What follows belongs to an exercise in optimizing a design on an open flow for small area, a short achievable clock period and few clock cycles; a production flow would make more cautious choices.
At most, simulation tests tie the RTL to the original design; equivalence was not proved.
The series may have gaps, and a smaller design here may also do less where the tests do not look.
No functional check of the RTL was part of run 12.

run_1/closeup.png
Scale bar: 10 um. Window x 143 to 173, y 206 to 236 um. Cells in grey, sequential cells in the stronger grey; small squares are vias.
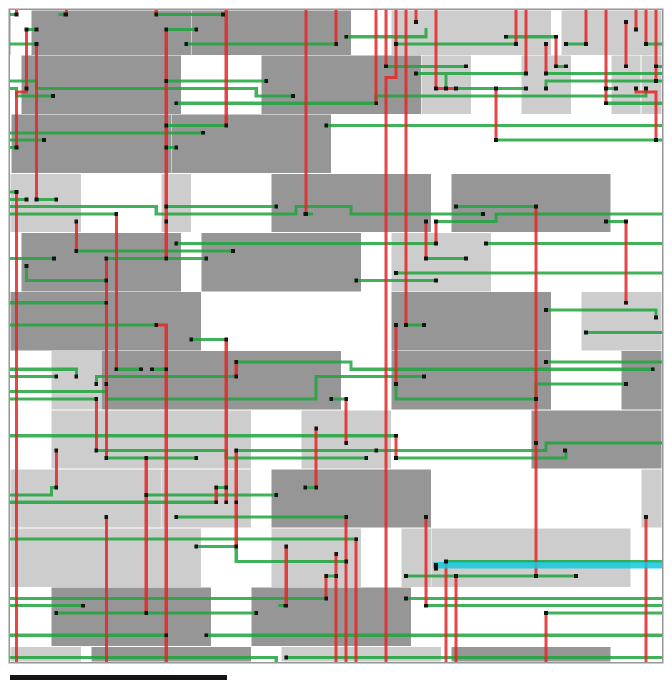
run_1/m2.png
Scale bar: 100 um.
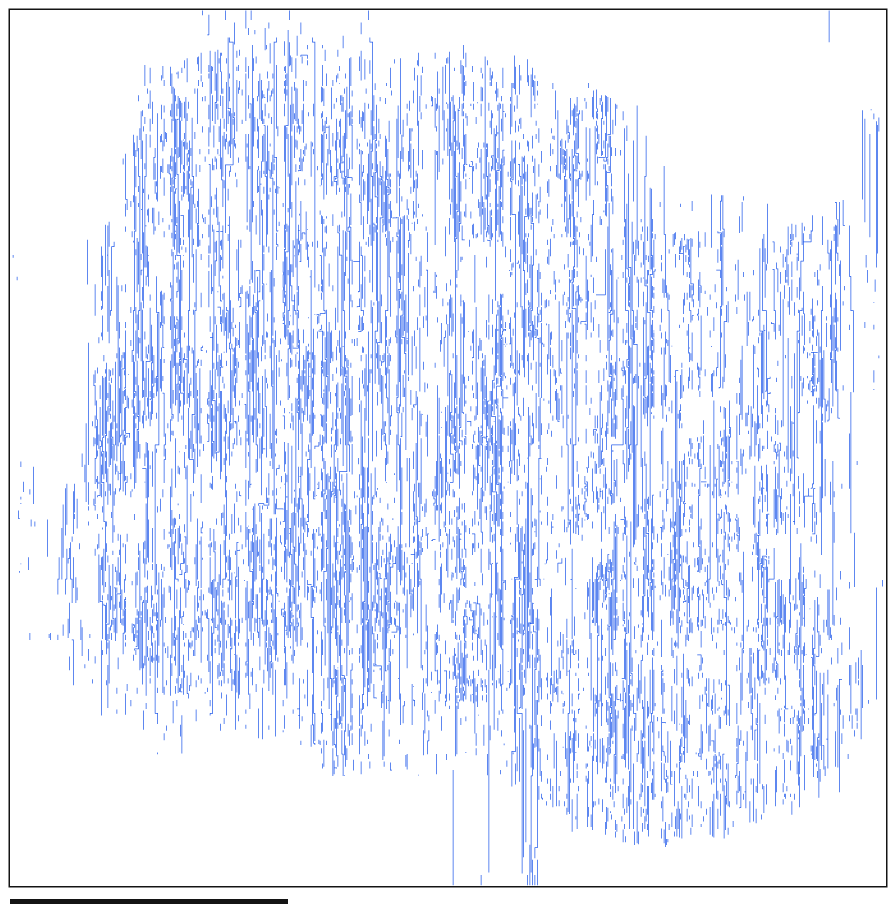
run_1/critical_path.png
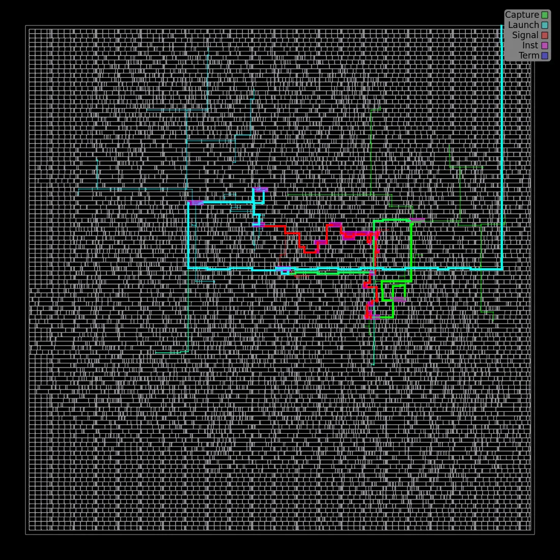
run_1/sizing.png
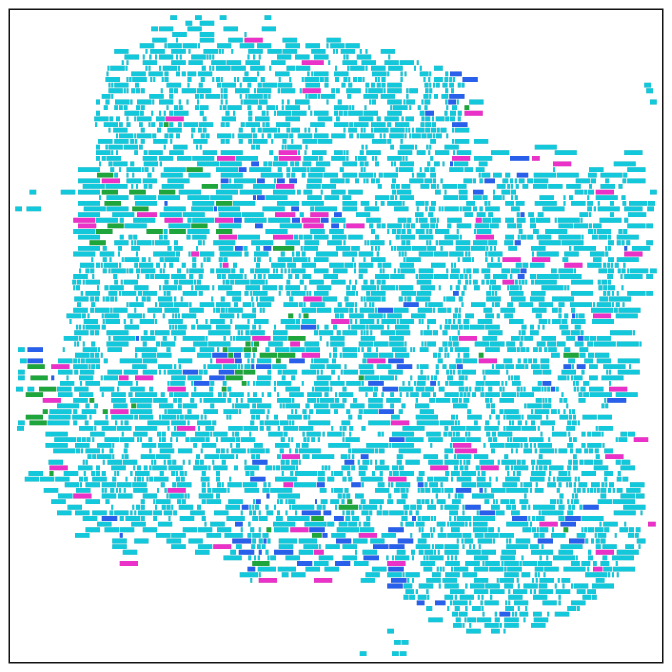
## flow/design.v in outline (module list and top-level ports)
// module SNN: 1636 lines
module SNN(
	clk,
	rst_n,
	in_valid,
	img,
	ker,
	weight,
	out_valid,
	out_data
);
  // ...
==> flow/run.sh <==
#!/bin/bash
# synth_recipe.tcl (not shown) runs the flow's synth.tcl, then flattens the netlist and writes it again
# the make line also repeats each setting of config.mk as NAME=value (left out here)
make -C /OpenROAD-flow-scripts/flow DESIGN_CONFIG=/design/flow/config.mk WORK_HOME=/design/flow/orfs CLKGATE_MAP_FILE= SYNTH_SCRIPT=/design/flow/synth_recipe.tcl finish
==> flow/config.mk <==
export PLATFORM = sky130hd
export DESIGN_NAME = SNN
export DESIGN_NICKNAME = SNN
export VERILOG_FILES = /design/flow/design.v
export SDC_FILE = /design/flow/constraint.sdc
export NUM_CORES = 4
export LEC_CHECK = 0
export CAP_MARGIN = 50
export CORE_MARGIN = 2
export CORE_UTILIZATION = 40
export SLEW_MARGIN = 70
==> flow/constraint.sdc <==
create_clock -name core_clock -period 15.0 [get_ports {clk}]
set_input_delay 3.0000 -clock core_clock [delete_from_list [all_inputs] [get_ports {clk}]]
set_output_delay 3.0000 -clock core_clock [all_outputs]
set_load 0.01 [all_outputs]
==> out/metrics.cfg, run 1 <==
[final_layout]
largest_cell_class=multi-input gates
clkCellAreaFrac_pct=4.31
seq_area_share_pct=29.9
nNonClkBuffers=67
drive_above_1_share_pct=7.10
inv_count=732
final_common_cell=inv_1
regArea_sq_um=12900
diodes=2
largest_reg_flops=80

[die]
die_area_sq_um=99300
die_w_um=315
die_h_um=315
initial_core_util_pct=40.2

[synth]
synthTopCellsByCount=inv_1, fa_1, and2_1
synth_flop_cell=dfxtp_1
synth_seq_cells=541
synth_adder_area_share_pct=39.0
muxShareOfSynthArea_pct=1.75
yosys.cell_count.top_type=inv_1
syn_inst=3433
ys_top_cells_by_area=fa_1, dfxtp_1, edfxtp_1, ha_1, inv_1
synth.cell_area_sq_um=38700
synth-seq-area-share_pct=33.0
synth_edf_count=182
synth_nets=4310
synth_top_area_share_pct=30.8

[routing]
wl_um=91600
wl_met3_um=5560
drc=0
wl_met1_um=42700
ant_nets=0

[status]
status=timing/DRC/antenna clean

[global_routing]
grt_pass1_vias=24300
overflow=0
antenna_found_initial=6
grt_pass1_wl_um=143000
use_met3_pct=3.89
grtUsageMet2_pct=29.9

[worst_setup_path]
slowest_delay_ps=530
crit_cells=17
crit_chain=and2_1, fa_1, fa_1, inv_1, fa_1, fa_1, fa_1, inv_1, ha_1, o21ai_0, nand2b_1, and3_1, a41o_1, or4_1, a311o_1, a21oi_1, xnor2_1
worst_ep_arrival_time_ps=5950
critPathRequiredTime_ps=15560

[timing]
holdWs_ps=314
drv_slew=0
slew_headroom_pct=69.2
clock.fmax_mhz=186

[cts]
post_cts_buffers=0
numCtsBuffers=58
clock-root-buffer=clkbuf_16
cts_sinks=541
htreeDepth=2
clk_latency_ps=650

[min_path]
min_path_type=register to register

[job]
drv_cap=0

[placement]
placedCellCount=4726

Testbench counts for the RTL of run 1, summed over its fixed seeds: cycles 24,648.
Back to the opening pictures, closeup.png:
| colour | layer |
|---|---|
| green | M1 |
| cyan | M3 |
| red | M2 |
sequential cells in the window: 18
most frequent: dfxtp_1 (16)
cells with their middle in the window: 37

Back to the opening pictures, m2.png:
main direction: vertical
longest straight run: 88.2 um
nets with wire on the layer: 3558

Back to the opening pictures, critical_path.png:
setup tns final: 0 ps
Final Non-Filler Cells: 4840

Back to the opening pictures, sizing.png:
| colour | size | cells | most used |
|---|---|---|---|
| cyan | x1 and smaller | 3309 | inv_1 |
| blue | x2 | 118 | dfxtp_2 |
| green | x3 and x4 | 57 | mux2i_4 |
| magenta | x6 and larger | 78 | clkbuf_16 |
Design Area, Final: 43100 sq um
final worst setup slack: 9620 ps

run_1/ff_map.png
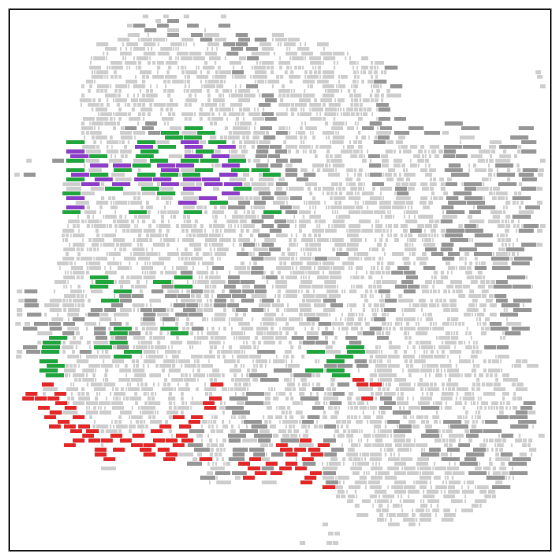

==> inputs of run 2 (changes only) <==
--- a/flow/config.mk
+++ b/flow/config.mk
@@ -7,5 +7,5 @@
 export LEC_CHECK = 0
 export CAP_MARGIN = 50
 export CORE_MARGIN = 2
-export CORE_UTILIZATION = 40
+export CORE_UTILIZATION = 60
 export SLEW_MARGIN = 70
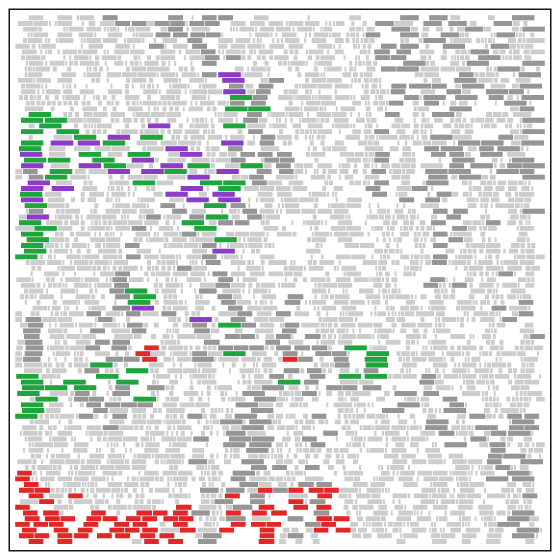
run_2/ff_map.png
| colour | netlist name | sequential cells |
|---|---|---|
| red | lb | 80 |
| purple | w | 32 |
| green | k | 72 |
not coloured: 357

==> run 2 against run 1 <==
Compared with the run above:
- worst hold slack improved by 1.9 ps
- synthesized area is the same
- count of clock-buffer cells in the layout decreased by 4
- final area fell by 1.2%
- clock skew down 3.7 ps
- worst setup slack lost 100 ps
- first-iteration DRC count rose by 24%
- non-clock buffer count is 9 lower
==> out/metrics.cfg, run 2 <==
[timing]
finalHoldViolCount=0  ; unchanged
holdWs_ps=316  ; was 314 ps
fin_tns_setup_ps=0  ; unchanged
slew_headroom_pct=70.3  ; was 69.2%
clock.fmax_mhz=182  ; was 186 MHz
drv_slew=0  ; unchanged
layout_setup_ws_ps=9520  ; was 9620 ps

[die]
die_area_sq_um=66600  ; was 99300 sq um
die_h_um=258  ; was 315 um
die_w_um=258  ; was 315 um

[final_layout]
fin_cells=4403  ; was 4840
drive_above_1_share_pct=7.24  ; was 7.10%
largest_cell_class=multi-input gates  ; unchanged
seq_area_share_pct=30.3  ; was 29.9%
final_common_cell=inv_1  ; unchanged
fin_area_sq_um=42600  ; was 43100 sq um
regArea_sq_um=12900  ; about the same
largest_reg_flops=80  ; unchanged
diodes=0  ; was 2

[synth]
synth_flop_cell=dfxtp_1  ; unchanged
muxShareOfSynthArea_pct=1.75  ; unchanged
synth_top_area_share_pct=30.8  ; unchanged
synth_edf_count=182  ; unchanged
synthTopCellsByCount=inv_1, fa_1, and2_1  ; unchanged
syn_inst=3433  ; unchanged
synth-seq-area-share_pct=33.0  ; unchanged
synth_adder_area_share_pct=39.0  ; unchanged
ys_top_cells_by_area=fa_1, dfxtp_1, edfxtp_1, ha_1, inv_1  ; unchanged
synth.cell_area_sq_um=38700  ; unchanged

[cts]
cts_sinks=541  ; unchanged
clock-root-buffer=clkbuf_16  ; unchanged
numCtsBuffers=57  ; was 58
clk_latency_ps=620  ; was 650 ps

[global_routing]
overflow=0  ; unchanged
grt_pass1_wl_um=149000  ; was 143000 um
grt_pass1_vias=26000  ; was 24300
antenna_found_initial=5  ; was 6
use_met3_pct=4.35  ; was 3.89%
grtUsageMet2_pct=49.1  ; was 29.9%

[worst_setup_path]
critPathRequiredTime_ps=15530  ; was 15560 ps
slowest_delay_ps=530  ; about the same
crit_cells=17  ; unchanged
worst_ep_arrival_time_ps=6010  ; was 5950 ps

[placement]
placedCellCount=4294  ; was 4726
placed_area_sq_um=40600  ; was 41200 sq um

[job]
drv_cap=0  ; unchanged

[status]
status=timing/DRC/antenna clean  ; unchanged

[routing]
wl_met3_um=5020  ; was 5560 um
wl_met1_um=40800  ; was 42700 um
drc=0  ; unchanged
wl_um=93200  ; was 91600 um

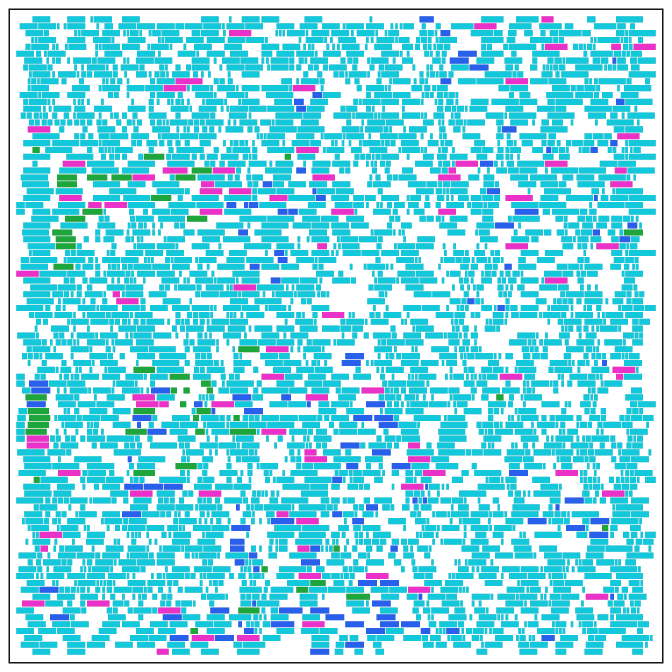
run_2/sizing.png
| colour | size | cells | most used |
|---|---|---|---|
| cyan | x1 and smaller | 3291 | inv_1 |
| magenta | x6 and larger | 85 | clkbuf_16 |
| blue | x2 | 122 | dfxtp_2 |
| green | x3 and x4 | 50 | mux2i_4 |

run_2/closeup.png
Scale bar: 10 um. Window x 114 to 144, y 166 to 196 um. Cells in grey, sequential cells in the stronger grey; small squares are vias.
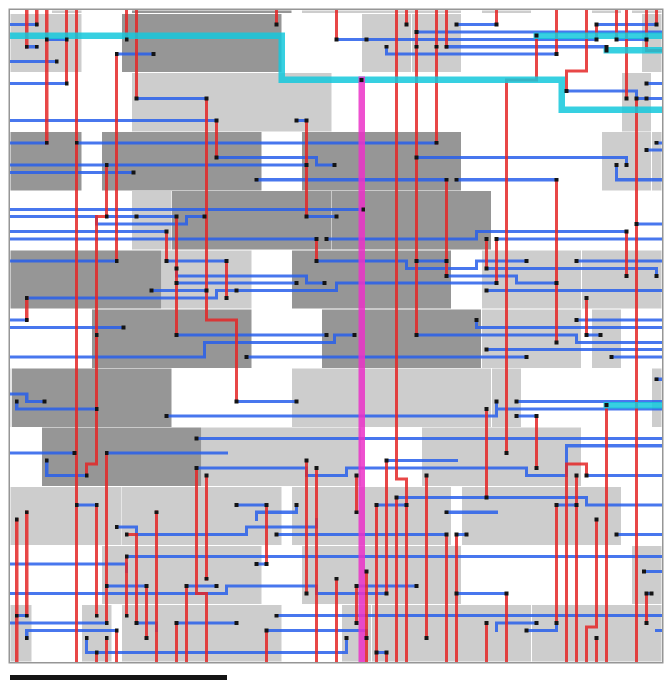

==> inputs of run 3 (changes only) <==
==> flow/flow/run.sh (new file) <==
#!/bin/bash
# The standard layout with one netlist pass between synthesis and floorplan:
# flow/invopt.py folds away the inverters that Yosys's full-adder extraction
# leaves between full adder cells (a full adder is self-dual, so adders are
# flipped to need fewer inverters). Registers and all other cells are kept.
# Each tool writes its full output to its own log in this folder.
set -euo pipefail
R=orfs/results/${FLOW_PLATFORM}/SNN/base
bash standard.sh synth > synth.log 2>&1
cp "$R/1_2_yosys.v" 1_2_yosys.before_invopt.v
python3 flow/invopt.py "$R/1_2_yosys.v" > invopt.log 2>&1
rm -f "$R/1_synth.odb" "$R/1_synth.sdc"
bash standard.sh > layout.log 2>&1
==> flow/flow/invopt.py (new file) <==
#!/usr/bin/env python3
"""Removes the inverters that Yosys's full-adder extraction leaves between
full adder cells. A full adder is self-dual (FA(~a,~b,~c) = ~FA(a,b,c) on
both outputs), so each full adder may be flipped: its inputs and outputs
change polarity. Flips are chosen by local search to minimise the number of
signals whose complement is needed; then every inverter is rebuilt, one per
signal that needs its complement. Registers and all other cells are kept.
usage: invopt.py netlist.v  (rewrites the file in place)"""
import re, sys

path = sys.argv[1]
src = open(path).read()
m = re.search(r'^(.*?\bmodule\s+\S+\s*\(.*?\);)(.*)(\bendmodule\b.*)$', src, re.S)
head, body, tail = m.group(1), m.group(2), m.group(3)

OUTS = {'X', 'Y', 'Q', 'Q_N', 'SUM', 'COUT', 'HI', 'LO'}
stmts = [s for s in body.split(';')]
decls, insts, others = [], [], []
inst_re = re.compile(r'^\s*(sky130_fd_sc_hd__\w+)\s+(\S+)\s*\((.*)\)\s*$', re.S)
pin_re = re.compile(r'\.(\w+)\s*\(\s*(.*?)\s*\)\s*(?:,|$)', re.S)
for s in stmts:
    t = re.sub(r'\(\*.*?\*\)', '', s).strip()
    if not t:
        continue
    mi = inst_re.match(t)
    if mi:
        pins = [(p, n.strip()) for p, n in pin_re.findall(mi.group(3))]
        insts.append([mi.group(1), mi.group(2), pins])
    elif re.match(r'^(input|output|inout|wire|reg)\b', t):
        decls.append(t)
    else:
        others.append(t)

# nets referenced outside cell pins (ports, assigns) stay as they are
port_nets = set()
for d in decls:
    if d.startswith('output') or d.startswith('input'):
        pass
fixed_text = ' '.join(others)

driver = {}
for idx, (typ, name, pins) in enumerate(insts):
    for p, n in pins:
        if p in OUTS:
            driver[n] = (idx, p)

def is_inv(idx):
    return insts[idx][0].startswith('sky130_fd_sc_hd__inv_')

out_ports = set()
for d in decls:
    mo = re.match(r'^output\s+(?:\[(\d+):(\d+)\]\s*)?(\S+)', d)
    if mo:
        if mo.group(1):
            for b in range(int(mo.group(2)), int(mo.group(1)) + 1):
                out_ports.add(f'{mo.group(3)}[{b}]')
        else:
            out_ports.add(mo.group(3))

def keep_inv(idx):
    y = dict(insts[idx][2])['Y']
    return y in out_ports or y in fixed_text

def root(n):
    """(root net, parity) following removable inverters"""
    par = 0
    seen = 0
    while n in driver and is_inv(driver[n][0]) and not keep_inv(driver[n][0]) and seen < 100:
        n = dict(insts[driver[n][0]][2])['A']
        par ^= 1
        seen += 1
    return n, par

# consumers: (inst idx, pin, root, parity)
cons = []
for idx, (typ, name, pins) in enumerate(insts):
    if is_inv(idx) and not keep_inv(idx):
        continue
    for p, n in pins:
        if p in OUTS:
            continue
        r, par = root(n)
        cons.append([idx, p, r, par])

fa = [i for i, (t, _, _) in enumerate(insts) if t.startswith('sky130_fd_sc_hd__fa_')]
fa_set = set(fa)
flip = {i: 0 for i in fa}

def drv_flip(r):
    d = driver.get(r)
    if d and d[0] in fa_set:
        return flip[d[0]]
    return 0

by_root = {}
for c in cons:
    by_root.setdefault(c[2], []).append(c)
def need_comp(r):
    f = drv_flip(r)
    for idx, p, rr, par in by_root[r]:
        e = par ^ f ^ (flip[idx] if idx in fa_set else 0)
        if e:
            return 1
    return 0
def cost_around(i):
    roots = set()
    for p, n in insts[i][2]:
        if p in OUTS:
            roots.add(n)
        else:
            roots.add(root(n)[0])
    return sum(need_comp(r) for r in roots if r in by_root), roots

before = sum(need_comp(r) for r in by_root)
improved = True
rounds = 0
while improved and rounds < 50:
    improved = False
    rounds += 1
    for i in fa:
        c0, roots = cost_around(i)
        flip[i] ^= 1
        c1 = sum(need_comp(r) for r in roots if r in by_root)
        if c1 < c0:
            improved = True
        else:
            flip[i] ^= 1
after = sum(need_comp(r) for r in by_root)

# rebuild: remove removable inverters, one new inverter per root needing its complement
comp_net = {}
new_insts = []
k = 0
for r in sorted(by_root):
    if need_comp(r):
        k += 1
        nn = f'_invopt_n{k}_'
        comp_net[r] = nn
        new_insts.append(['sky130_fd_sc_hd__inv_1', f'_invopt_{k}_', [('A', r), ('Y', nn)]])
newpins = {}
for idx, p, r, par in cons:
    e = par ^ drv_flip(r) ^ (flip[idx] if idx in fa_set else 0)
    newpins[(idx, p)] = comp_net[r] if e else r
out = []
for idx, (typ, name, pins) in enumerate(insts):
    if is_inv(idx) and not keep_inv(idx):
        continue
    ps = [(p, newpins.get((idx, p), n)) for p, n in pins]
    out.append([typ, name, ps])
out += new_insts

def net(n):
    return n + ' ' if n.startswith('\\') else n
lines = [head]
for d in decls:
    lines.append('  ' + d + ' ;')
for d in new_insts:
    lines.append(f'  wire {d[2][1][1]};')
for typ, name, ps in out:
    conn = ',\n    '.join(f'.{p}({net(n)})' for p, n in ps)
    lines.append(f'  {typ} {net(name)}(\n    {conn}\n  );')
for o in others:
    lines.append('  ' + o + ' ;')
lines.append(tail)
open(path, 'w').write('\n'.join(lines) + ('\n' if not tail.endswith('\n') else ''))
ninv = sum(1 for i in range(len(insts)) if is_inv(i))
print(f'invopt: {ninv} inverters before, {len(new_insts)} after '
      f'({sum(1 for i in range(len(insts)) if is_inv(i) and keep_inv(i))} kept on ports); '
      f'{sum(flip.values())} of {len(fa)} full adders flipped; {rounds} rounds')
==> flow/standard.sh (new file) <==
#!/bin/bash
# synth_recipe.tcl (not shown) runs the flow's synth.tcl, then flattens the netlist and writes it again
# the make line also repeats each setting of config.mk as NAME=value (left out here)
make -C /OpenROAD-flow-scripts/flow DESIGN_CONFIG=/design/flow/config.mk WORK_HOME=/design/flow/orfs CLKGATE_MAP_FILE= SYNTH_SCRIPT=/design/flow/synth_recipe.tcl "${@:-finish}"
==> flow/config.mk (replaced) <==
export PLATFORM = sky130hd
export DESIGN_NAME = SNN
export DESIGN_NICKNAME = SNN
export VERILOG_FILES = /design/flow/design.v
export SDC_FILE = /design/flow/constraint.sdc
export NUM_CORES = 4
export LEC_CHECK = 0
export CAP_MARGIN = 20
export CORE_MARGIN = 2
export CORE_UTILIZATION = 40
export SLEW_MARGIN = 20
removed: flow/run.sh
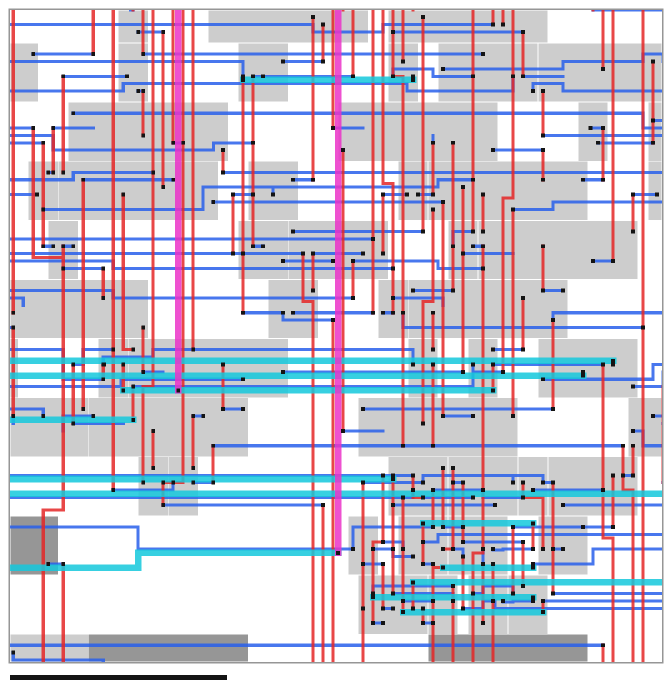
run_3/closeup.png
Scale bar: 10 um. Window x 139 to 169, y 200 to 230 um. Cells in grey, sequential cells in the stronger grey; small squares are vias.
| colour | layer |
|---|---|
| cyan | M3 |
| red | M2 |
| blue | M1 |
| magenta | M4 |
most frequent: fa_1 (13), nand2_1 (9), inv_1 (5)
cells with their middle in the window: 46
sequential cells in the window: 0

==> run 3 against run 2 <==
Compared with the run above:
- still clean on timing, DRC and antenna
- final cell count shrank 3.2%
- count of clock-buffer cells in the layout increased by 5
- critical path type unchanged
- largest cell class unchanged
- highest routed layer unchanged
==> out/metrics.cfg, run 3 <==
[min_path]
min_path_type=register to register  ; unchanged
hold-path-cell-count=0  ; unchanged

[final_layout]
final_common_cell=fa_1  ; was inv_1
nonClkBufAreaFrac_pct=1.23  ; was 1.40%
multi_input_area_sq_um=23000  ; was 23300 sq um
fin_cells=4260  ; was 4403
largest_cell_class=multi-input gates  ; unchanged
seq_area_share_pct=31.3  ; was 30.3%
regArea_sq_um=12800  ; was 12900 sq um
layout_common_cells=fa_1, and2_1, dfxtp_1, ha_1, inv_1  ; was inv_1, fa_1, and2_1, dfxtp_1, ha_1
inv_count=250  ; was 732
largest_reg_flops=80  ; unchanged
fin_area_sq_um=40800  ; was 42600 sq um
diodes=0  ; unchanged
nNonClkBuffers=55  ; was 58
n_clock_buffer=86  ; was 81
drive_above_1_share_pct=5.17  ; was 7.24%
fillers=8282  ; was 4925
clkCellAreaFrac_pct=5.19  ; was 4.52%

[die]
die_area_sq_um=94700  ; was 66600 sq um
die_w_um=308  ; was 258 um
initial_core_util_pct=40.3  ; was 60.4%
coreArea_sq_um=91500  ; was 64100 sq um
die_h_um=308  ; was 258 um

[placement]
placed_area_sq_um=38700  ; was 40600 sq um
post-place-ws_ps=9360  ; was 9590 ps
globalplace.congestion=0.859  ; was 0.907
placedCellCount=4144  ; was 4294
io_buffer_count=37  ; unchanged

[routing]
wl_met1_um=39900  ; was 40800 um
drc=0  ; unchanged
wl_um=88700  ; was 93200 um
drtPass1Iterations=5  ; was 7
ant_nets=0  ; unchanged
wl_per_cell_um=20.8  ; was 21.2 um
vias_per_cell=5.02  ; was 5.35
wl_met3_um=5650  ; was 5020 um

[global_routing]
grt-busiest-layer=met2  ; unchanged
antenna_found_initial=6  ; was 5
grtUsageMet1_pct=27.1  ; was 40.7%
use_met3_pct=4.16  ; was 4.35%
grtUsageMet2_pct=30.7  ; was 49.1%
grt_pass1_wl_um=139000  ; was 149000 um
grt_pass1_vias=23100  ; was 26000
overflow=0  ; unchanged

[timing]
worst_pin_slew_ps=1060  ; was 436 ps
fin_tns_setup_ps=0  ; unchanged
rsz0062_at_grt=false  ; unchanged
finalHoldViolCount=0  ; unchanged
clock.fmax_mhz=177  ; was 182 MHz
holdWs_ps=313  ; was 316 ps
drv_slew=0  ; unchanged
layout_setup_ws_ps=9350  ; was 9520 ps
slew_headroom_pct=29.2  ; was 70.3%

[cts]
clock-root-buffer=clkbuf_16  ; unchanged
post_cts_buffers=0  ; unchanged
cts_hold_buffers=0  ; unchanged
cts_sinks=541  ; unchanged
htreeDepth=2  ; unchanged
numCtsBuffers=61  ; was 57
clk_latency_ps=680  ; was 620 ps

[worst_setup_path]
slowest_stage=dfxtp_1  ; was or4_1
critPathRequiredTime_ps=15570  ; was 15530 ps
worst_ep_arrival_time_ps=6230  ; was 6010 ps
r2r_cells=15  ; was 17
r2r_setup_slack_ps=9350  ; was 9520 ps
crit_path_start_kind=register  ; unchanged
crit_cells=15  ; was 17
crit_top_cell=fa_1  ; unchanged
crit_chain=and2_1, fa_1, fa_1, fa_1, fa_1, fa_1, ha_1, nor3_1, o21ai_0, and3_1, a41o_1, or4_1, a311o_1, a21oi_1, xnor2_1  ; was and2_1, fa_1, fa_1, inv_1, fa_1, fa_1, fa_1, inv_1, ha_1, nor3_1, o21ai_0, and3_1, a41o_1, or4_1, a311o_1, a21oi_1, xnor2_1
slowest_delay_ps=810  ; was 530 ps

[synth]
syn_inst=2951  ; was 3433
synth.cell_area_sq_um=36900  ; was 38700 sq um
ys_warn_count=5  ; unchanged
synth_nets=3828  ; was 4310

[status]
status=timing/DRC/antenna clean  ; unchanged

[job]
drv_cap=0  ; unchanged

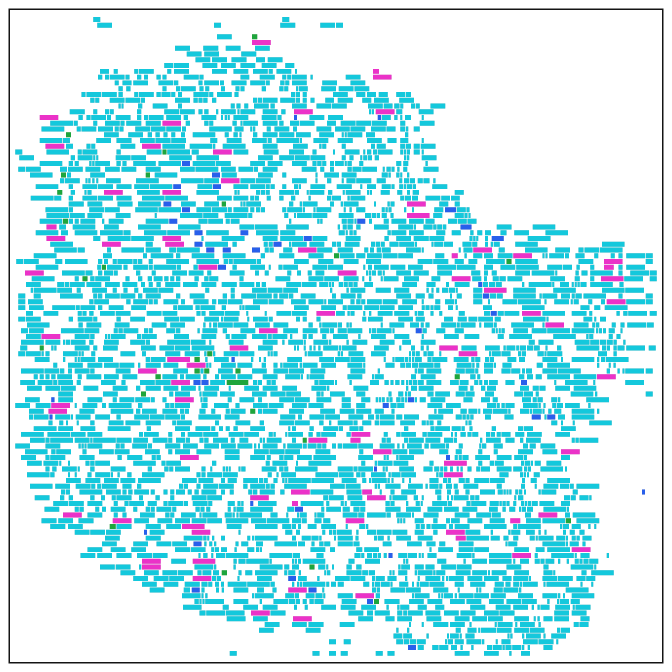
run_3/sizing.png
| colour | size | cells | most used |
|---|---|---|---|
| magenta | x6 and larger | 81 | clkbuf_16 |
| blue | x2 | 49 | mux2_2 |
| cyan | x1 and smaller | 2915 | fa_1 |
| green | x3 and x4 | 29 | buf_4 |

run_3/m2.png
Scale bar: 100 um.
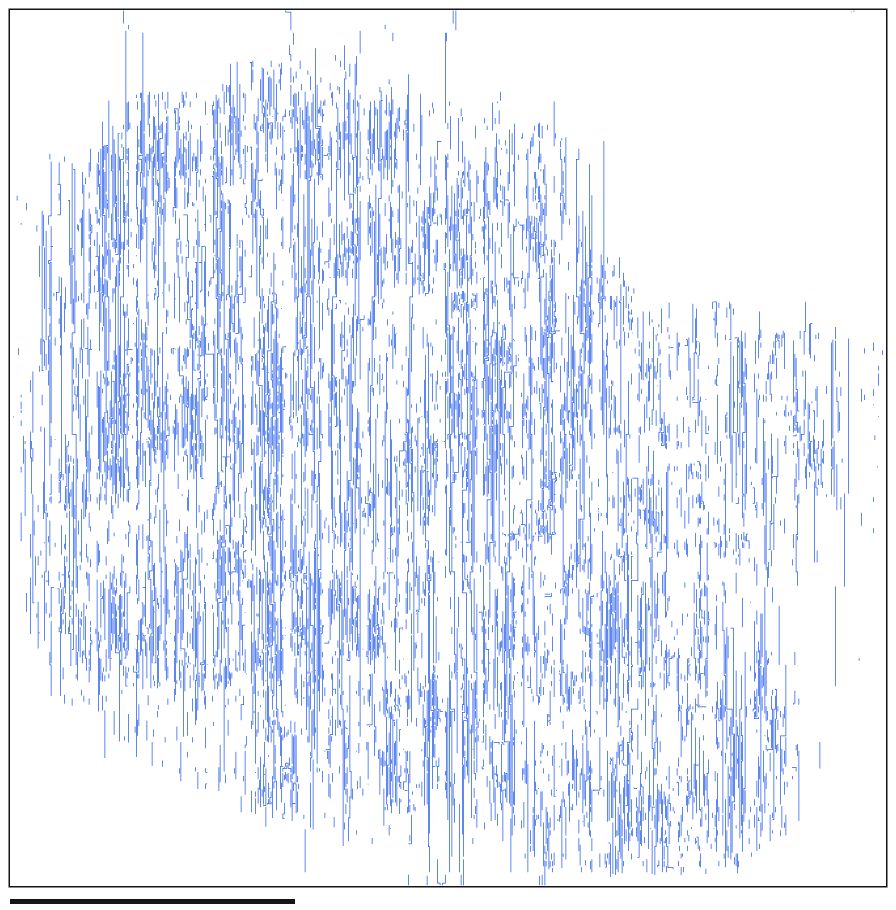

==> inputs of run 4 (changes only) <==
--- a/flow/config.mk
+++ b/flow/config.mk
@@ -5,7 +5,7 @@
 export SDC_FILE = /design/flow/constraint.sdc
 export NUM_CORES = 4
 export LEC_CHECK = 0
-export CAP_MARGIN = 20
+export CAP_MARGIN = 50
 export CORE_MARGIN = 2
 export CORE_UTILIZATION = 40
-export SLEW_MARGIN = 20
+export SLEW_MARGIN = 70
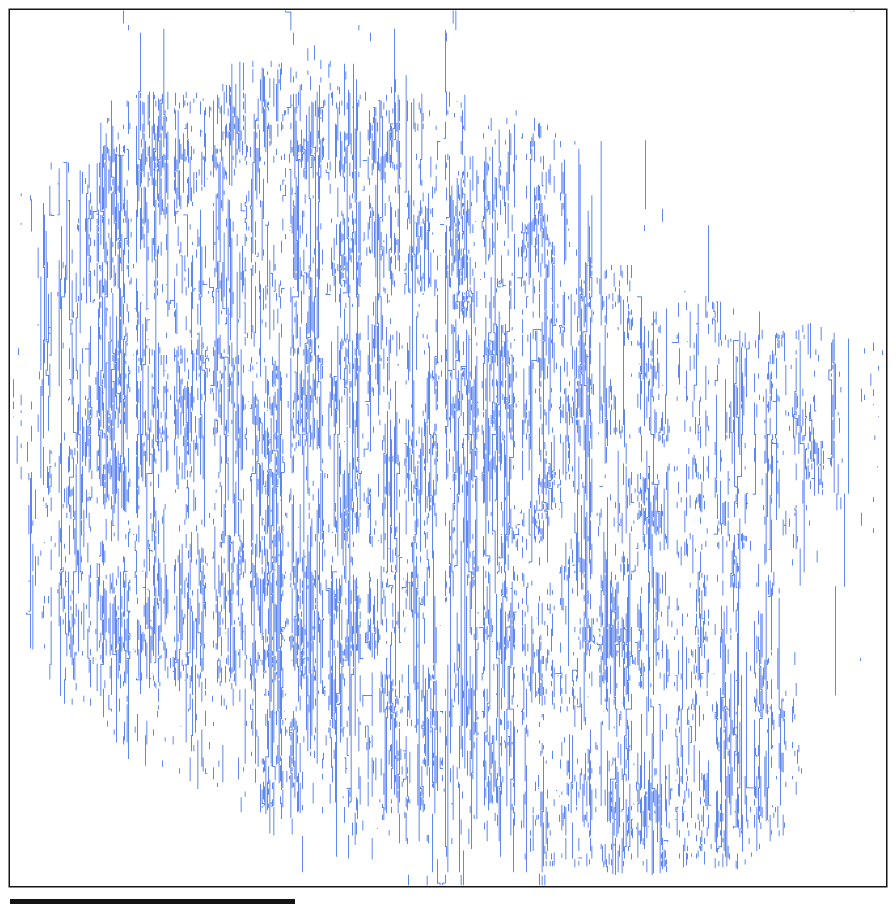
run_4/m2.png
Scale bar: 100 um.
longest straight run: 110 um
share of all routed wire: 46%

==> run 4 against run 3 <==
Compared with the run above:
- clock skew up 15 ps
- routed wire length is 0.14% higher
- non-clock buffer count up 12
- flip-flop and latch count unchanged
- worst setup slack better by 320 ps
- synthesized area stayed put
- final cell count up 0.21%
- critical path type unchanged
- largest cell class unchanged
==> out/metrics.cfg, run 4 <==
[global_routing]
overflow=0  ; unchanged
grtUsageMet2_pct=31.1  ; was 30.7%
grt-busiest-layer=met2  ; unchanged
grt_pass1_wl_um=139000  ; about the same

[placement]
placedCellCount=4154  ; was 4144
post-place-ws_ps=9650  ; was 9360 ps
globalplace.congestion=0.859  ; unchanged

[worst_setup_path]
slowest_delay_ps=560  ; was 810 ps
slowest_stage=dfxtp_2  ; was dfxtp_1
crit_cells=15  ; unchanged
crit_chain=and2_1, fa_1, fa_1, fa_1, fa_1, fa_1, ha_1, nor3_1, o21ai_0, and3_1, a41o_1, or4_1, a311o_1, a21oi_1, xnor2_1  ; unchanged
crit_path_start_kind=register  ; unchanged
r2r_cells=15  ; unchanged

[cts]
clock-root-buffer=clkbuf_16  ; unchanged
cts_sinks=541  ; unchanged
cts_hold_buffers=0  ; unchanged

[min_path]
hold-path-cell-count=0  ; unchanged

[synth]
ys_warn_count=5  ; unchanged
syn_inst=2951  ; unchanged
synth.cell_area_sq_um=36900  ; unchanged

[job]
drv_cap=0  ; unchanged

[final_layout]
regArea_sq_um=12900  ; was 12800 sq um
drive_above_1_share_pct=8.50  ; was 5.17%
seq_area_share_pct=31.2  ; was 31.3%
n_clock_buffer=86  ; unchanged
clkCellAreaFrac_pct=5.05  ; was 5.19%
diodes=0  ; unchanged
layout_common_cells=fa_1, and2_1, dfxtp_1, ha_1, inv_1  ; unchanged
nNonClkBuffers=67  ; was 55
multi_input_area_sq_um=23300  ; was 23000 sq um
nonClkBufAreaFrac_pct=1.64  ; was 1.23%
fillers=8226  ; was 8282
final_common_cell=fa_1  ; unchanged
largest_reg_flops=80  ; unchanged
inv_count=250  ; unchanged
largest_cell_class=multi-input gates  ; unchanged

[routing]
drtPass1Iterations=7  ; was 5
wl_met1_um=39800  ; was 39900 um
ant_nets=0  ; unchanged
vias_per_cell=5.01  ; was 5.02

[timing]
fin_tns_setup_ps=0  ; unchanged
drv_slew=0  ; unchanged
slew_headroom_pct=68.3  ; was 29.2%
clock.fmax_mhz=188  ; was 177 MHz
holdWs_ps=299  ; was 313 ps
rsz0062_at_grt=false  ; unchanged

[status]
status=timing/DRC/antenna clean  ; unchanged

[die]
coreArea_sq_um=91500  ; unchanged
die_area_sq_um=94700  ; unchanged
die_w_um=308  ; unchanged
initial_core_util_pct=40.3  ; unchanged

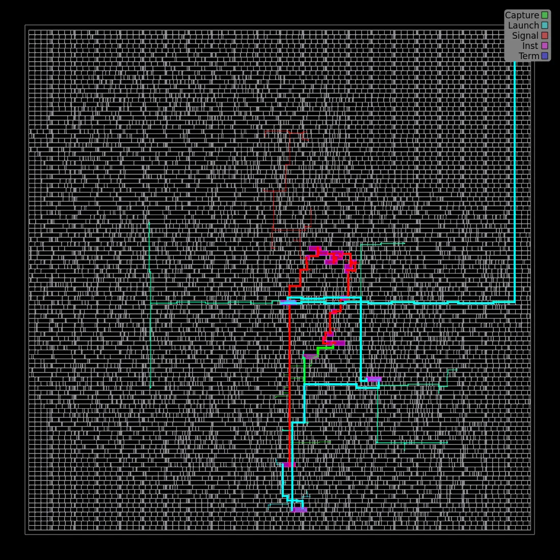
run_4/critical_path.png
Final Non-Filler Cells: 4269
fin crit period: 5330 ps
final worst setup slack: 9670 ps

run_4/ff_map.png
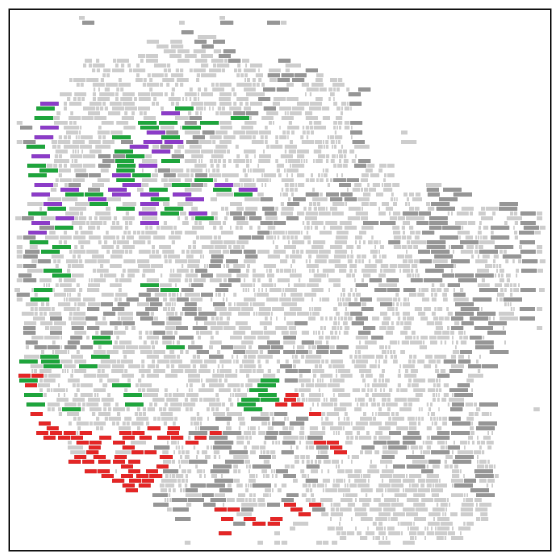

==> inputs of run 5 (changes only) <==
--- a/flow/flow/run.sh
+++ b/flow/flow/run.sh
@@ -10,4 +10,5 @@
 cp "$R/1_2_yosys.v" 1_2_yosys.before_invopt.v
 python3 flow/invopt.py "$R/1_2_yosys.v" > invopt.log 2>&1
 rm -f "$R/1_synth.odb" "$R/1_synth.sdc"
-bash standard.sh > layout.log 2>&1
+# repair aims at a setup slack of 10 ns (the clock period is unchanged)
+bash standard.sh finish SETUP_SLACK_MARGIN=10 > layout.log 2>&1
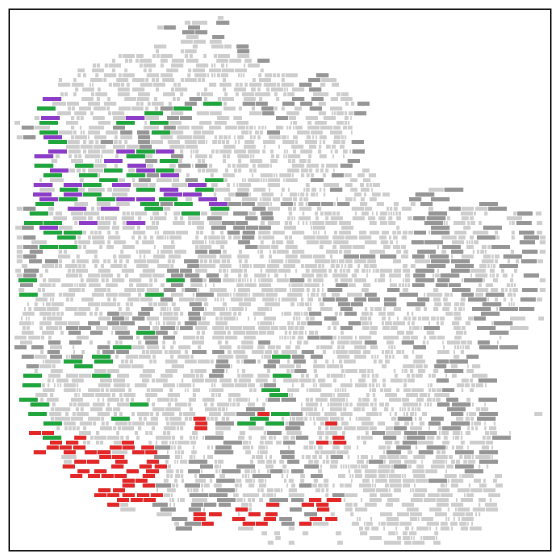
run_5/ff_map.png
| colour | netlist name | sequential cells |
|---|---|---|
| purple | w | 32 |
| red | lb | 80 |
| green | k | 72 |
not coloured: 357
Reg area: 13000 sq um
sequential share of cell area: 30.8%
fin util: 45.9%

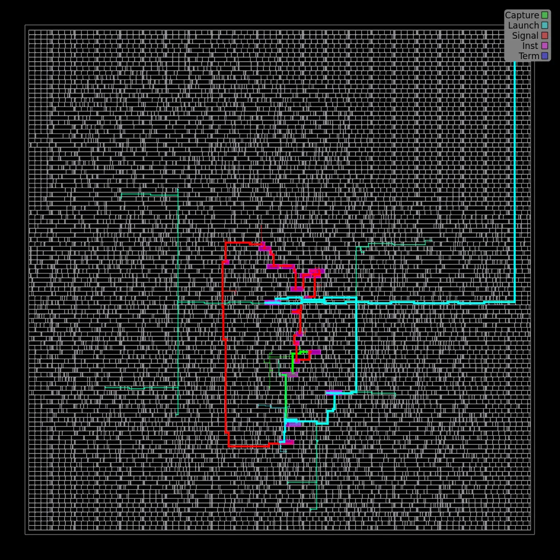
run_5/critical_path.png
final worst setup slack: 10090 ps
fin crit period: 4910 ps
Final Non-Filler Cells: 4308

==> run 5 against run 4 <==
Compared with the run above:
- highest routed layer is now met4
- routed wire length up 1.9%
- critical endpoint unchanged
- non-clock buffer count up 30
- synthesized cell count unchanged
- worst setup slack better by 420 ps
- flip-flop and latch count unchanged
- core utilization up 0.75 points
- maximum frequency up 8.6%
- critical path type unchanged
==> out/metrics.cfg, run 5 <==
[final_layout]
final_common_cell=fa_1  ; unchanged
multi_input_area_sq_um=23500  ; was 23300 sq um
drive_above_1_share_pct=11.2  ; was 8.50%
nonClkBufAreaFrac_pct=2.16  ; was 1.64%
inv_count=250  ; unchanged
diodes=2  ; was 0
clkCellAreaFrac_pct=5.31  ; was 5.05%
fillers=8178  ; was 8226
layout_common_cells=fa_1, and2_1, dfxtp_1, ha_1, inv_1  ; unchanged
fin_area_sq_um=42000  ; was 41400 sq um
largest_reg_flops=80  ; unchanged

[synth]
synth.cell_area_sq_um=36900  ; unchanged
synth_nets=3828  ; unchanged
ys_warn_count=5  ; unchanged
syn_inst=2951  ; unchanged

[status]
status=timing/DRC/antenna clean  ; unchanged

[timing]
slew_headroom_pct=71.3  ; was 68.3%
holdWs_ps=320  ; was 299 ps
finalHoldViolCount=0  ; unchanged
worst_pin_slew_ps=421  ; was 471 ps
clock.fmax_mhz=204  ; was 188 MHz

[job]
drv_cap=0  ; unchanged

[worst_setup_path]
crit_chain=buf_4, and2_1, fa_1, inv_1, fa_1, fa_1, inv_1, fa_1, fa_1, ha_4, and3_4, a41o_1, or4_4, a311o_1, a21oi_2, xnor2_1  ; was and2_1, fa_1, fa_1, fa_1, fa_1, fa_1, ha_1, nor3_1, o21ai_0, and3_1, a41o_1, or4_1, a311o_1, a21oi_1, xnor2_1
crit_path_start_kind=register  ; unchanged
worst_ep_arrival_time_ps=5430  ; was 5890 ps

[global_routing]
grt_pass1_wl_um=141000  ; was 139000 um
grtUsageMet1_pct=27.2  ; was 27.1%
antenna_found_initial=5  ; was 4

[cts]
clk_latency_ps=630  ; was 660 ps
cts_sinks=541  ; unchanged
post_cts_buffers=20  ; was 0

[routing]
wl_met1_um=40600  ; was 39800 um
drc=0  ; unchanged
ant_nets=0  ; unchanged

[die]
die_h_um=308  ; unchanged
coreArea_sq_um=91500  ; unchanged

[placement]
post-place-ws_ps=9680  ; was 9650 ps
placed_area_sq_um=39200  ; about the same
globalplace.congestion=0.859  ; about the same
io_buffer_count=37  ; unchanged

[min_path]
min_path_type=register to register  ; unchanged
hold-path-cell-count=0  ; unchanged

run_5/sizing.png
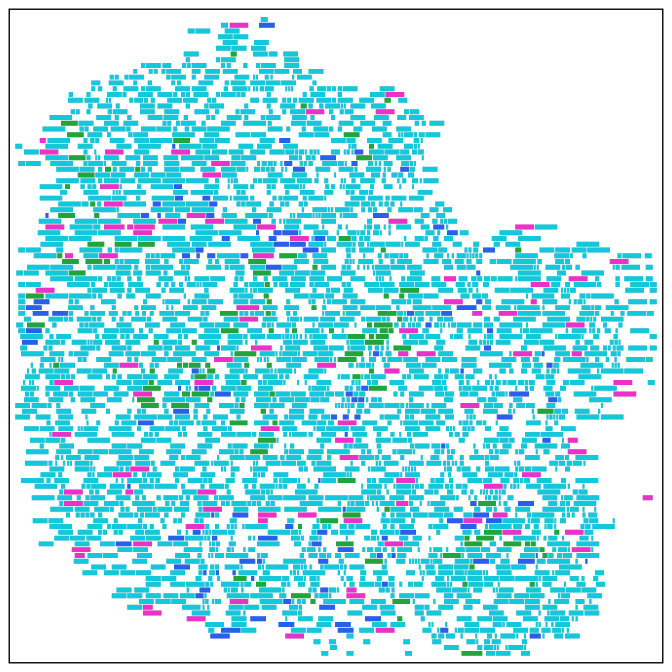

==> inputs of run 6 (changes only) <==
--- a/flow/flow/run.sh
+++ b/flow/flow/run.sh
@@ -10,5 +10,5 @@
 cp "$R/1_2_yosys.v" 1_2_yosys.before_invopt.v
 python3 flow/invopt.py "$R/1_2_yosys.v" > invopt.log 2>&1
 rm -f "$R/1_synth.odb" "$R/1_synth.sdc"
-# repair aims at a setup slack of 10 ns (the clock period is unchanged)
-bash standard.sh finish SETUP_SLACK_MARGIN=10 > layout.log 2>&1
+# repair aims at a setup slack of 10.5 ns (the clock period is unchanged)
+bash standard.sh finish SETUP_SLACK_MARGIN=10.5 > layout.log 2>&1
--- a/flow/flow/invopt.py
+++ b/flow/flow/invopt.py
@@ -92,16 +92,34 @@
         return flip[d[0]]
     return 0
 
+# simple gates that have a complementary cell with the same inputs: a root
+# driven by one whose consumers all want the complement is swapped instead
+SWAP = {}
+for a, b in [('and2_1', 'nand2_1'), ('or2_1', 'nor2_1'), ('xor2_1', 'xnor2_1'),
+             ('and3_1', 'nand3_1'), ('or3_1', 'nor3_1'), ('a21o_1', 'a21oi_1'),
+             ('o21a_1', 'o21ai_1'), ('a22o_1', 'a22oi_1'), ('o22a_1', 'o22ai_1'),
+             ('a31o_1', 'a31oi_1'), ('a211o_1', 'a211oi_1'), ('o211a_1', 'o211ai_1')]:
+    SWAP['sky130_fd_sc_hd__' + a] = ('sky130_fd_sc_hd__' + b, 'X', 'Y')
+    SWAP['sky130_fd_sc_hd__' + b] = ('sky130_fd_sc_hd__' + a, 'Y', 'X')
+def swappable(r):
+    d = driver.get(r)
+    return d is not None and insts[d[0]][0] in SWAP and r not in out_ports and r not in fixed_text
+
 by_root = {}
 for c in cons:
     by_root.setdefault(c[2], []).append(c)
+def comp_state(r):
+    """0: no consumer wants the complement, 1: some do (an inverter), 2: all
+    do and the driver can be swapped for its complement instead"""
+    f = drv_flip(r)
+    es = [par ^ f ^ (flip[idx] if idx in fa_set else 0) for idx, p, rr, par in by_root[r]]
+    if not any(es):
+        return 0
+    if all(es) and swappable(r):
+        return 2
+    return 1
 def need_comp(r):
-    f = drv_flip(r)
-    for idx, p, rr, par in by_root[r]:
-        e = par ^ f ^ (flip[idx] if idx in fa_set else 0)
-        if e:
-            return 1
-    return 0
+    return 1 if comp_state(r) == 1 else 0
 def cost_around(i):
     roots = set()
     for p, n in insts[i][2]:
@@ -112,27 +130,49 @@
     return sum(need_comp(r) for r in roots if r in by_root), roots
 
 before = sum(need_comp(r) for r in by_root)
-improved = True
-rounds = 0
-while improved and rounds < 50:
-    improved = False
-    rounds += 1
+def descend():
+    rounds = 0
+    improved = True
+    while improved and rounds < 50:
+        improved = False
+        rounds += 1
+        for i in fa:
+            c0, roots = cost_around(i)
+            flip[i] ^= 1
+            c1 = sum(need_comp(r) for r in roots if r in by_root)
+            if c1 < c0:
+                improved = True
+            else:
+                flip[i] ^= 1
+    return rounds
+import random
+rng = random.Random(1)
+rounds = descend()
+best = (sum(need_comp(r) for r in by_root), dict(flip))
+for trial in range(300):
+    # perturb the best solution and descend again
     for i in fa:
-        c0, roots = cost_around(i)
+        flip[i] = best[1][i]
+    for i in rng.sample(fa, max(1, len(fa) // 10)):
         flip[i] ^= 1
-        c1 = sum(need_comp(r) for r in roots if r in by_root)
-        if c1 < c0:
-            improved = True
-        else:
-            flip[i] ^= 1
+    descend()
+    c = sum(need_comp(r) for r in by_root)
+    if c < best[0]:
+        best = (c, dict(flip))
+for i in fa:
+    flip[i] = best[1][i]
 after = sum(need_comp(r) for r in by_root)
 
 # rebuild: remove removable inverters, one new inverter per root needing its complement
 comp_net = {}
 new_insts = []
+swapped = set()
 k = 0
 for r in sorted(by_root):
-    if need_comp(r):
+    if comp_state(r) == 2:
+        swapped.add(r)
+        comp_net[r] = r
+    elif need_comp(r):
         k += 1
         nn = f'_invopt_n{k}_'
         comp_net[r] = nn
@@ -146,6 +186,11 @@
     if is_inv(idx) and not keep_inv(idx):
         continue
     ps = [(p, newpins.get((idx, p), n)) for p, n in pins]
+    outnets = [n for p, n in pins if p in OUTS]
+    if outnets and outnets[0] in swapped:
+        ntyp, po, pn = SWAP[typ]
+        typ = ntyp
+        ps = [(pn if p == po else p, n) for p, n in ps]
     out.append([typ, name, ps])
 out += new_insts
 
@@ -166,4 +211,4 @@
 ninv = sum(1 for i in range(len(insts)) if is_inv(i))
 print(f'invopt: {ninv} inverters before, {len(new_insts)} after '
       f'({sum(1 for i in range(len(insts)) if is_inv(i) and keep_inv(i))} kept on ports); '
-      f'{sum(flip.values())} of {len(fa)} full adders flipped; {rounds} rounds')
+      f'{sum(flip.values())} of {len(fa)} full adders flipped; {len(swapped)} gates swapped')
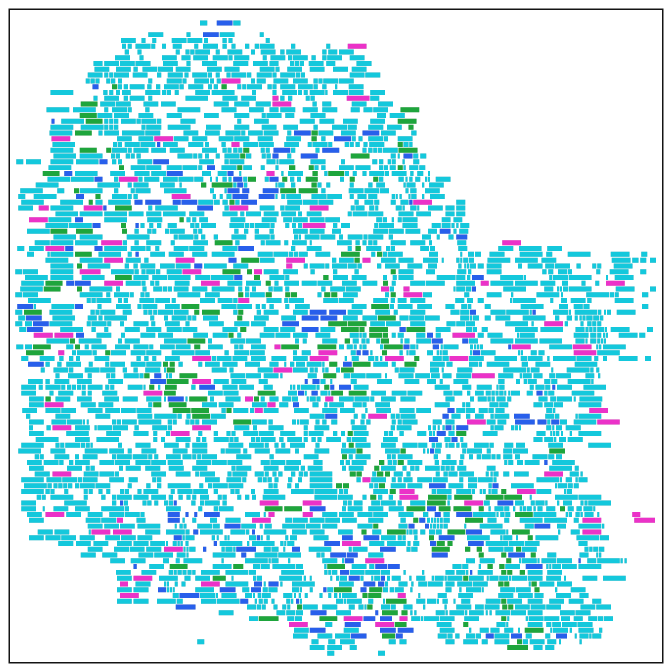
run_6/sizing.png
| colour | size | cells | most used |
|---|---|---|---|
| cyan | x1 and smaller | 2543 | fa_1 |
| green | x3 and x4 | 219 | buf_4 |
| magenta | x6 and larger | 99 | clkbuf_16 |
| blue | x2 | 182 | dfxtp_2 |
Design Area, Final: 42600 sq um
nonclk buf count: 153

==> run 6 against run 5 <==
Compared with the run above:
- count of clock-buffer cells in the layout down 12
- core utilization rose by 0.80 points
- highest routed layer unchanged
- critical path depth down 1
- still clean
- first-iteration DRC count grew 14%
==> out/metrics.cfg, run 6 <==
[final_layout]
final_common_cell=fa_1  ; unchanged
fin_cells=4229  ; was 4308
fillers=7995  ; was 8178
n_clock_buffer=76  ; was 88
multi_input_area_sq_um=24300  ; was 23500 sq um
clkCellAreaFrac_pct=4.83  ; was 5.31%
nonClkBufAreaFrac_pct=3.09  ; was 2.16%
largest_reg_flops=80  ; unchanged
diodes=0  ; was 2
multi_input_comb_cells=2112  ; unchanged
fin_nets=3869  ; was 3945
layout_common_cells=fa_1, and2_1, dfxtp_1, ha_1, edfxtp_1  ; was fa_1, and2_1, dfxtp_1, ha_1, inv_1
drive_above_1_share_pct=16.4  ; was 11.2%
inv_count=125  ; was 250
syn2layout_area_growth_pct=16.3  ; was 13.9%
seq_cell_count=541  ; unchanged
largest_cell_class=multi-input gates  ; unchanged

[global_routing]
antenna_found_initial=1  ; was 5
use_met3_pct=4.74  ; was 3.61%
grt-busiest-layer=met2  ; unchanged
grt_pass1_vias=24400  ; was 23500
grtUsageMet1_pct=27.0  ; was 27.2%
grt_pass1_wl_um=145000  ; was 141000 um
grt_max_degree=45  ; unchanged
overflow=0  ; unchanged
grtUsageMet2_pct=33.4  ; was 32.3%

[worst_setup_path]
worst_ep_arrival_time_ps=5460  ; was 5430 ps
r2r_setup_slack_ps=10100  ; was 10090 ps
crit_top_cell=fa_1  ; unchanged
critPathRequiredTime_ps=15560  ; was 15520 ps
crit_path_start_kind=register  ; unchanged
crit_chain=and2_4, fa_1, fa_1, fa_1, fa_1, fa_1, ha_4, nor3_4, o21ai_2, and3_4, a41o_1, or4_4, a311o_1, a21oi_2, xnor2_1  ; was buf_4, and2_1, fa_1, inv_1, fa_1, fa_1, inv_1, fa_1, fa_1, ha_4, and3_4, a41o_1, or4_4, a311o_1, a21oi_2, xnor2_1
critical_path_class=register to register  ; unchanged
r2r_cells=15  ; was 16
cp_num_buf_inv=0  ; was 3
crit_family=adder cells  ; unchanged
crit_cells=15  ; was 16
slowest_delay_ps=520  ; was 540 ps
slowest_stage=fa_1  ; unchanged
end_kind=register  ; unchanged

[routing]
wl_per_cell_um=22.3  ; was 21.0 um
ant_nets=0  ; unchanged
wl_met3_um=6640  ; was 4950 um
drc=0  ; unchanged
vias_per_cell=5.18  ; was 5.00
vias=21900  ; was 21500
routed-wl-met2_um=44800  ; was 42700 um
wl_um=94300  ; was 90500 um
drt_iter0_drc=1413  ; was 1244
drtPass1Iterations=5  ; unchanged
wl_met1_um=40100  ; was 40600 um

[timing]
slew_headroom_pct=69.2  ; was 71.3%
drv_slew=0  ; unchanged
rsz0062_at_grt=true  ; unchanged
post-route-period-util_pct=32.7  ; about the same
setup_viol=0  ; unchanged
fin_crit_ps=4900  ; was 4910 ps
layout_setup_ws_ps=10100  ; was 10090 ps
finalHoldViolCount=0  ; unchanged
clock.fmax_mhz=204  ; about the same
skew_ps=28.8  ; was 34.6 ps
holdWs_ps=321  ; was 320 ps
fin_tns_setup_ps=0  ; unchanged
worst_pin_slew_ps=459  ; was 421 ps

[synth]
synth_nets=3703  ; was 3828
synth.cell_area_sq_um=36700  ; was 36900 sq um
ys_warn_count=5  ; unchanged
syn_inst=2826  ; was 2951
postSynthAreaPerCell_sq_um=13.0  ; was 12.5 sq um

[cts]
post_cts_buffers=62  ; was 20
cts_sinks=541  ; unchanged
clkTransAtPathRegs_ps=60  ; about the same
numCtsBuffers=59  ; was 66
htreeDepth=2  ; was 3
ctsResizeCount=121  ; was 40
clock-root-buffer=clkbuf_16  ; unchanged
cts_hold_buffers=0  ; unchanged
clk_latency_ps=650  ; was 630 ps

[die]
initial_core_util_pct=40.2  ; was 40.3%
die_h_um=307  ; was 308 um
die_area_sq_um=94100  ; was 94700 sq um
io_pins=38  ; unchanged
die_w_um=307  ; was 308 um
coreArea_sq_um=91200  ; was 91500 sq um
nWellTaps=1186  ; unchanged

[job]
drv_cap=0  ; unchanged

[status]
status=timing/DRC/antenna clean  ; unchanged

[placement]
placedCellCount=4027  ; was 4157
io_buffer_count=37  ; unchanged
globalplace.congestion=0.889  ; was 0.859
post-place-ws_ps=9770  ; was 9680 ps
placed_area_sq_um=39000  ; was 39200 sq um

[min_path]
hold-path-cell-count=0  ; unchanged
min_path_type=register to register  ; unchanged

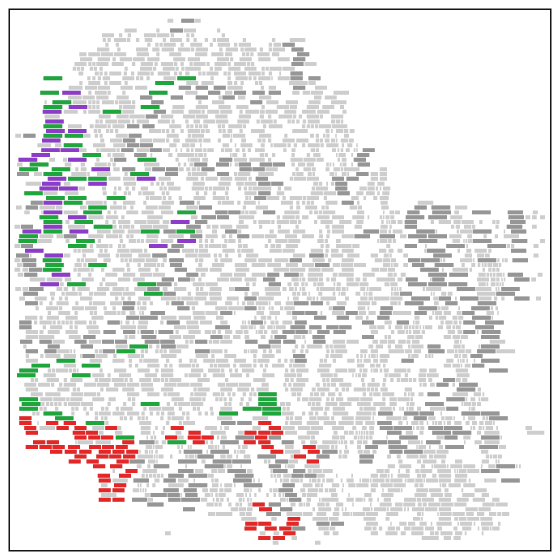
run_6/ff_map.png
| colour | netlist name | sequential cells |
|---|---|---|
| purple | w | 32 |
| red | lb | 80 |
| green | k | 72 |
fin util: 46.7%
sequential share of cell area: 30.5%
Reg area: 13000 sq um

run_6/closeup.png
Scale bar: 10 um. Window x 138 to 168, y 200 to 230 um. Cells in grey, sequential cells in the stronger grey; small squares are vias.
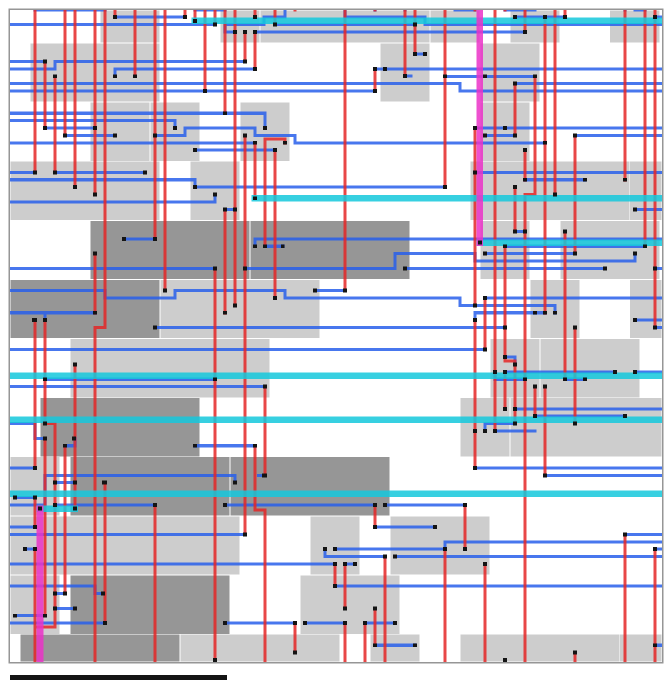

==> inputs of run 7 (changes only) <==
--- a/flow/flow/run.sh
+++ b/flow/flow/run.sh
@@ -10,5 +10,5 @@
 cp "$R/1_2_yosys.v" 1_2_yosys.before_invopt.v
 python3 flow/invopt.py "$R/1_2_yosys.v" > invopt.log 2>&1
 rm -f "$R/1_synth.odb" "$R/1_synth.sdc"
-# repair aims at a setup slack of 10.5 ns (the clock period is unchanged)
-bash standard.sh finish SETUP_SLACK_MARGIN=10.5 > layout.log 2>&1
+# repair aims at a setup slack of 10 ns (the clock period is unchanged)
+bash standard.sh finish SETUP_SLACK_MARGIN=10 > layout.log 2>&1
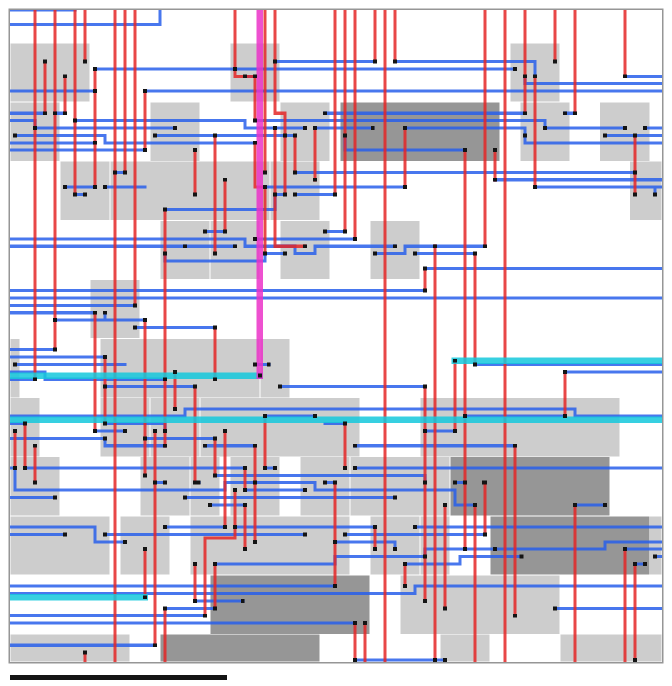
run_7/closeup.png
Scale bar: 10 um. Window x 138 to 168, y 200 to 230 um. Cells in grey, sequential cells in the stronger grey; small squares are vias.
| colour | layer |
|---|---|
| blue | M1 |
| cyan | M3 |
| magenta | M4 |
| red | M2 |
most frequent: and2_1 (18), fa_1 (7), dfxtp_1 (4)
sequential cells in the window: 4
cells with their middle in the window: 40

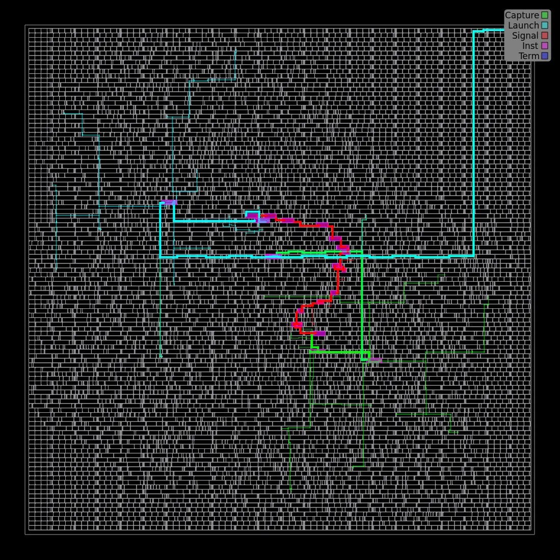
run_7/critical_path.png
final worst setup slack: 10000 ps
fin util: 45.8%
Final Non-Filler Cells: 4185
fin crit period: 5000 ps

==> run 7 against run 6 <==
Compared with the run above:
- final cell count shrank 1.0%
- via count decreased by 1.7%
- count of clock-buffer cells in the layout is 1 higher
- register-to-register slack got worse by 96 ps
- final area is 2.1% lower
- die area unchanged
- maximum frequency down 1.9%
- clock skew rose by 22 ps
- largest cell class unchanged
- worst setup slack got worse by 96 ps
- global-route usage fell by 0.22 points
- critical endpoint unchanged
==> out/metrics.cfg, run 7 <==
[die]
io_pins=38  ; unchanged
die_area_sq_um=94100  ; unchanged
initial_core_util_pct=40.2  ; unchanged
die_h_um=307  ; unchanged
coreArea_sq_um=91200  ; unchanged
nWellTaps=1186  ; unchanged
die_w_um=307  ; unchanged

[final_layout]
multi_input_area_sq_um=23700  ; was 24300 sq um
layout_common_cells=fa_1, and2_1, dfxtp_1, ha_1, edfxtp_1  ; unchanged
largest_cell_class=multi-input gates  ; unchanged
fillers=7965  ; was 7995
diodes=3  ; was 0
fin_nets=3821  ; was 3869
seq_cell_count=541  ; unchanged
regArea_sq_um=13000  ; about the same
nNonClkBuffers=103  ; was 153
drive_above_1_share_pct=11.5  ; was 16.4%
clkCellAreaFrac_pct=5.17  ; was 4.83%
n_clock_buffer=77  ; was 76
seq_area_share_pct=31.0  ; was 30.5%
final_common_cell=fa_1  ; unchanged
inv_count=125  ; unchanged
largest_reg_flops=80  ; unchanged
fin_area_sq_um=41800  ; was 42600 sq um
nonClkBufAreaFrac_pct=2.26  ; was 3.09%
syn2layout_area_growth_pct=13.9  ; was 16.3%

[cts]
ctsResizeCount=30  ; was 121
cts_hold_buffers=0  ; unchanged
numCtsBuffers=61  ; was 59
cts_sinks=541  ; unchanged
post_cts_buffers=4  ; was 62
clkTransAtPathRegs_ps=60  ; about the same
htreeDepth=2  ; unchanged
clk_latency_ps=650  ; about the same
clock-root-buffer=clkbuf_16  ; unchanged

[placement]
post-place-ws_ps=9670  ; was 9770 ps
placedCellCount=4033  ; was 4027
placed_area_sq_um=39100  ; was 39000 sq um

[synth]
synth_nets=3703  ; unchanged
postSynthAreaPerCell_sq_um=13.0  ; unchanged
ys_warn_count=5  ; unchanged
synth.cell_area_sq_um=36700  ; unchanged
syn_inst=2826  ; unchanged

[routing]
wl_per_cell_um=22.0  ; was 22.3 um
drtPass1Iterations=5  ; unchanged
wl_um=91900  ; was 94300 um
routed-wl-met2_um=43000  ; was 44800 um
vias_per_cell=5.15  ; was 5.18
wl_met3_um=5400  ; was 6640 um
ant_nets=0  ; unchanged
drc=0  ; unchanged
wl_met1_um=40000  ; was 40100 um

[timing]
clock.fmax_mhz=200  ; was 204 MHz
slew_headroom_pct=69.2  ; about the same
setup_viol=0  ; unchanged
skew_ps=50.8  ; was 28.8 ps
drv_slew=0  ; unchanged
post-route-period-util_pct=33.3  ; was 32.7%
worst_pin_slew_ps=461  ; was 459 ps
fin_tns_setup_ps=0  ; unchanged
holdWs_ps=316  ; was 321 ps
finalHoldViolCount=0  ; unchanged

[worst_setup_path]
end_kind=register  ; unchanged
crit_family=adder cells  ; unchanged
worst_ep_arrival_time_ps=5570  ; was 5460 ps
crit_cells=14  ; was 15
critical_path_class=register to register  ; unchanged
cp_num_buf_inv=0  ; unchanged
r2r_setup_slack_ps=10000  ; was 10100 ps
crit_chain=fa_1, fa_1, fa_1, fa_1, fa_1, ha_1, o21ai_0, nand2b_1, and3_4, a41o_1, or4_4, a311o_1, a21oi_2, xnor2_1  ; was and2_4, fa_1, fa_1, fa_1, fa_1, fa_1, ha_4, nor3_4, o21ai_2, and3_4, a41o_1, or4_4, a311o_1, a21oi_2, xnor2_1
slowest_delay_ps=560  ; was 520 ps
slowest_stage=fa_1  ; unchanged
r2r_cells=14  ; was 15
crit_top_cell=fa_1  ; unchanged
crit_path_start_kind=register  ; unchanged
critPathRequiredTime_ps=15570  ; was 15560 ps

[global_routing]
antenna_found_initial=4  ; was 1
grt_max_degree=45  ; unchanged
grt_pass1_wl_um=144000  ; was 145000 um
grt-busiest-layer=met2  ; unchanged
overflow=0  ; unchanged
grt_pass1_vias=24100  ; was 24400
grtUsageMet2_pct=32.5  ; was 33.4%
grtUsageMet1_pct=27.1  ; was 27.0%
use_met3_pct=3.76  ; was 4.74%

[status]
status=timing/DRC/antenna clean  ; unchanged

[min_path]
min_path_type=register to register  ; unchanged
hold-path-cell-count=0  ; unchanged

[job]
drv_cap=0  ; unchanged

run_7/m2.png
Scale bar: 100 um.
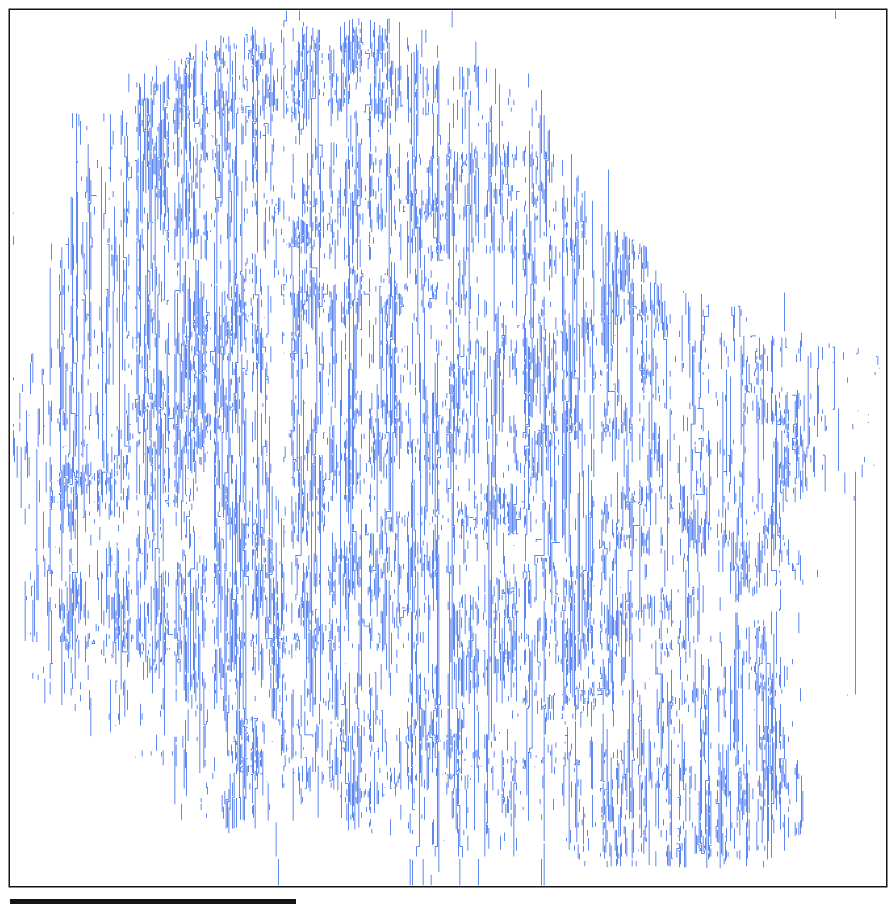

==> inputs of run 8 (changes only) <==
--- a/flow/config.mk
+++ b/flow/config.mk
@@ -7,5 +7,5 @@
 export LEC_CHECK = 0
 export CAP_MARGIN = 50
 export CORE_MARGIN = 2
-export CORE_UTILIZATION = 40
+export CORE_UTILIZATION = 60
 export SLEW_MARGIN = 70
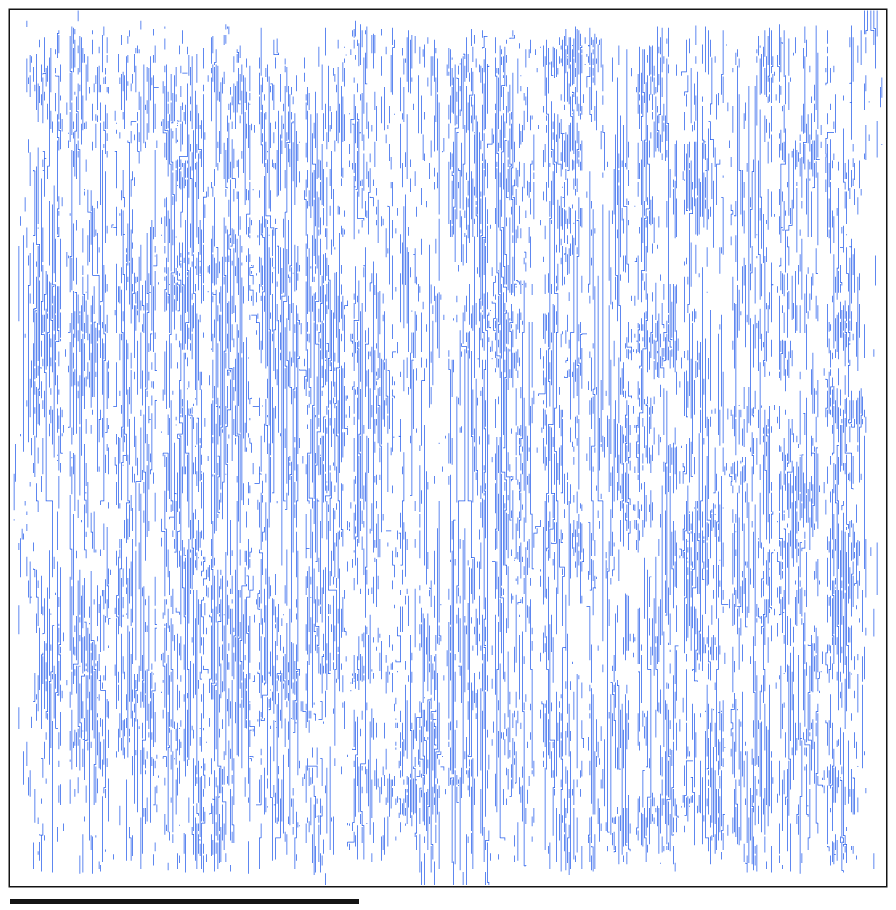
run_8/m2.png
Scale bar: 100 um.
wire length on this layer: 43.9 mm
share of all routed wire: 48%
main direction: vertical
longest straight run: 94.9 um

==> run 8 against run 7 <==
Compared with the run above:
- synthesized area unchanged
- critical endpoint is now s2[15]$_DFF_P_
- flip-flop and latch count unchanged
- non-clock buffer count decreased by 19
- synthesized cell count stayed put
- count of clock-buffer cells in the layout up 2
- global-route usage up 10 points
- final area shrank 2.0%
==> out/metrics.cfg, run 8 <==
[cts]
cts_hold_buffers=0  ; unchanged
post_cts_buffers=12  ; was 4
cts_sinks=541  ; unchanged
numCtsBuffers=58  ; was 61

[final_layout]
seq_cell_count=541  ; unchanged
final_common_cell=fa_1  ; unchanged
multi_input_comb_cells=2112  ; unchanged
diodes=0  ; was 3
multi_input_area_sq_um=23700  ; about the same
largest_cell_class=multi-input gates  ; unchanged
n_clock_buffer=79  ; was 77
fillers=4395  ; was 7965
regArea_sq_um=12900  ; was 13000 sq um
drive_above_1_share_pct=10.9  ; was 11.5%
fin_nets=3799  ; was 3821
nonClkBufAreaFrac_pct=1.88  ; was 2.26%
utilization_pct=67.8  ; was 45.8%
seq_area_share_pct=31.6  ; was 31.0%
fin_cells=3754  ; was 4185
largest_reg_flops=80  ; unchanged

[worst_setup_path]
crit_family=adder cells  ; unchanged
slowest_stage=fa_1  ; unchanged
crit_chain=and2_4, fa_1, fa_1, fa_1, fa_1, fa_1, ha_4, nor3_4, o21ai_2, and3_4, a41o_1, or4_4, buf_4, a31o_2, a21oi_2, xnor2_1  ; was fa_1, fa_1, fa_1, fa_1, fa_1, ha_1, o21ai_0, nand2b_1, and3_4, a41o_1, or4_4, a311o_1, a21oi_2, xnor2_1
r2r_cells=16  ; was 14
worst_ep_arrival_time_ps=5520  ; was 5570 ps
crit_path_start_kind=register  ; unchanged
cp_num_buf_inv=1  ; was 0
crit_cells=16  ; was 14
r2r_setup_slack_ps=10020  ; was 10000 ps

[timing]
slew_headroom_pct=69.3  ; was 69.2%
setup_viol=0  ; unchanged
holdWs_ps=322  ; was 316 ps
fin_crit_ps=4980  ; was 5000 ps
layout_setup_ws_ps=10020  ; was 10000 ps
skew_ps=65.7  ; was 50.8 ps
drv_slew=0  ; unchanged
fin_tns_setup_ps=0  ; unchanged
finalHoldViolCount=0  ; unchanged
rsz0062_at_grt=true  ; unchanged
post-route-period-util_pct=33.2  ; was 33.3%

[global_routing]
grt_pass1_wl_um=144000  ; about the same
grt-busiest-layer=met2  ; unchanged
use_met3_pct=4.61  ; was 3.76%
grt_pass1_vias=24300  ; was 24100
grtUsageMet2_pct=50.3  ; was 32.5%
grt_max_degree=44  ; was 45

[synth]
synth_nets=3703  ; unchanged
ys_warn_count=5  ; unchanged
postSynthAreaPerCell_sq_um=13.0  ; unchanged
synth.cell_area_sq_um=36700  ; unchanged

[die]
die_area_sq_um=63100  ; was 94100 sq um
die_w_um=251  ; was 307 um
die_h_um=251  ; was 307 um
io_pins=38  ; unchanged
coreArea_sq_um=60400  ; was 91200 sq um
initial_core_util_pct=60.7  ; was 40.2%
nWellTaps=782  ; was 1186

[min_path]
hold-path-cell-count=0  ; unchanged
min_path_type=register to register  ; unchanged

[routing]
wl_met3_um=5160  ; was 5400 um
drt_iter0_drc=1363  ; was 1190
routed-wl-met2_um=43900  ; was 43000 um
wl_met1_um=39300  ; was 40000 um
wl_um=91300  ; was 91900 um
vias_per_cell=5.75  ; was 5.15
vias=21600  ; was 21500

[status]
status=timing/DRC/antenna clean  ; unchanged

[placement]
placed_area_sq_um=38400  ; was 39100 sq um
globalplace.congestion=0.904  ; was 0.859
post-place-ws_ps=9470  ; was 9670 ps
placedCellCount=3619  ; was 4033

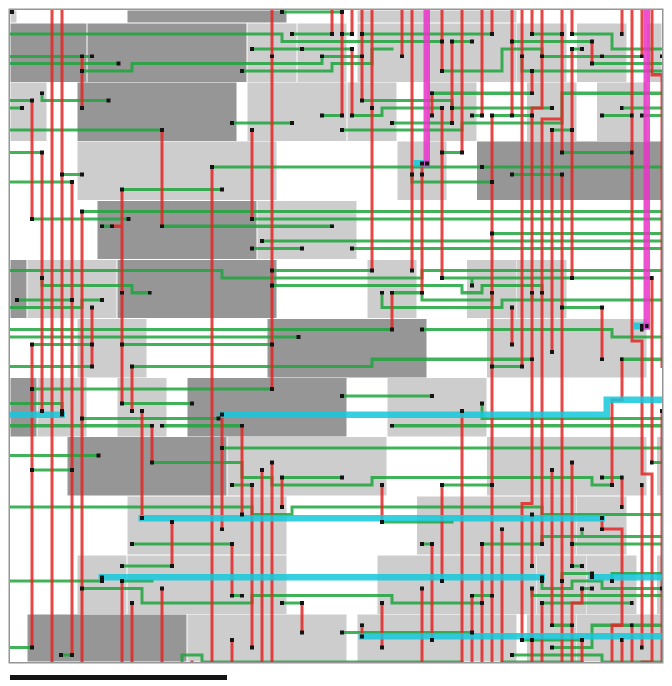
run_8/closeup.png
Scale bar: 10 um. Window x 111 to 141, y 161 to 191 um. Cells in grey, sequential cells in the stronger grey; small squares are vias.
| colour | layer |
|---|---|
| green | M1 |
| red | M2 |
| magenta | M4 |
| cyan | M3 |
sequential cells in the window: 9
most frequent: and2_1 (19), fa_1 (11), dfxtp_1 (8)
cells with their middle in the window: 45

run_8/ff_map.png
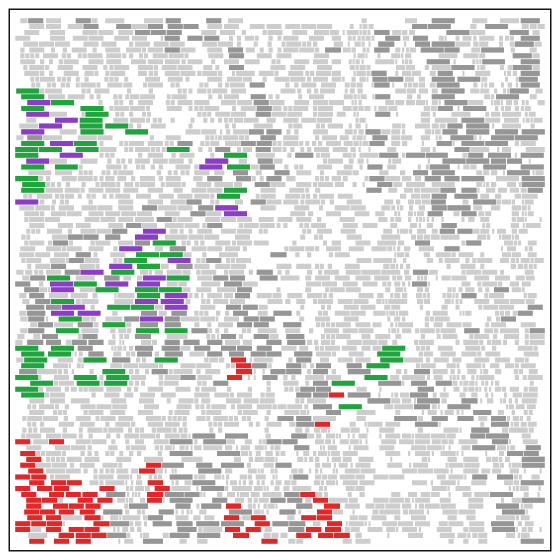

==> inputs of run 9 (changes only) <==
--- a/flow/config.mk
+++ b/flow/config.mk
@@ -8,4 +8,5 @@
 export CAP_MARGIN = 50
 export CORE_MARGIN = 2
 export CORE_UTILIZATION = 60
+export CTS_BUF_LIST = sky130_fd_sc_hd__clkbuf_8
 export SLEW_MARGIN = 70
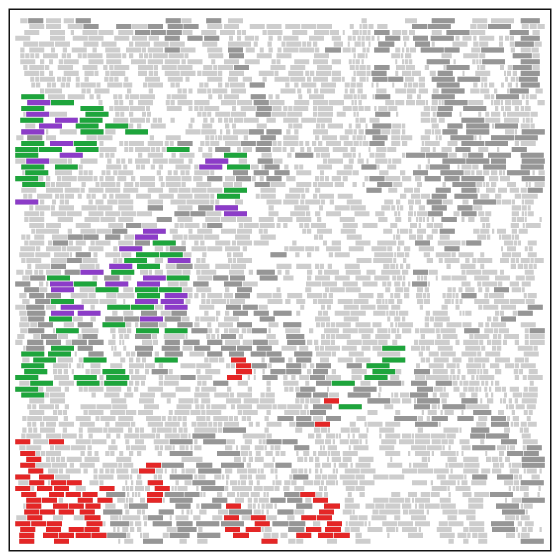
run_9/ff_map.png
| colour | netlist name | sequential cells |
|---|---|---|
| green | k | 72 |
| purple | w | 32 |
| red | lb | 80 |
fin util: 67.8%
Reg area: 12900 sq um
sequential share of cell area: 31.6%

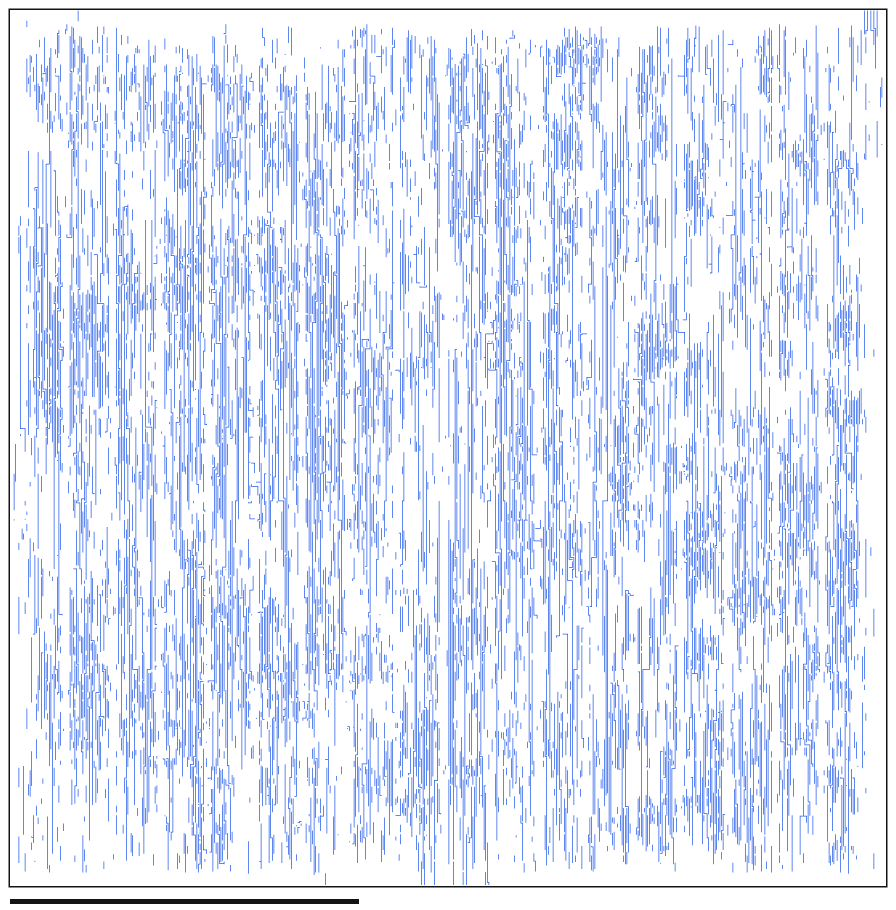
run_9/m2.png
Scale bar: 100 um.
main direction: vertical
share of all routed wire: 47%
nets with wire on the layer: 3349
longest straight run: 119 um
wire length on this layer: 43.5 mm
Routed WL: 91800 um
via count: 21800
GRT met2 Usage: 49.5%

==> run 9 against run 8 <==
Compared with the run above:
- still clean
- clock skew is 22 ps lower
- non-clock buffer count shrank 3
- sequential share of layout area barely moved
- critical path type unchanged
- critical endpoint is now s2[17]$_DFF_P_
- highest routed layer unchanged
==> out/metrics.cfg, run 9 <==
[final_layout]
multi_input_comb_cells=2112  ; unchanged
fin_area_sq_um=41000  ; was 40900 sq um
n_clock_buffer=106  ; was 79
largest_cell_class=multi-input gates  ; unchanged
final_common_cell=fa_1  ; unchanged
nonClkBufAreaFrac_pct=1.83  ; was 1.88%
fin_nets=3829  ; was 3799
syn2layout_area_growth_pct=11.7  ; was 11.6%
drive_above_1_share_pct=12.2  ; was 10.9%
largest_reg_flops=80  ; unchanged
clkCellAreaFrac_pct=5.17  ; was 4.98%
inv_count=125  ; unchanged
fillers=4431  ; was 4395

[synth]
ys_warn_count=5  ; unchanged
syn_inst=2826  ; unchanged
synth.cell_area_sq_um=36700  ; unchanged
synth_nets=3703  ; unchanged

[placement]
post-place-ws_ps=9470  ; unchanged
io_buffer_count=37  ; unchanged
placed_area_sq_um=38400  ; unchanged
placedCellCount=3619  ; unchanged

[timing]
skew_ps=43.8  ; was 65.7 ps
holdWs_ps=320  ; was 322 ps
drv_slew=0  ; unchanged
slew_headroom_pct=67.5  ; was 69.3%
post-route-period-util_pct=33.0  ; was 33.2%
fin_crit_ps=4950  ; was 4980 ps
rsz0062_at_grt=true  ; unchanged
fin_tns_setup_ps=0  ; unchanged
finalHoldViolCount=0  ; unchanged
clock.fmax_mhz=202  ; was 201 MHz
layout_setup_ws_ps=10050  ; was 10020 ps
setup_viol=0  ; unchanged

[worst_setup_path]
slowest_stage=fa_1  ; unchanged
critPathRequiredTime_ps=15620  ; was 15540 ps
r2r_setup_slack_ps=10050  ; was 10020 ps
worst_ep_arrival_time_ps=5570  ; was 5520 ps
r2r_cells=15  ; was 16
slowest_delay_ps=530  ; about the same
cp_num_buf_inv=0  ; was 1
crit_path_start_kind=register  ; unchanged
end_kind=register  ; unchanged
crit_cells=15  ; was 16
crit_family=adder cells  ; unchanged
crit_top_cell=fa_1  ; unchanged

[die]
nWellTaps=782  ; unchanged
die_h_um=251  ; unchanged
io_pins=38  ; unchanged
coreArea_sq_um=60400  ; unchanged
initial_core_util_pct=60.7  ; unchanged
die_area_sq_um=63100  ; unchanged

[cts]
ctsResizeCount=39  ; was 40
post_cts_buffers=8  ; was 12
clk_latency_ps=710  ; was 660 ps
clock-root-buffer=clkbuf_8  ; was clkbuf_16
clkTransAtPathRegs_ps=70  ; was 60 ps
cts_sinks=541  ; unchanged
cts_hold_buffers=0  ; unchanged

[global_routing]
grt_pass1_wl_um=144000  ; about the same
use_met3_pct=5.50  ; was 4.61%
overflow=0  ; unchanged
grt_pass1_vias=24500  ; was 24300
grt_max_degree=44  ; unchanged
antenna_found_initial=6  ; was 8
grtUsageMet1_pct=42.3  ; was 42.2%

[min_path]
min_path_type=register to register  ; unchanged
hold-path-cell-count=0  ; unchanged

[routing]
drt_iter0_drc=1444  ; was 1363
drtPass1Iterations=5  ; unchanged
vias_per_cell=5.72  ; was 5.75
wl_per_cell_um=24.1  ; was 24.3 um
wl_met1_um=39300  ; about the same
drc=0  ; unchanged
ant_nets=0  ; unchanged
wl_met3_um=5640  ; was 5160 um

[status]
status=timing/DRC/antenna clean  ; unchanged

[job]
drv_cap=0  ; unchanged

run_9/critical_path.png
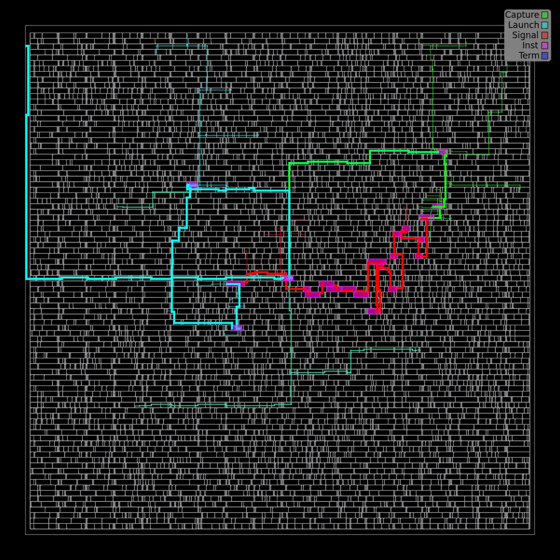

==> inputs of run 10 (changes only) <==
--- a/flow/config.mk
+++ b/flow/config.mk
@@ -8,5 +8,7 @@
 export CAP_MARGIN = 50
 export CORE_MARGIN = 2
 export CORE_UTILIZATION = 60
-export CTS_BUF_LIST = sky130_fd_sc_hd__clkbuf_8
+export CTS_BUF_LIST = sky130_fd_sc_hd__clkbuf_16
+export CTS_CLUSTER_DIAMETER = 70
+export CTS_CLUSTER_SIZE = 32
 export SLEW_MARGIN = 70
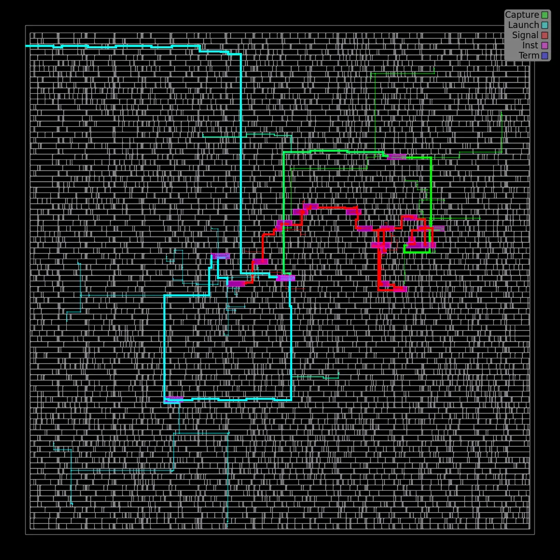
run_10/critical_path.png
final worst setup slack: 10060 ps
fin crit period: 4940 ps
fin util: 67.2%
Final Non-Filler Cells: 3730

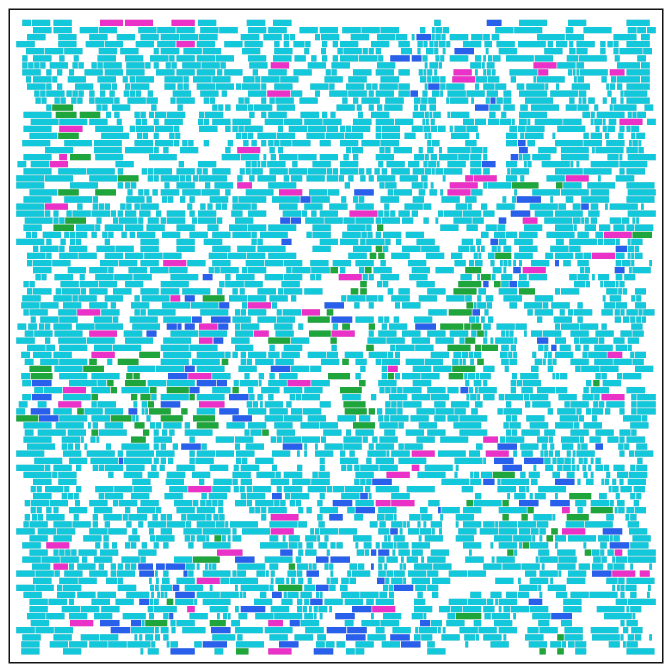
run_10/sizing.png
| colour | size | cells | most used |
|---|---|---|---|
| green | x3 and x4 | 120 | buf_4 |
| cyan | x1 and smaller | 2625 | fa_1 |
| magenta | x6 and larger | 73 | clkbuf_16 |
| blue | x2 | 127 | dfxtp_2 |
Area growth syn-to-layout: 10.7%
nonclk buf count: 97

==> run 10 against run 9 <==
Compared with the run above:
- still clean on timing, DRC and antenna
- routed wire length fell by 1.2%
- register-to-register slack barely moved
- flip-flop and latch count did not move
- synthesized cell count did not move
- sequential share of layout area rose by 0.29 points
- die area did not move
- critical path type unchanged
- highest routed layer unchanged
==> out/metrics.cfg, run 10 <==
[status]
status=timing/DRC/antenna clean  ; unchanged

[die]
coreArea_sq_um=60400  ; unchanged
die_area_sq_um=63100  ; unchanged
nWellTaps=782  ; unchanged
die_w_um=251  ; unchanged
io_pins=38  ; unchanged
initial_core_util_pct=60.7  ; unchanged
die_h_um=251  ; unchanged

[global_routing]
grtUsageMet1_pct=42.0  ; was 42.3%
overflow=0  ; unchanged
antenna_found_initial=5  ; was 6
use_met3_pct=4.96  ; was 5.50%
grt_pass1_wl_um=143000  ; was 144000 um
grt_max_degree=44  ; unchanged
grtUsageMet2_pct=49.9  ; was 49.5%
grt_pass1_vias=24100  ; was 24500

[worst_setup_path]
end_kind=register  ; unchanged
crit_cells=16  ; was 15
crit_top_cell=fa_1  ; unchanged
slowest_stage=fa_1  ; unchanged
cp_num_buf_inv=1  ; was 0
r2r_setup_slack_ps=10060  ; was 10050 ps
worst_ep_arrival_time_ps=5470  ; was 5570 ps
r2r_cells=16  ; was 15
crit_family=adder cells  ; unchanged
critical_path_class=register to register  ; unchanged
slowest_delay_ps=570  ; was 530 ps
crit_chain=buf_12, and2_4, fa_1, fa_1, fa_1, fa_1, fa_1, ha_4, a21o_1, or3_4, a31o_4, nand3_4, nand3_4, a31o_4, a21oi_2, xnor2_1  ; was and2_4, fa_1, fa_1, fa_1, fa_1, fa_1, ha_4, nor3_4, o21ai_2, and3_4, a41o_1, or4_4, a311o_1, a21oi_2, xnor2_1

[cts]
clock-root-buffer=clkbuf_16  ; was clkbuf_8
post_cts_buffers=18  ; was 8
clk_latency_ps=620  ; was 710 ps
cts_sinks=541  ; unchanged
ctsResizeCount=44  ; was 39
htreeDepth=2  ; was 3
clkTransAtPathRegs_ps=110  ; was 70 ps
numCtsBuffers=38  ; was 91
cts_hold_buffers=0  ; unchanged

[routing]
wl_met1_um=39000  ; was 39300 um
vias=21600  ; was 21800
drtPass1Iterations=5  ; unchanged
ant_nets=0  ; unchanged
drc=0  ; unchanged
drt_iter0_drc=1400  ; was 1444
vias_per_cell=5.79  ; was 5.72
routed-wl-met2_um=43400  ; was 43500 um
wl_met3_um=5380  ; was 5640 um
wl_um=90700  ; was 91800 um
wl_per_cell_um=24.3  ; was 24.1 um

[synth]
synth_nets=3703  ; unchanged
ys_warn_count=5  ; unchanged
syn_inst=2826  ; unchanged

[final_layout]
seq_area_share_pct=31.9  ; was 31.6%
clkCellAreaFrac_pct=3.65  ; was 5.17%
regArea_sq_um=12900  ; about the same
diodes=3  ; was 2
fin_nets=3792  ; was 3829
nonClkBufAreaFrac_pct=2.18  ; was 1.83%
layout_common_cells=fa_1, and2_1, dfxtp_1, ha_1, edfxtp_1  ; unchanged
inv_count=125  ; unchanged
final_common_cell=fa_1  ; unchanged
multi_input_comb_cells=2112  ; unchanged
seq_cell_count=541  ; unchanged
fillers=4415  ; was 4431
largest_reg_flops=80  ; unchanged
fin_area_sq_um=40600  ; was 41000 sq um
largest_cell_class=multi-input gates  ; unchanged
n_clock_buffer=39  ; was 106
drive_above_1_share_pct=10.9  ; was 12.2%

[job]
drv_cap=0  ; unchanged

[timing]
clock.fmax_mhz=202  ; about the same
drv_slew=0  ; unchanged
finalHoldViolCount=0  ; unchanged
holdWs_ps=324  ; was 320 ps
skew_ps=48.9  ; was 43.8 ps
worst_pin_slew_ps=449  ; was 487 ps
rsz0062_at_grt=true  ; unchanged
setup_viol=0  ; unchanged
post-route-period-util_pct=32.9  ; was 33.0%
slew_headroom_pct=70.1  ; was 67.5%
fin_tns_setup_ps=0  ; unchanged

[placement]
globalplace.congestion=0.904  ; unchanged
post-place-ws_ps=9470  ; unchanged
placedCellCount=3619  ; unchanged

[min_path]
hold-path-cell-count=0  ; unchanged

run_10/ff_map.png
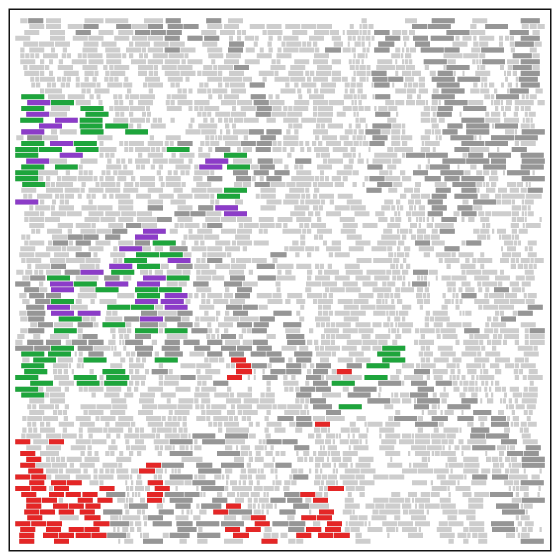

==> inputs of run 11 (changes only) <==
--- a/flow/config.mk
+++ b/flow/config.mk
@@ -9,6 +9,6 @@
 export CORE_MARGIN = 2
 export CORE_UTILIZATION = 60
 export CTS_BUF_LIST = sky130_fd_sc_hd__clkbuf_16
-export CTS_CLUSTER_DIAMETER = 70
-export CTS_CLUSTER_SIZE = 32
+export CTS_CLUSTER_DIAMETER = 60
+export CTS_CLUSTER_SIZE = 24
 export SLEW_MARGIN = 70
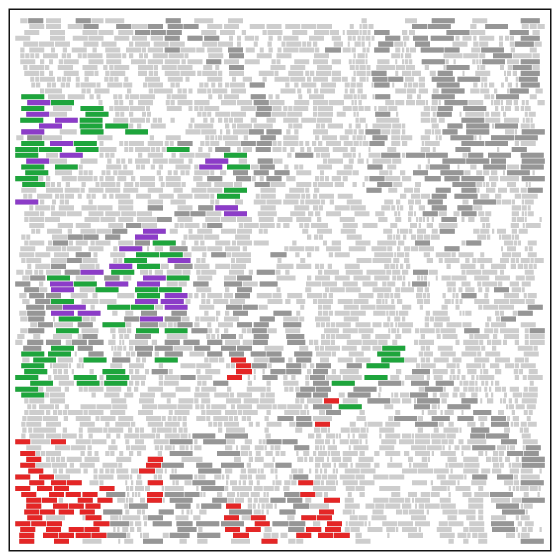
run_11/ff_map.png
| colour | netlist name | sequential cells |
|---|---|---|
| red | lb | 80 |
| purple | w | 32 |
| green | k | 72 |

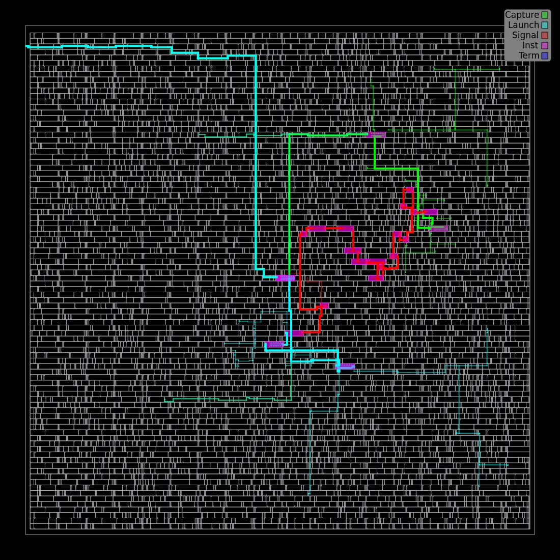
run_11/critical_path.png
final worst setup slack: 10060 ps
fin crit period: 4940 ps

==> run 11 against run 10 <==
Compared with the run above:
- still clean
- worst hold slack got worse by 6.5 ps
- critical path depth down 1
- final area up 0.45%
- synthesized area is the same
- non-clock buffer count is 8 higher
- flip-flop and latch count is the same
- largest cell class unchanged
==> out/metrics.cfg, run 11 <==
[status]
status=timing/DRC/antenna clean  ; unchanged

[worst_setup_path]
critical_path_class=register to register  ; unchanged
r2r_cells=15  ; was 16
r2r_setup_slack_ps=10060  ; about the same
crit_chain=buf_6, and2_4, fa_2, fa_1, fa_2, fa_1, fa_1, ha_4, buf_4, a41o_1, or4_4, buf_4, a31o_2, a21oi_2, xnor2_1  ; was buf_12, and2_4, fa_1, fa_1, fa_1, fa_1, fa_1, ha_4, a21o_1, or3_4, a31o_4, nand3_4, nand3_4, a31o_4, a21oi_2, xnor2_1
cp_num_buf_inv=3  ; was 1
critPathRequiredTime_ps=15530  ; was 15520 ps
slowest_stage=fa_2  ; was fa_1
crit_path_start_kind=register  ; unchanged

[final_layout]
final_common_cell=fa_1  ; unchanged
fin_area_sq_um=40700  ; was 40600 sq um
inv_count=125  ; unchanged
regArea_sq_um=13000  ; was 12900 sq um
fin_cells=3751  ; was 3730
syn2layout_area_growth_pct=11.2  ; was 10.7%
nonClkBufAreaFrac_pct=2.28  ; was 2.18%
fillers=4430  ; was 4415
largest_cell_class=multi-input gates  ; unchanged
seq_area_share_pct=31.8  ; was 31.9%
n_clock_buffer=43  ; was 39
nNonClkBuffers=105  ; was 97
diodes=6  ; was 3

[cts]
clk_latency_ps=650  ; was 620 ps
ctsResizeCount=41  ; was 44
post_cts_buffers=15  ; was 18
numCtsBuffers=43  ; was 38
clock-root-buffer=clkbuf_16  ; unchanged
htreeDepth=2  ; unchanged

[timing]
drv_slew=0  ; unchanged
holdWs_ps=318  ; was 324 ps
worst_pin_slew_ps=463  ; was 449 ps
slew_headroom_pct=69.1  ; was 70.1%
fin_tns_setup_ps=0  ; unchanged
rsz0062_at_grt=true  ; unchanged

[die]
initial_core_util_pct=60.7  ; unchanged
io_pins=38  ; unchanged
die_h_um=251  ; unchanged
die_area_sq_um=63100  ; unchanged

[global_routing]
grt_pass1_vias=24100  ; about the same
grtUsageMet2_pct=49.7  ; was 49.9%
overflow=0  ; unchanged
grt_pass1_wl_um=142000  ; was 143000 um
antenna_found_initial=6  ; was 5
grt-busiest-layer=met2  ; unchanged
grtUsageMet1_pct=42.1  ; was 42.0%

[routing]
wl_um=90700  ; about the same
wl_met3_um=4940  ; was 5380 um
drt_iter0_drc=1410  ; was 1400
routed-wl-met2_um=43500  ; was 43400 um
drc=0  ; unchanged
wl_met1_um=39700  ; was 39000 um
drtPass1Iterations=7  ; was 5

[synth]
synth.cell_area_sq_um=36700  ; unchanged

[placement]
globalplace.congestion=0.904  ; unchanged
placed_area_sq_um=38400  ; unchanged

[min_path]
hold-path-cell-count=0  ; unchanged

run_11/closeup.png
Scale bar: 10 um. Window x 111 to 141, y 161 to 191 um. Cells in grey, sequential cells in the stronger grey; small squares are vias.
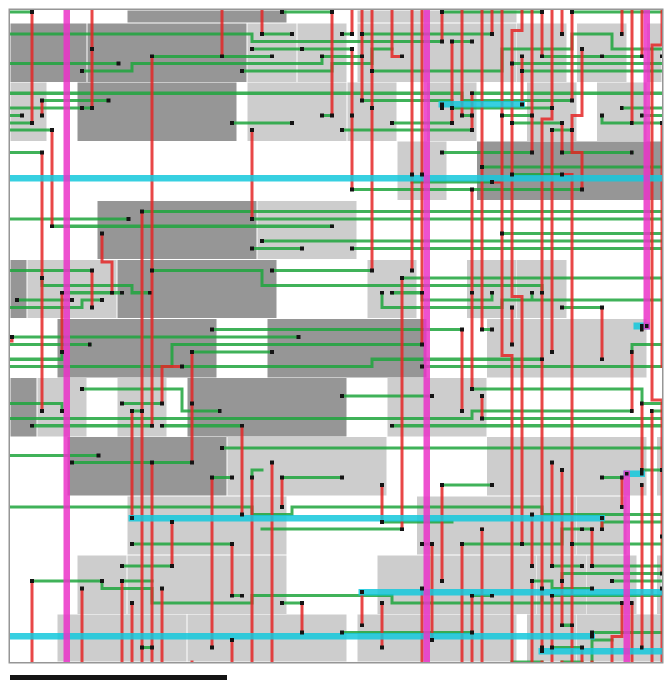

==> inputs of run 12 (changes only) <==
--- a/flow/design.v
+++ b/flow/design.v
@@ -74,7 +74,8 @@
 reg  [7:0] mx [0:1];
 wire [7:0] nt2 = lb[9];
 wire [7:0] nm2 = lb[3];
-reg  [7:0] ua, um;
+wire [7:0] ua = fa_a ? mx[0] : lb[10];
+wire [7:0] um = fa_a ? 8'd0 : lb[4];
 wire [7:0] kw0 = fa_a ? w[0] : k0;
 wire [7:0] kw1 = fa_a ? w[1] : k1;
 reg  [7:0] pbm, kw6, kw7;
@@ -1486,8 +1487,6 @@
 wire a_next = a_cd || a_ab;
 always @(posedge clk) begin
 	pbm <= ({8{bq}} & qp[22:15]) | ({8{!bq}} & vr);
-	ua <= a_next ? (a_cd ? pool : mx[0]) : lb[9];
-	um <= a_next ? 8'd0 : lb[3];
 	kw6 <= fa_a ? w[2] : k6;
 	kw7 <= fa_a ? w[3] : k7;
 end
--- a/flow/flow/run.sh
+++ b/flow/flow/run.sh
@@ -2,7 +2,8 @@
 # The standard layout with one netlist pass between synthesis and floorplan:
 # flow/invopt.py folds away the inverters that Yosys's full-adder extraction
 # leaves between full adder cells (a full adder is self-dual, so adders are
-# flipped to need fewer inverters). Registers and all other cells are kept.
+# flipped to need fewer inverters, and simple gates swapped for their
+# complementary cells). Registers and all other cells are kept.
 # Each tool writes its full output to its own log in this folder.
 set -euo pipefail
 R=orfs/results/${FLOW_PLATFORM}/SNN/base
--- a/flow/flow/invopt.py
+++ b/flow/flow/invopt.py
@@ -3,8 +3,10 @@
 full adder cells. A full adder is self-dual (FA(~a,~b,~c) = ~FA(a,b,c) on
 both outputs), so each full adder may be flipped: its inputs and outputs
 change polarity. Flips are chosen by local search to minimise the number of
-signals whose complement is needed; then every inverter is rebuilt, one per
-signal that needs its complement. Registers and all other cells are kept.
+signals whose complement is needed; a simple gate whose loads all want its
+complement is swapped for its complementary cell (and2 <-> nand2, ...);
+then every remaining inverter is rebuilt, one per signal that needs its
+complement. Registers and all other cells are kept as they are.
 usage: invopt.py netlist.v  (rewrites the file in place)"""
 import re, sys
 
@@ -94,13 +96,32 @@
 
 # simple gates that have a complementary cell with the same inputs: a root
 # driven by one whose consumers all want the complement is swapped instead
+INV_AREA = 3.75
+PAIRS = [('and2_1','nand2_1',6.26,3.75,'X','Y'), ('or2_1','nor2_1',6.26,3.75,'X','Y'),
+    ('xor2_1','xnor2_1',8.76,8.76,'X','Y'), ('and3_1','nand3_1',6.26,5.00,'X','Y'),
+    ('or3_1','nor3_1',6.26,5.00,'X','Y'), ('nor2b_1','or2b_1',6.26,7.51,'Y','X'),
+    ('nand2b_1','and2b_1',6.26,7.51,'Y','X'), ('a21o_1','a21oi_1',7.51,5.00,'X','Y'),
+    ('o21a_1','o21ai_1',7.51,5.00,'X','Y'), ('o21a_1','o21ai_0',7.51,5.00,'X','Y'),
+    ('a22o_1','a22oi_1',8.76,7.51,'X','Y'), ('o22a_1','o22ai_1',8.76,6.26,'X','Y'),
+    ('a31o_1','a31oi_1',8.76,6.26,'X','Y'), ('a211o_1','a211oi_1',8.76,7.51,'X','Y'),
+    ('o211a_1','o211ai_1',10.01,7.51,'X','Y'), ('mux2_1','mux2i_1',11.26,10.01,'X','Y'),
+    ('and4_1','nand4_1',8.76,6.26,'X','Y'), ('or4_1','nor4_1',7.51,6.26,'X','Y'),
+    ('a21bo_1','a21boi_0',10.01,7.51,'X','Y'), ('o21ba_1','o21bai_1',10.01,7.51,'X','Y'),
+    ('a2bb2o_1','a2bb2oi_1',10.01,8.76,'X','Y'), ('o2bb2a_1','o2bb2ai_1',10.01,8.76,'X','Y'),
+    ('a32o_1','a32oi_1',10.01,8.76,'X','Y'), ('o31a_1','o31ai_1',8.76,7.51,'X','Y'),
+    ('o32a_1','o32ai_1',10.01,8.76,'X','Y'), ('a311o_1','a311oi_1',10.01,8.76,'X','Y'),
+    ('o311a_1','o311ai_0',10.01,8.76,'X','Y'), ('a41o_1','a41oi_1',10.01,8.76,'X','Y'),
+    ('o41a_1','o41ai_1',11.26,8.76,'X','Y'), ('a221o_1','a221oi_1',10.01,8.76,'X','Y'),
+    ('o221a_1','o221ai_1',11.26,8.76,'X','Y'), ('a2111o_1','a2111oi_0',11.26,8.76,'X','Y'),
+    ('o2111a_1','o2111ai_1',11.26,8.76,'X','Y'), ('and3b_1','nand3b_1',8.76,7.51,'X','Y'),
+    ('or3b_1','nor3b_1',8.76,7.51,'X','Y'), ('and4b_1','nand4b_1',10.01,8.76,'X','Y'),
+    ('or4b_1','nor4b_1',10.01,8.76,'X','Y')]
+# cell -> (complementary cell, its output pin here, output pin there, area change)
 SWAP = {}
-for a, b in [('and2_1', 'nand2_1'), ('or2_1', 'nor2_1'), ('xor2_1', 'xnor2_1'),
-             ('and3_1', 'nand3_1'), ('or3_1', 'nor3_1'), ('a21o_1', 'a21oi_1'),
-             ('o21a_1', 'o21ai_1'), ('a22o_1', 'a22oi_1'), ('o22a_1', 'o22ai_1'),
-             ('a31o_1', 'a31oi_1'), ('a211o_1', 'a211oi_1'), ('o211a_1', 'o211ai_1')]:
-    SWAP['sky130_fd_sc_hd__' + a] = ('sky130_fd_sc_hd__' + b, 'X', 'Y')
-    SWAP['sky130_fd_sc_hd__' + b] = ('sky130_fd_sc_hd__' + a, 'Y', 'X')
+for a, b, aa, ab, oa, ob in PAIRS:
+    pa, pb = 'sky130_fd_sc_hd__' + a, 'sky130_fd_sc_hd__' + b
+    SWAP.setdefault(pa, (pb, oa, ob, ab - aa))
+    SWAP.setdefault(pb, (pa, ob, oa, aa - ab))
 def swappable(r):
     d = driver.get(r)
     return d is not None and insts[d[0]][0] in SWAP and r not in out_ports and r not in fixed_text
@@ -109,17 +130,29 @@
 for c in cons:
     by_root.setdefault(c[2], []).append(c)
 def comp_state(r):
-    """0: no consumer wants the complement, 1: some do (an inverter), 2: all
-    do and the driver can be swapped for its complement instead"""
+    """(state, area): 0 no consumer wants the complement; 1 some do (an
+    inverter); 2 all do and swapping the driver for its complementary cell
+    costs less than an inverter"""
     f = drv_flip(r)
     es = [par ^ f ^ (flip[idx] if idx in fa_set else 0) for idx, p, rr, par in by_root[r]]
     if not any(es):
-        return 0
+        return 0, 0.0
     if all(es) and swappable(r):
-        return 2
-    return 1
+        d = SWAP[insts[driver[r][0]][0]][3]
+        if d < INV_AREA:
+            return 2, d
+    return 1, INV_AREA
+PHASE = [1]
 def need_comp(r):
-    return 1 if comp_state(r) == 1 else 0
+    st, a = comp_state(r)
+    if PHASE[0] == 1:
+        # first phase: count inverters only, any swap is free
+        if st == 0:
+            return 0.0
+        f = drv_flip(r)
+        es = [par ^ f ^ (flip[idx] if idx in fa_set else 0) for idx, p, rr, par in by_root[r]]
+        return 0.0 if (all(es) and swappable(r)) else 1.0
+    return a
 def cost_around(i):
     roots = set()
     for p, n in insts[i][2]:
@@ -140,27 +173,32 @@
             c0, roots = cost_around(i)
             flip[i] ^= 1
             c1 = sum(need_comp(r) for r in roots if r in by_root)
-            if c1 < c0:
+            if c1 < c0 - 1e-9:
                 improved = True
             else:
                 flip[i] ^= 1
     return rounds
 import random
 rng = random.Random(1)
-rounds = descend()
-best = (sum(need_comp(r) for r in by_root), dict(flip))
-for trial in range(300):
-    # perturb the best solution and descend again
+def search(trials):
+    descend()
+    best = (sum(need_comp(r) for r in by_root), dict(flip))
+    for trial in range(trials):
+        # perturb the best solution and descend again
+        for i in fa:
+            flip[i] = best[1][i]
+        for i in rng.sample(fa, max(1, len(fa) // 10)):
+            flip[i] ^= 1
+        descend()
+        c = sum(need_comp(r) for r in by_root)
+        if c < best[0] - 1e-9:
+            best = (c, dict(flip))
     for i in fa:
         flip[i] = best[1][i]
-    for i in rng.sample(fa, max(1, len(fa) // 10)):
-        flip[i] ^= 1
-    descend()
-    c = sum(need_comp(r) for r in by_root)
-    if c < best[0]:
-        best = (c, dict(flip))
-for i in fa:
-    flip[i] = best[1][i]
+search(300)
+PHASE[0] = 2
+before = len([i for i in range(len(insts)) if is_inv(i)]) * INV_AREA
+search(100)
 after = sum(need_comp(r) for r in by_root)
 
 # rebuild: remove removable inverters, one new inverter per root needing its complement
@@ -169,10 +207,10 @@
 swapped = set()
 k = 0
 for r in sorted(by_root):
-    if comp_state(r) == 2:
+    if comp_state(r)[0] == 2:
         swapped.add(r)
         comp_net[r] = r
-    elif need_comp(r):
+    elif comp_state(r)[0] == 1:
         k += 1
         nn = f'_invopt_n{k}_'
         comp_net[r] = nn
@@ -188,7 +226,7 @@
     ps = [(p, newpins.get((idx, p), n)) for p, n in pins]
     outnets = [n for p, n in pins if p in OUTS]
     if outnets and outnets[0] in swapped:
-        ntyp, po, pn = SWAP[typ]
+        ntyp, po, pn, _ = SWAP[typ]
         typ = ntyp
         ps = [(pn if p == po else p, n) for p, n in ps]
     out.append([typ, name, ps])
@@ -209,6 +247,6 @@
 lines.append(tail)
 open(path, 'w').write('\n'.join(lines) + ('\n' if not tail.endswith('\n') else ''))
 ninv = sum(1 for i in range(len(insts)) if is_inv(i))
-print(f'invopt: {ninv} inverters before, {len(new_insts)} after '
+print(f'invopt: area of inverters and swaps {before:.1f} -> {after:.1f} um2; {ninv} inverters before, {len(new_insts)} after '
       f'({sum(1 for i in range(len(insts)) if is_inv(i) and keep_inv(i))} kept on ports); '
       f'{sum(flip.values())} of {len(fa)} full adders flipped; {len(swapped)} gates swapped')
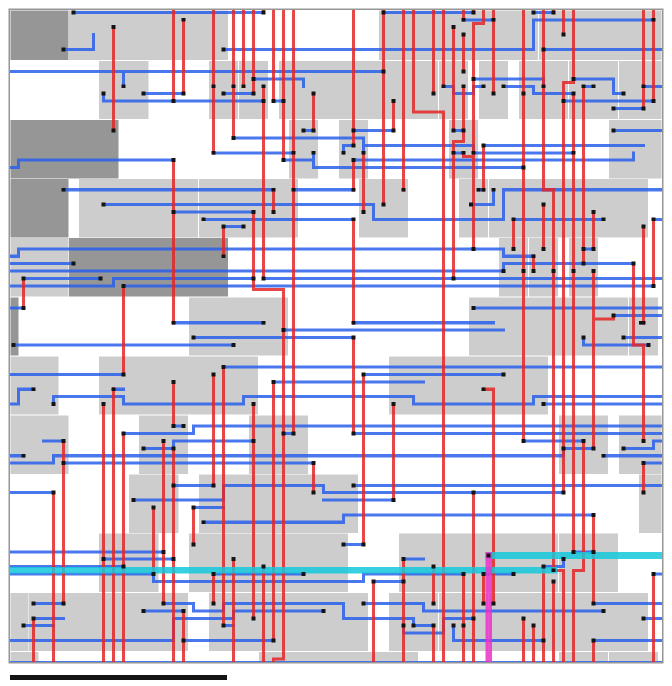
run_12/closeup.png
Scale bar: 10 um. Window x 110 to 140, y 160 to 190 um. Cells in grey, sequential cells in the stronger grey; small squares are vias.
| colour | layer |
|---|---|
| cyan | M3 |
| magenta | M4 |
| blue | M1 |
| red | M2 |
sequential cells in the window: 2
most frequent: fa_1 (14), and2_1 (11), nand2_1 (10)
cells with their middle in the window: 45

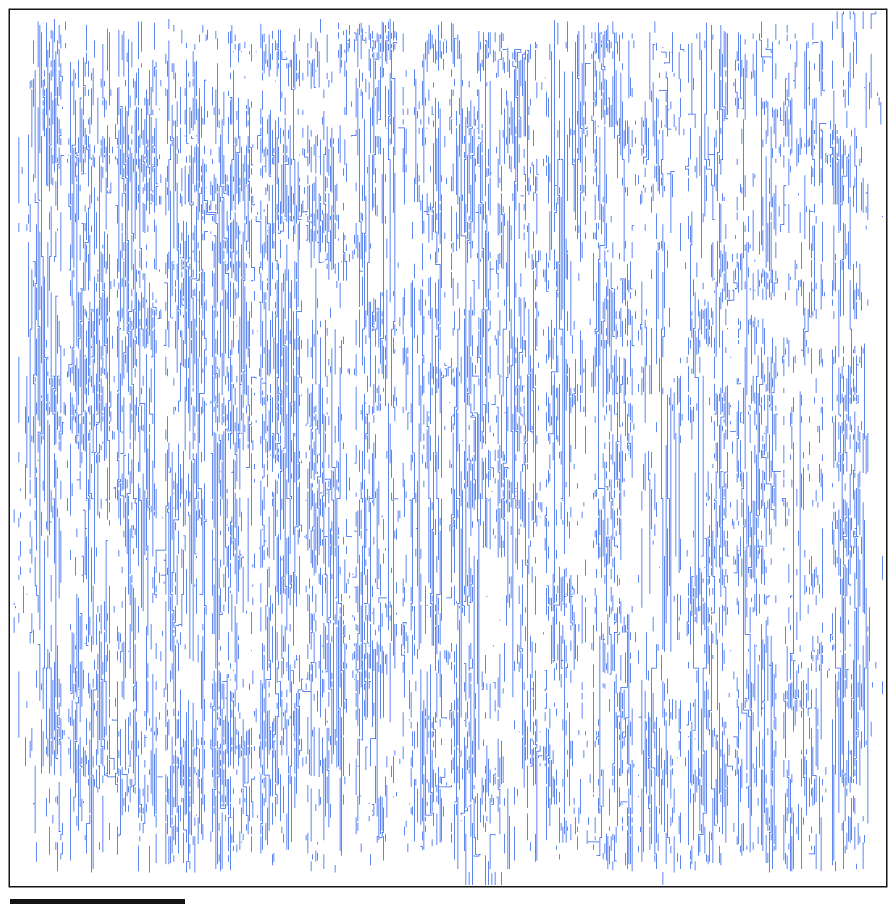
run_12/m2.png
Scale bar: 50 um.
main direction: vertical
longest straight run: 137 um
nets with wire on the layer: 3412
wire length on this layer: 43.2 mm
share of all routed wire: 48%

==> run 12 against run 11 <==
Compared with the run above:
- count of clock-buffer cells in the layout rose by 1
- global-route usage increased by 0.095 points
- flip-flop and latch count decreased by 8
- still clean
==> out/metrics.cfg, run 12 <==
[routing]
wl_met3_um=5230  ; was 4940 um
ant_nets=0  ; unchanged
vias_per_cell=5.67  ; was 5.77
routed-wl-met2_um=43200  ; was 43500 um
wl_per_cell_um=23.0  ; was 24.2 um
drtPass1Iterations=5  ; was 7

[worst_setup_path]
crit_chain=and2_4, fa_1, fa_1, fa_1, fa_1, fa_1, ha_4, a21oi_1, o21ai_0, a21boi_2, a41o_1, or4_4, a311oi_4, a21oi_2, xor2_1  ; was buf_6, and2_4, fa_2, fa_1, fa_2, fa_1, fa_1, ha_4, buf_4, a41o_1, or4_4, buf_4, a31o_2, a21oi_2, xnor2_1
crit_cells=15  ; unchanged
crit_path_start_kind=register  ; unchanged
slowest_stage=fa_1  ; was fa_2
critical_path_class=register to register  ; unchanged
cp_num_buf_inv=0  ; was 3
end_kind=register  ; unchanged
crit_family=adder cells  ; unchanged
crit_top_cell=fa_1  ; unchanged
critPathRequiredTime_ps=15500  ; was 15530 ps

[global_routing]
use_met3_pct=4.17  ; was 4.66%
grt_pass1_vias=24400  ; was 24100
grtUsageMet1_pct=41.1  ; was 42.1%
grt_max_degree=42  ; was 44
grtUsageMet2_pct=49.6  ; was 49.7%
overflow=0  ; unchanged
antenna_found_initial=2  ; was 6

[cts]
ctsResizeCount=22  ; was 41
htreeDepth=2  ; unchanged
post_cts_buffers=10  ; was 15

[placement]
globalplace.congestion=0.934  ; was 0.904
placedCellCount=3789  ; was 3619

[timing]
setup_viol=0  ; unchanged
drv_slew=0  ; unchanged
clock.fmax_mhz=203  ; was 202 MHz
finalHoldViolCount=0  ; unchanged
rsz0062_at_grt=true  ; unchanged
worst_pin_slew_ps=473  ; was 463 ps
fin_crit_ps=4920  ; was 4940 ps
post-route-period-util_pct=32.8  ; was 32.9%
layout_setup_ws_ps=10080  ; was 10060 ps

[min_path]
hold-path-cell-count=0  ; unchanged
min_path_type=register to register  ; unchanged

[final_layout]
seq_area_share_pct=31.7  ; was 31.8%
multi_input_area_sq_um=22800  ; was 23800 sq um
nonClkBufAreaFrac_pct=2.52  ; was 2.28%
diodes=0  ; was 6
fillers=4433  ; was 4430
fin_nets=3962  ; was 3805
fin_area_sq_um=40300  ; was 40700 sq um
n_clock_buffer=44  ; was 43
fin_cells=3903  ; was 3751
layout_common_cells=fa_1, nand2_1, inv_1, dfxtp_1, ha_1  ; was fa_1, and2_1, dfxtp_1, ha_1, edfxtp_1
nNonClkBuffers=111  ; was 105
seq_cell_count=533  ; was 541
drive_above_1_share_pct=10.7  ; was 11.4%
regArea_sq_um=12800  ; was 13000 sq um

[synth]
postSynthAreaPerCell_sq_um=12.2  ; was 13.0 sq um
ys_warn_count=5  ; unchanged
synth.cell_area_sq_um=36200  ; was 36700 sq um

[status]
status=timing/DRC/antenna clean  ; unchanged

[die]
coreArea_sq_um=60000  ; was 60400 sq um
nWellTaps=782  ; unchanged
die_w_um=250  ; was 251 um
io_pins=38  ; unchanged
die_area_sq_um=62300  ; was 63100 sq um
die_h_um=250  ; was 251 um

run_12/ff_map.png
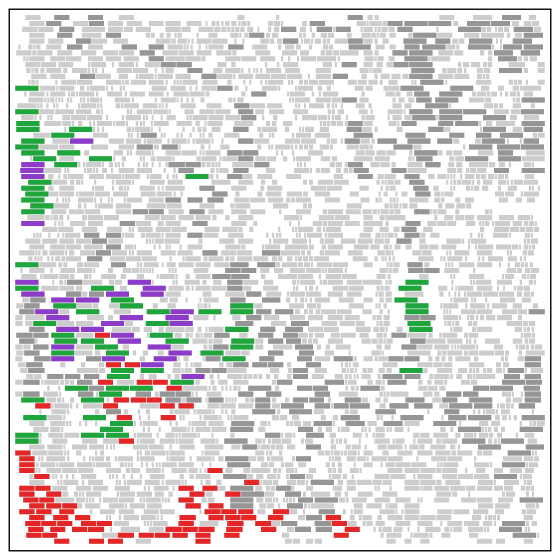

==> inputs of run 13 (changes only) <==
--- a/flow/design.v
+++ b/flow/design.v
@@ -74,8 +74,7 @@
 reg  [7:0] mx [0:1];
 wire [7:0] nt2 = lb[9];
 wire [7:0] nm2 = lb[3];
-wire [7:0] ua = fa_a ? mx[0] : lb[10];
-wire [7:0] um = fa_a ? 8'd0 : lb[4];
+reg  [7:0] ua, um;
 wire [7:0] kw0 = fa_a ? w[0] : k0;
 wire [7:0] kw1 = fa_a ? w[1] : k1;
 reg  [7:0] pbm, kw6, kw7;
@@ -1487,6 +1486,8 @@
 wire a_next = a_cd || a_ab;
 always @(posedge clk) begin
 	pbm <= ({8{bq}} & qp[22:15]) | ({8{!bq}} & vr);
+	ua <= a_next ? (a_cd ? pool : mx[0]) : lb[9];
+	um <= a_next ? 8'd0 : lb[3];
 	kw6 <= fa_a ? w[2] : k6;
 	kw7 <= fa_a ? w[3] : k7;
 end
--- a/flow/config.mk
+++ b/flow/config.mk
@@ -11,4 +11,5 @@
 export CTS_BUF_LIST = sky130_fd_sc_hd__clkbuf_16
 export CTS_CLUSTER_DIAMETER = 60
 export CTS_CLUSTER_SIZE = 24
+export PLACE_DENSITY = 0.75
 export SLEW_MARGIN = 70
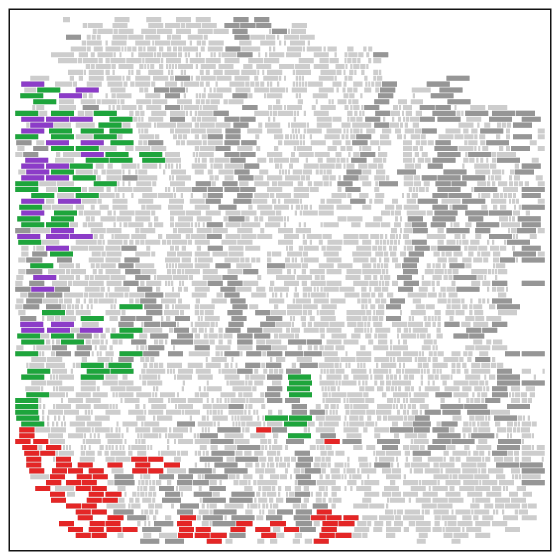
run_13/ff_map.png
| colour | netlist name | sequential cells |
|---|---|---|
| red | lb | 80 |
| green | k | 72 |
| purple | w | 32 |
fin util: 66.8%
sequential share of cell area: 32.1%
Reg area: 12900 sq um

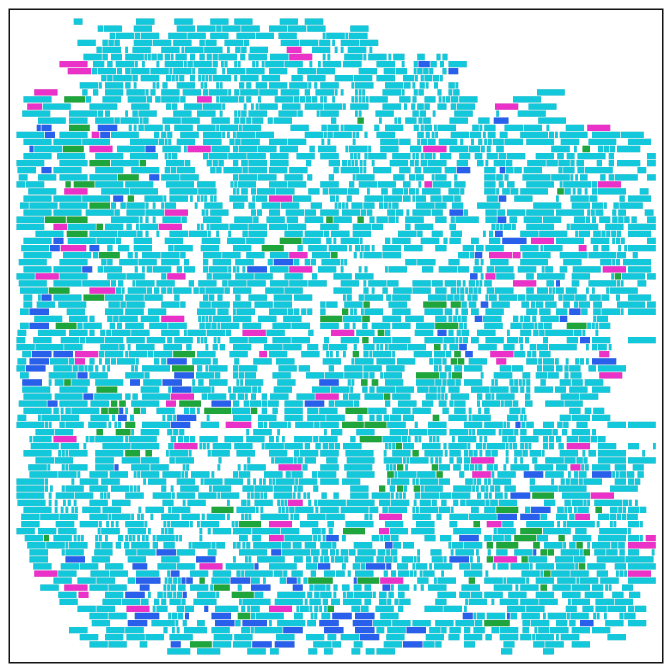
run_13/sizing.png
| colour | size | cells | most used |
|---|---|---|---|
| green | x3 and x4 | 111 | buf_4 |
| blue | x2 | 119 | dfxtp_2 |
| magenta | x6 and larger | 73 | clkbuf_16 |
| cyan | x1 and smaller | 2806 | fa_1 |

==> run 13 against run 12 <==
Compared with the run above:
- still clean
- core utilization fell by 0.24 points
- synthesized area rose by 0.79%
- global-route usage decreased by 1.1 points
- routed wire length is 2.8% lower
- non-clock buffer count decreased by 7
- first-iteration DRC count grew 10%
- sequential share of layout area rose by 0.43 points
- final area about the same
- critical path type unchanged
==> out/metrics.cfg, run 13 <==
[die]
io_pins=38  ; unchanged
die_w_um=251  ; was 250 um
die_h_um=251  ; was 250 um

[worst_setup_path]
worst_ep_arrival_time_ps=5520  ; was 5420 ps
crit_path_start_kind=register  ; unchanged
r2r_cells=15  ; unchanged
crit_cells=15  ; unchanged
cp_num_buf_inv=0  ; unchanged
crit_chain=and2_4, fa_1, fa_1, fa_1, fa_1, fa_1, ha_1, nor3_2, o21ai_1, and3_4, a41o_1, or4_4, a311o_1, a21oi_2, xnor2_1  ; was and2_4, fa_1, fa_1, fa_1, fa_1, fa_1, ha_4, a21oi_1, o21ai_0, a21boi_2, a41o_1, or4_4, a311oi_4, a21oi_2, xor2_1
crit_family=adder cells  ; unchanged
crit_top_cell=fa_1  ; unchanged
critPathRequiredTime_ps=15510  ; was 15500 ps
r2r_setup_slack_ps=9990  ; was 10080 ps
critical_path_class=register to register  ; unchanged

[timing]
clock.fmax_mhz=199  ; was 203 MHz
finalHoldViolCount=0  ; unchanged
worst_pin_slew_ps=482  ; was 473 ps

[final_layout]
fin_area_sq_um=40300  ; about the same
multi_input_comb_cells=2112  ; was 2125
fillers=4312  ; was 4433
drive_above_1_share_pct=9.75  ; was 10.7%
clkCellAreaFrac_pct=3.70  ; was 4.06%
final_common_cell=fa_1  ; unchanged
multi_input_area_sq_um=22900  ; was 22800 sq um

[job]
drv_cap=0  ; unchanged

[synth]
syn_inst=2975  ; was 2976
synth_nets=3852  ; was 3853

[routing]
wl_um=87500  ; was 89900 um
vias_per_cell=5.77  ; was 5.67
drtPass1Iterations=7  ; was 5
drt_iter0_drc=1641  ; was 1491

[global_routing]
antenna_found_initial=6  ; was 2
grtUsageMet2_pct=47.7  ; was 49.6%
use_met3_pct=5.08  ; was 4.17%
overflow=0  ; unchanged

[placement]
io_buffer_count=37  ; unchanged
globalplace.congestion=0.943  ; was 0.934
placed_area_sq_um=38300  ; was 38100 sq um

[status]
status=timing/DRC/antenna clean  ; unchanged

[cts]
clock-root-buffer=clkbuf_16  ; unchanged
cts_hold_buffers=0  ; unchanged
clkTransAtPathRegs_ps=80  ; was 90 ps
cts_sinks=541  ; was 533

Testbench counts for the RTL of run 13, summed over its fixed seeds: cycles 24,648.

==> separate check: timing with driven ports <==
Ports are ideal in the flow. The routed layouts listed here were re-timed in OpenROAD. Step 1: set_driving_cell puts a clkbuf_16 on clk and a buf_2 on each other input, an assumption about the parent block. Step 2 also shifts input and output timing later by t, the mid clock arrival at the registers, as if the neighbouring blocks saw the same clock. Slacks: no drivers / after step 1 / after step 2; pairs: no drivers / after step 1.
run	t (ns)	slack for setup (ns)	slew at the worst register clock pin (ns)
run 1	0.704	9.618 / 9.618 / 9.618	0.06 / 0.06
run 2	0.667	9.515 / 9.515 / 9.515	0.07 / 0.07
run 3	0.725	9.349 / 9.349 / 9.349	0.07 / 0.07
run 4	0.703	9.667 / 9.667 / 9.667	0.07 / 0.07
run 5	0.678	10.089 / 10.089 / 10.089	0.07 / 0.07
run 6	0.703	10.099 / 10.099 / 10.099	0.07 / 0.07
run 7	0.690	10.002 / 10.002 / 10.002	0.07 / 0.07
run 8	0.694	10.023 / 10.023 / 10.023	0.07 / 0.07
run 9	0.750	10.050 / 10.050 / 10.050	0.08 / 0.08
run 10	0.659	10.058 / 10.058 / 10.058	0.11 / 0.11
run 11	0.680	10.058 / 10.058 / 10.058	0.09 / 0.09
run 12	0.670	10.081 / 10.081 / 10.081	0.09 / 0.09
run 13	0.655	9.986 / 9.986 / 9.986	0.09 / 0.09
After both steps setup and hold are still met in every run listed.
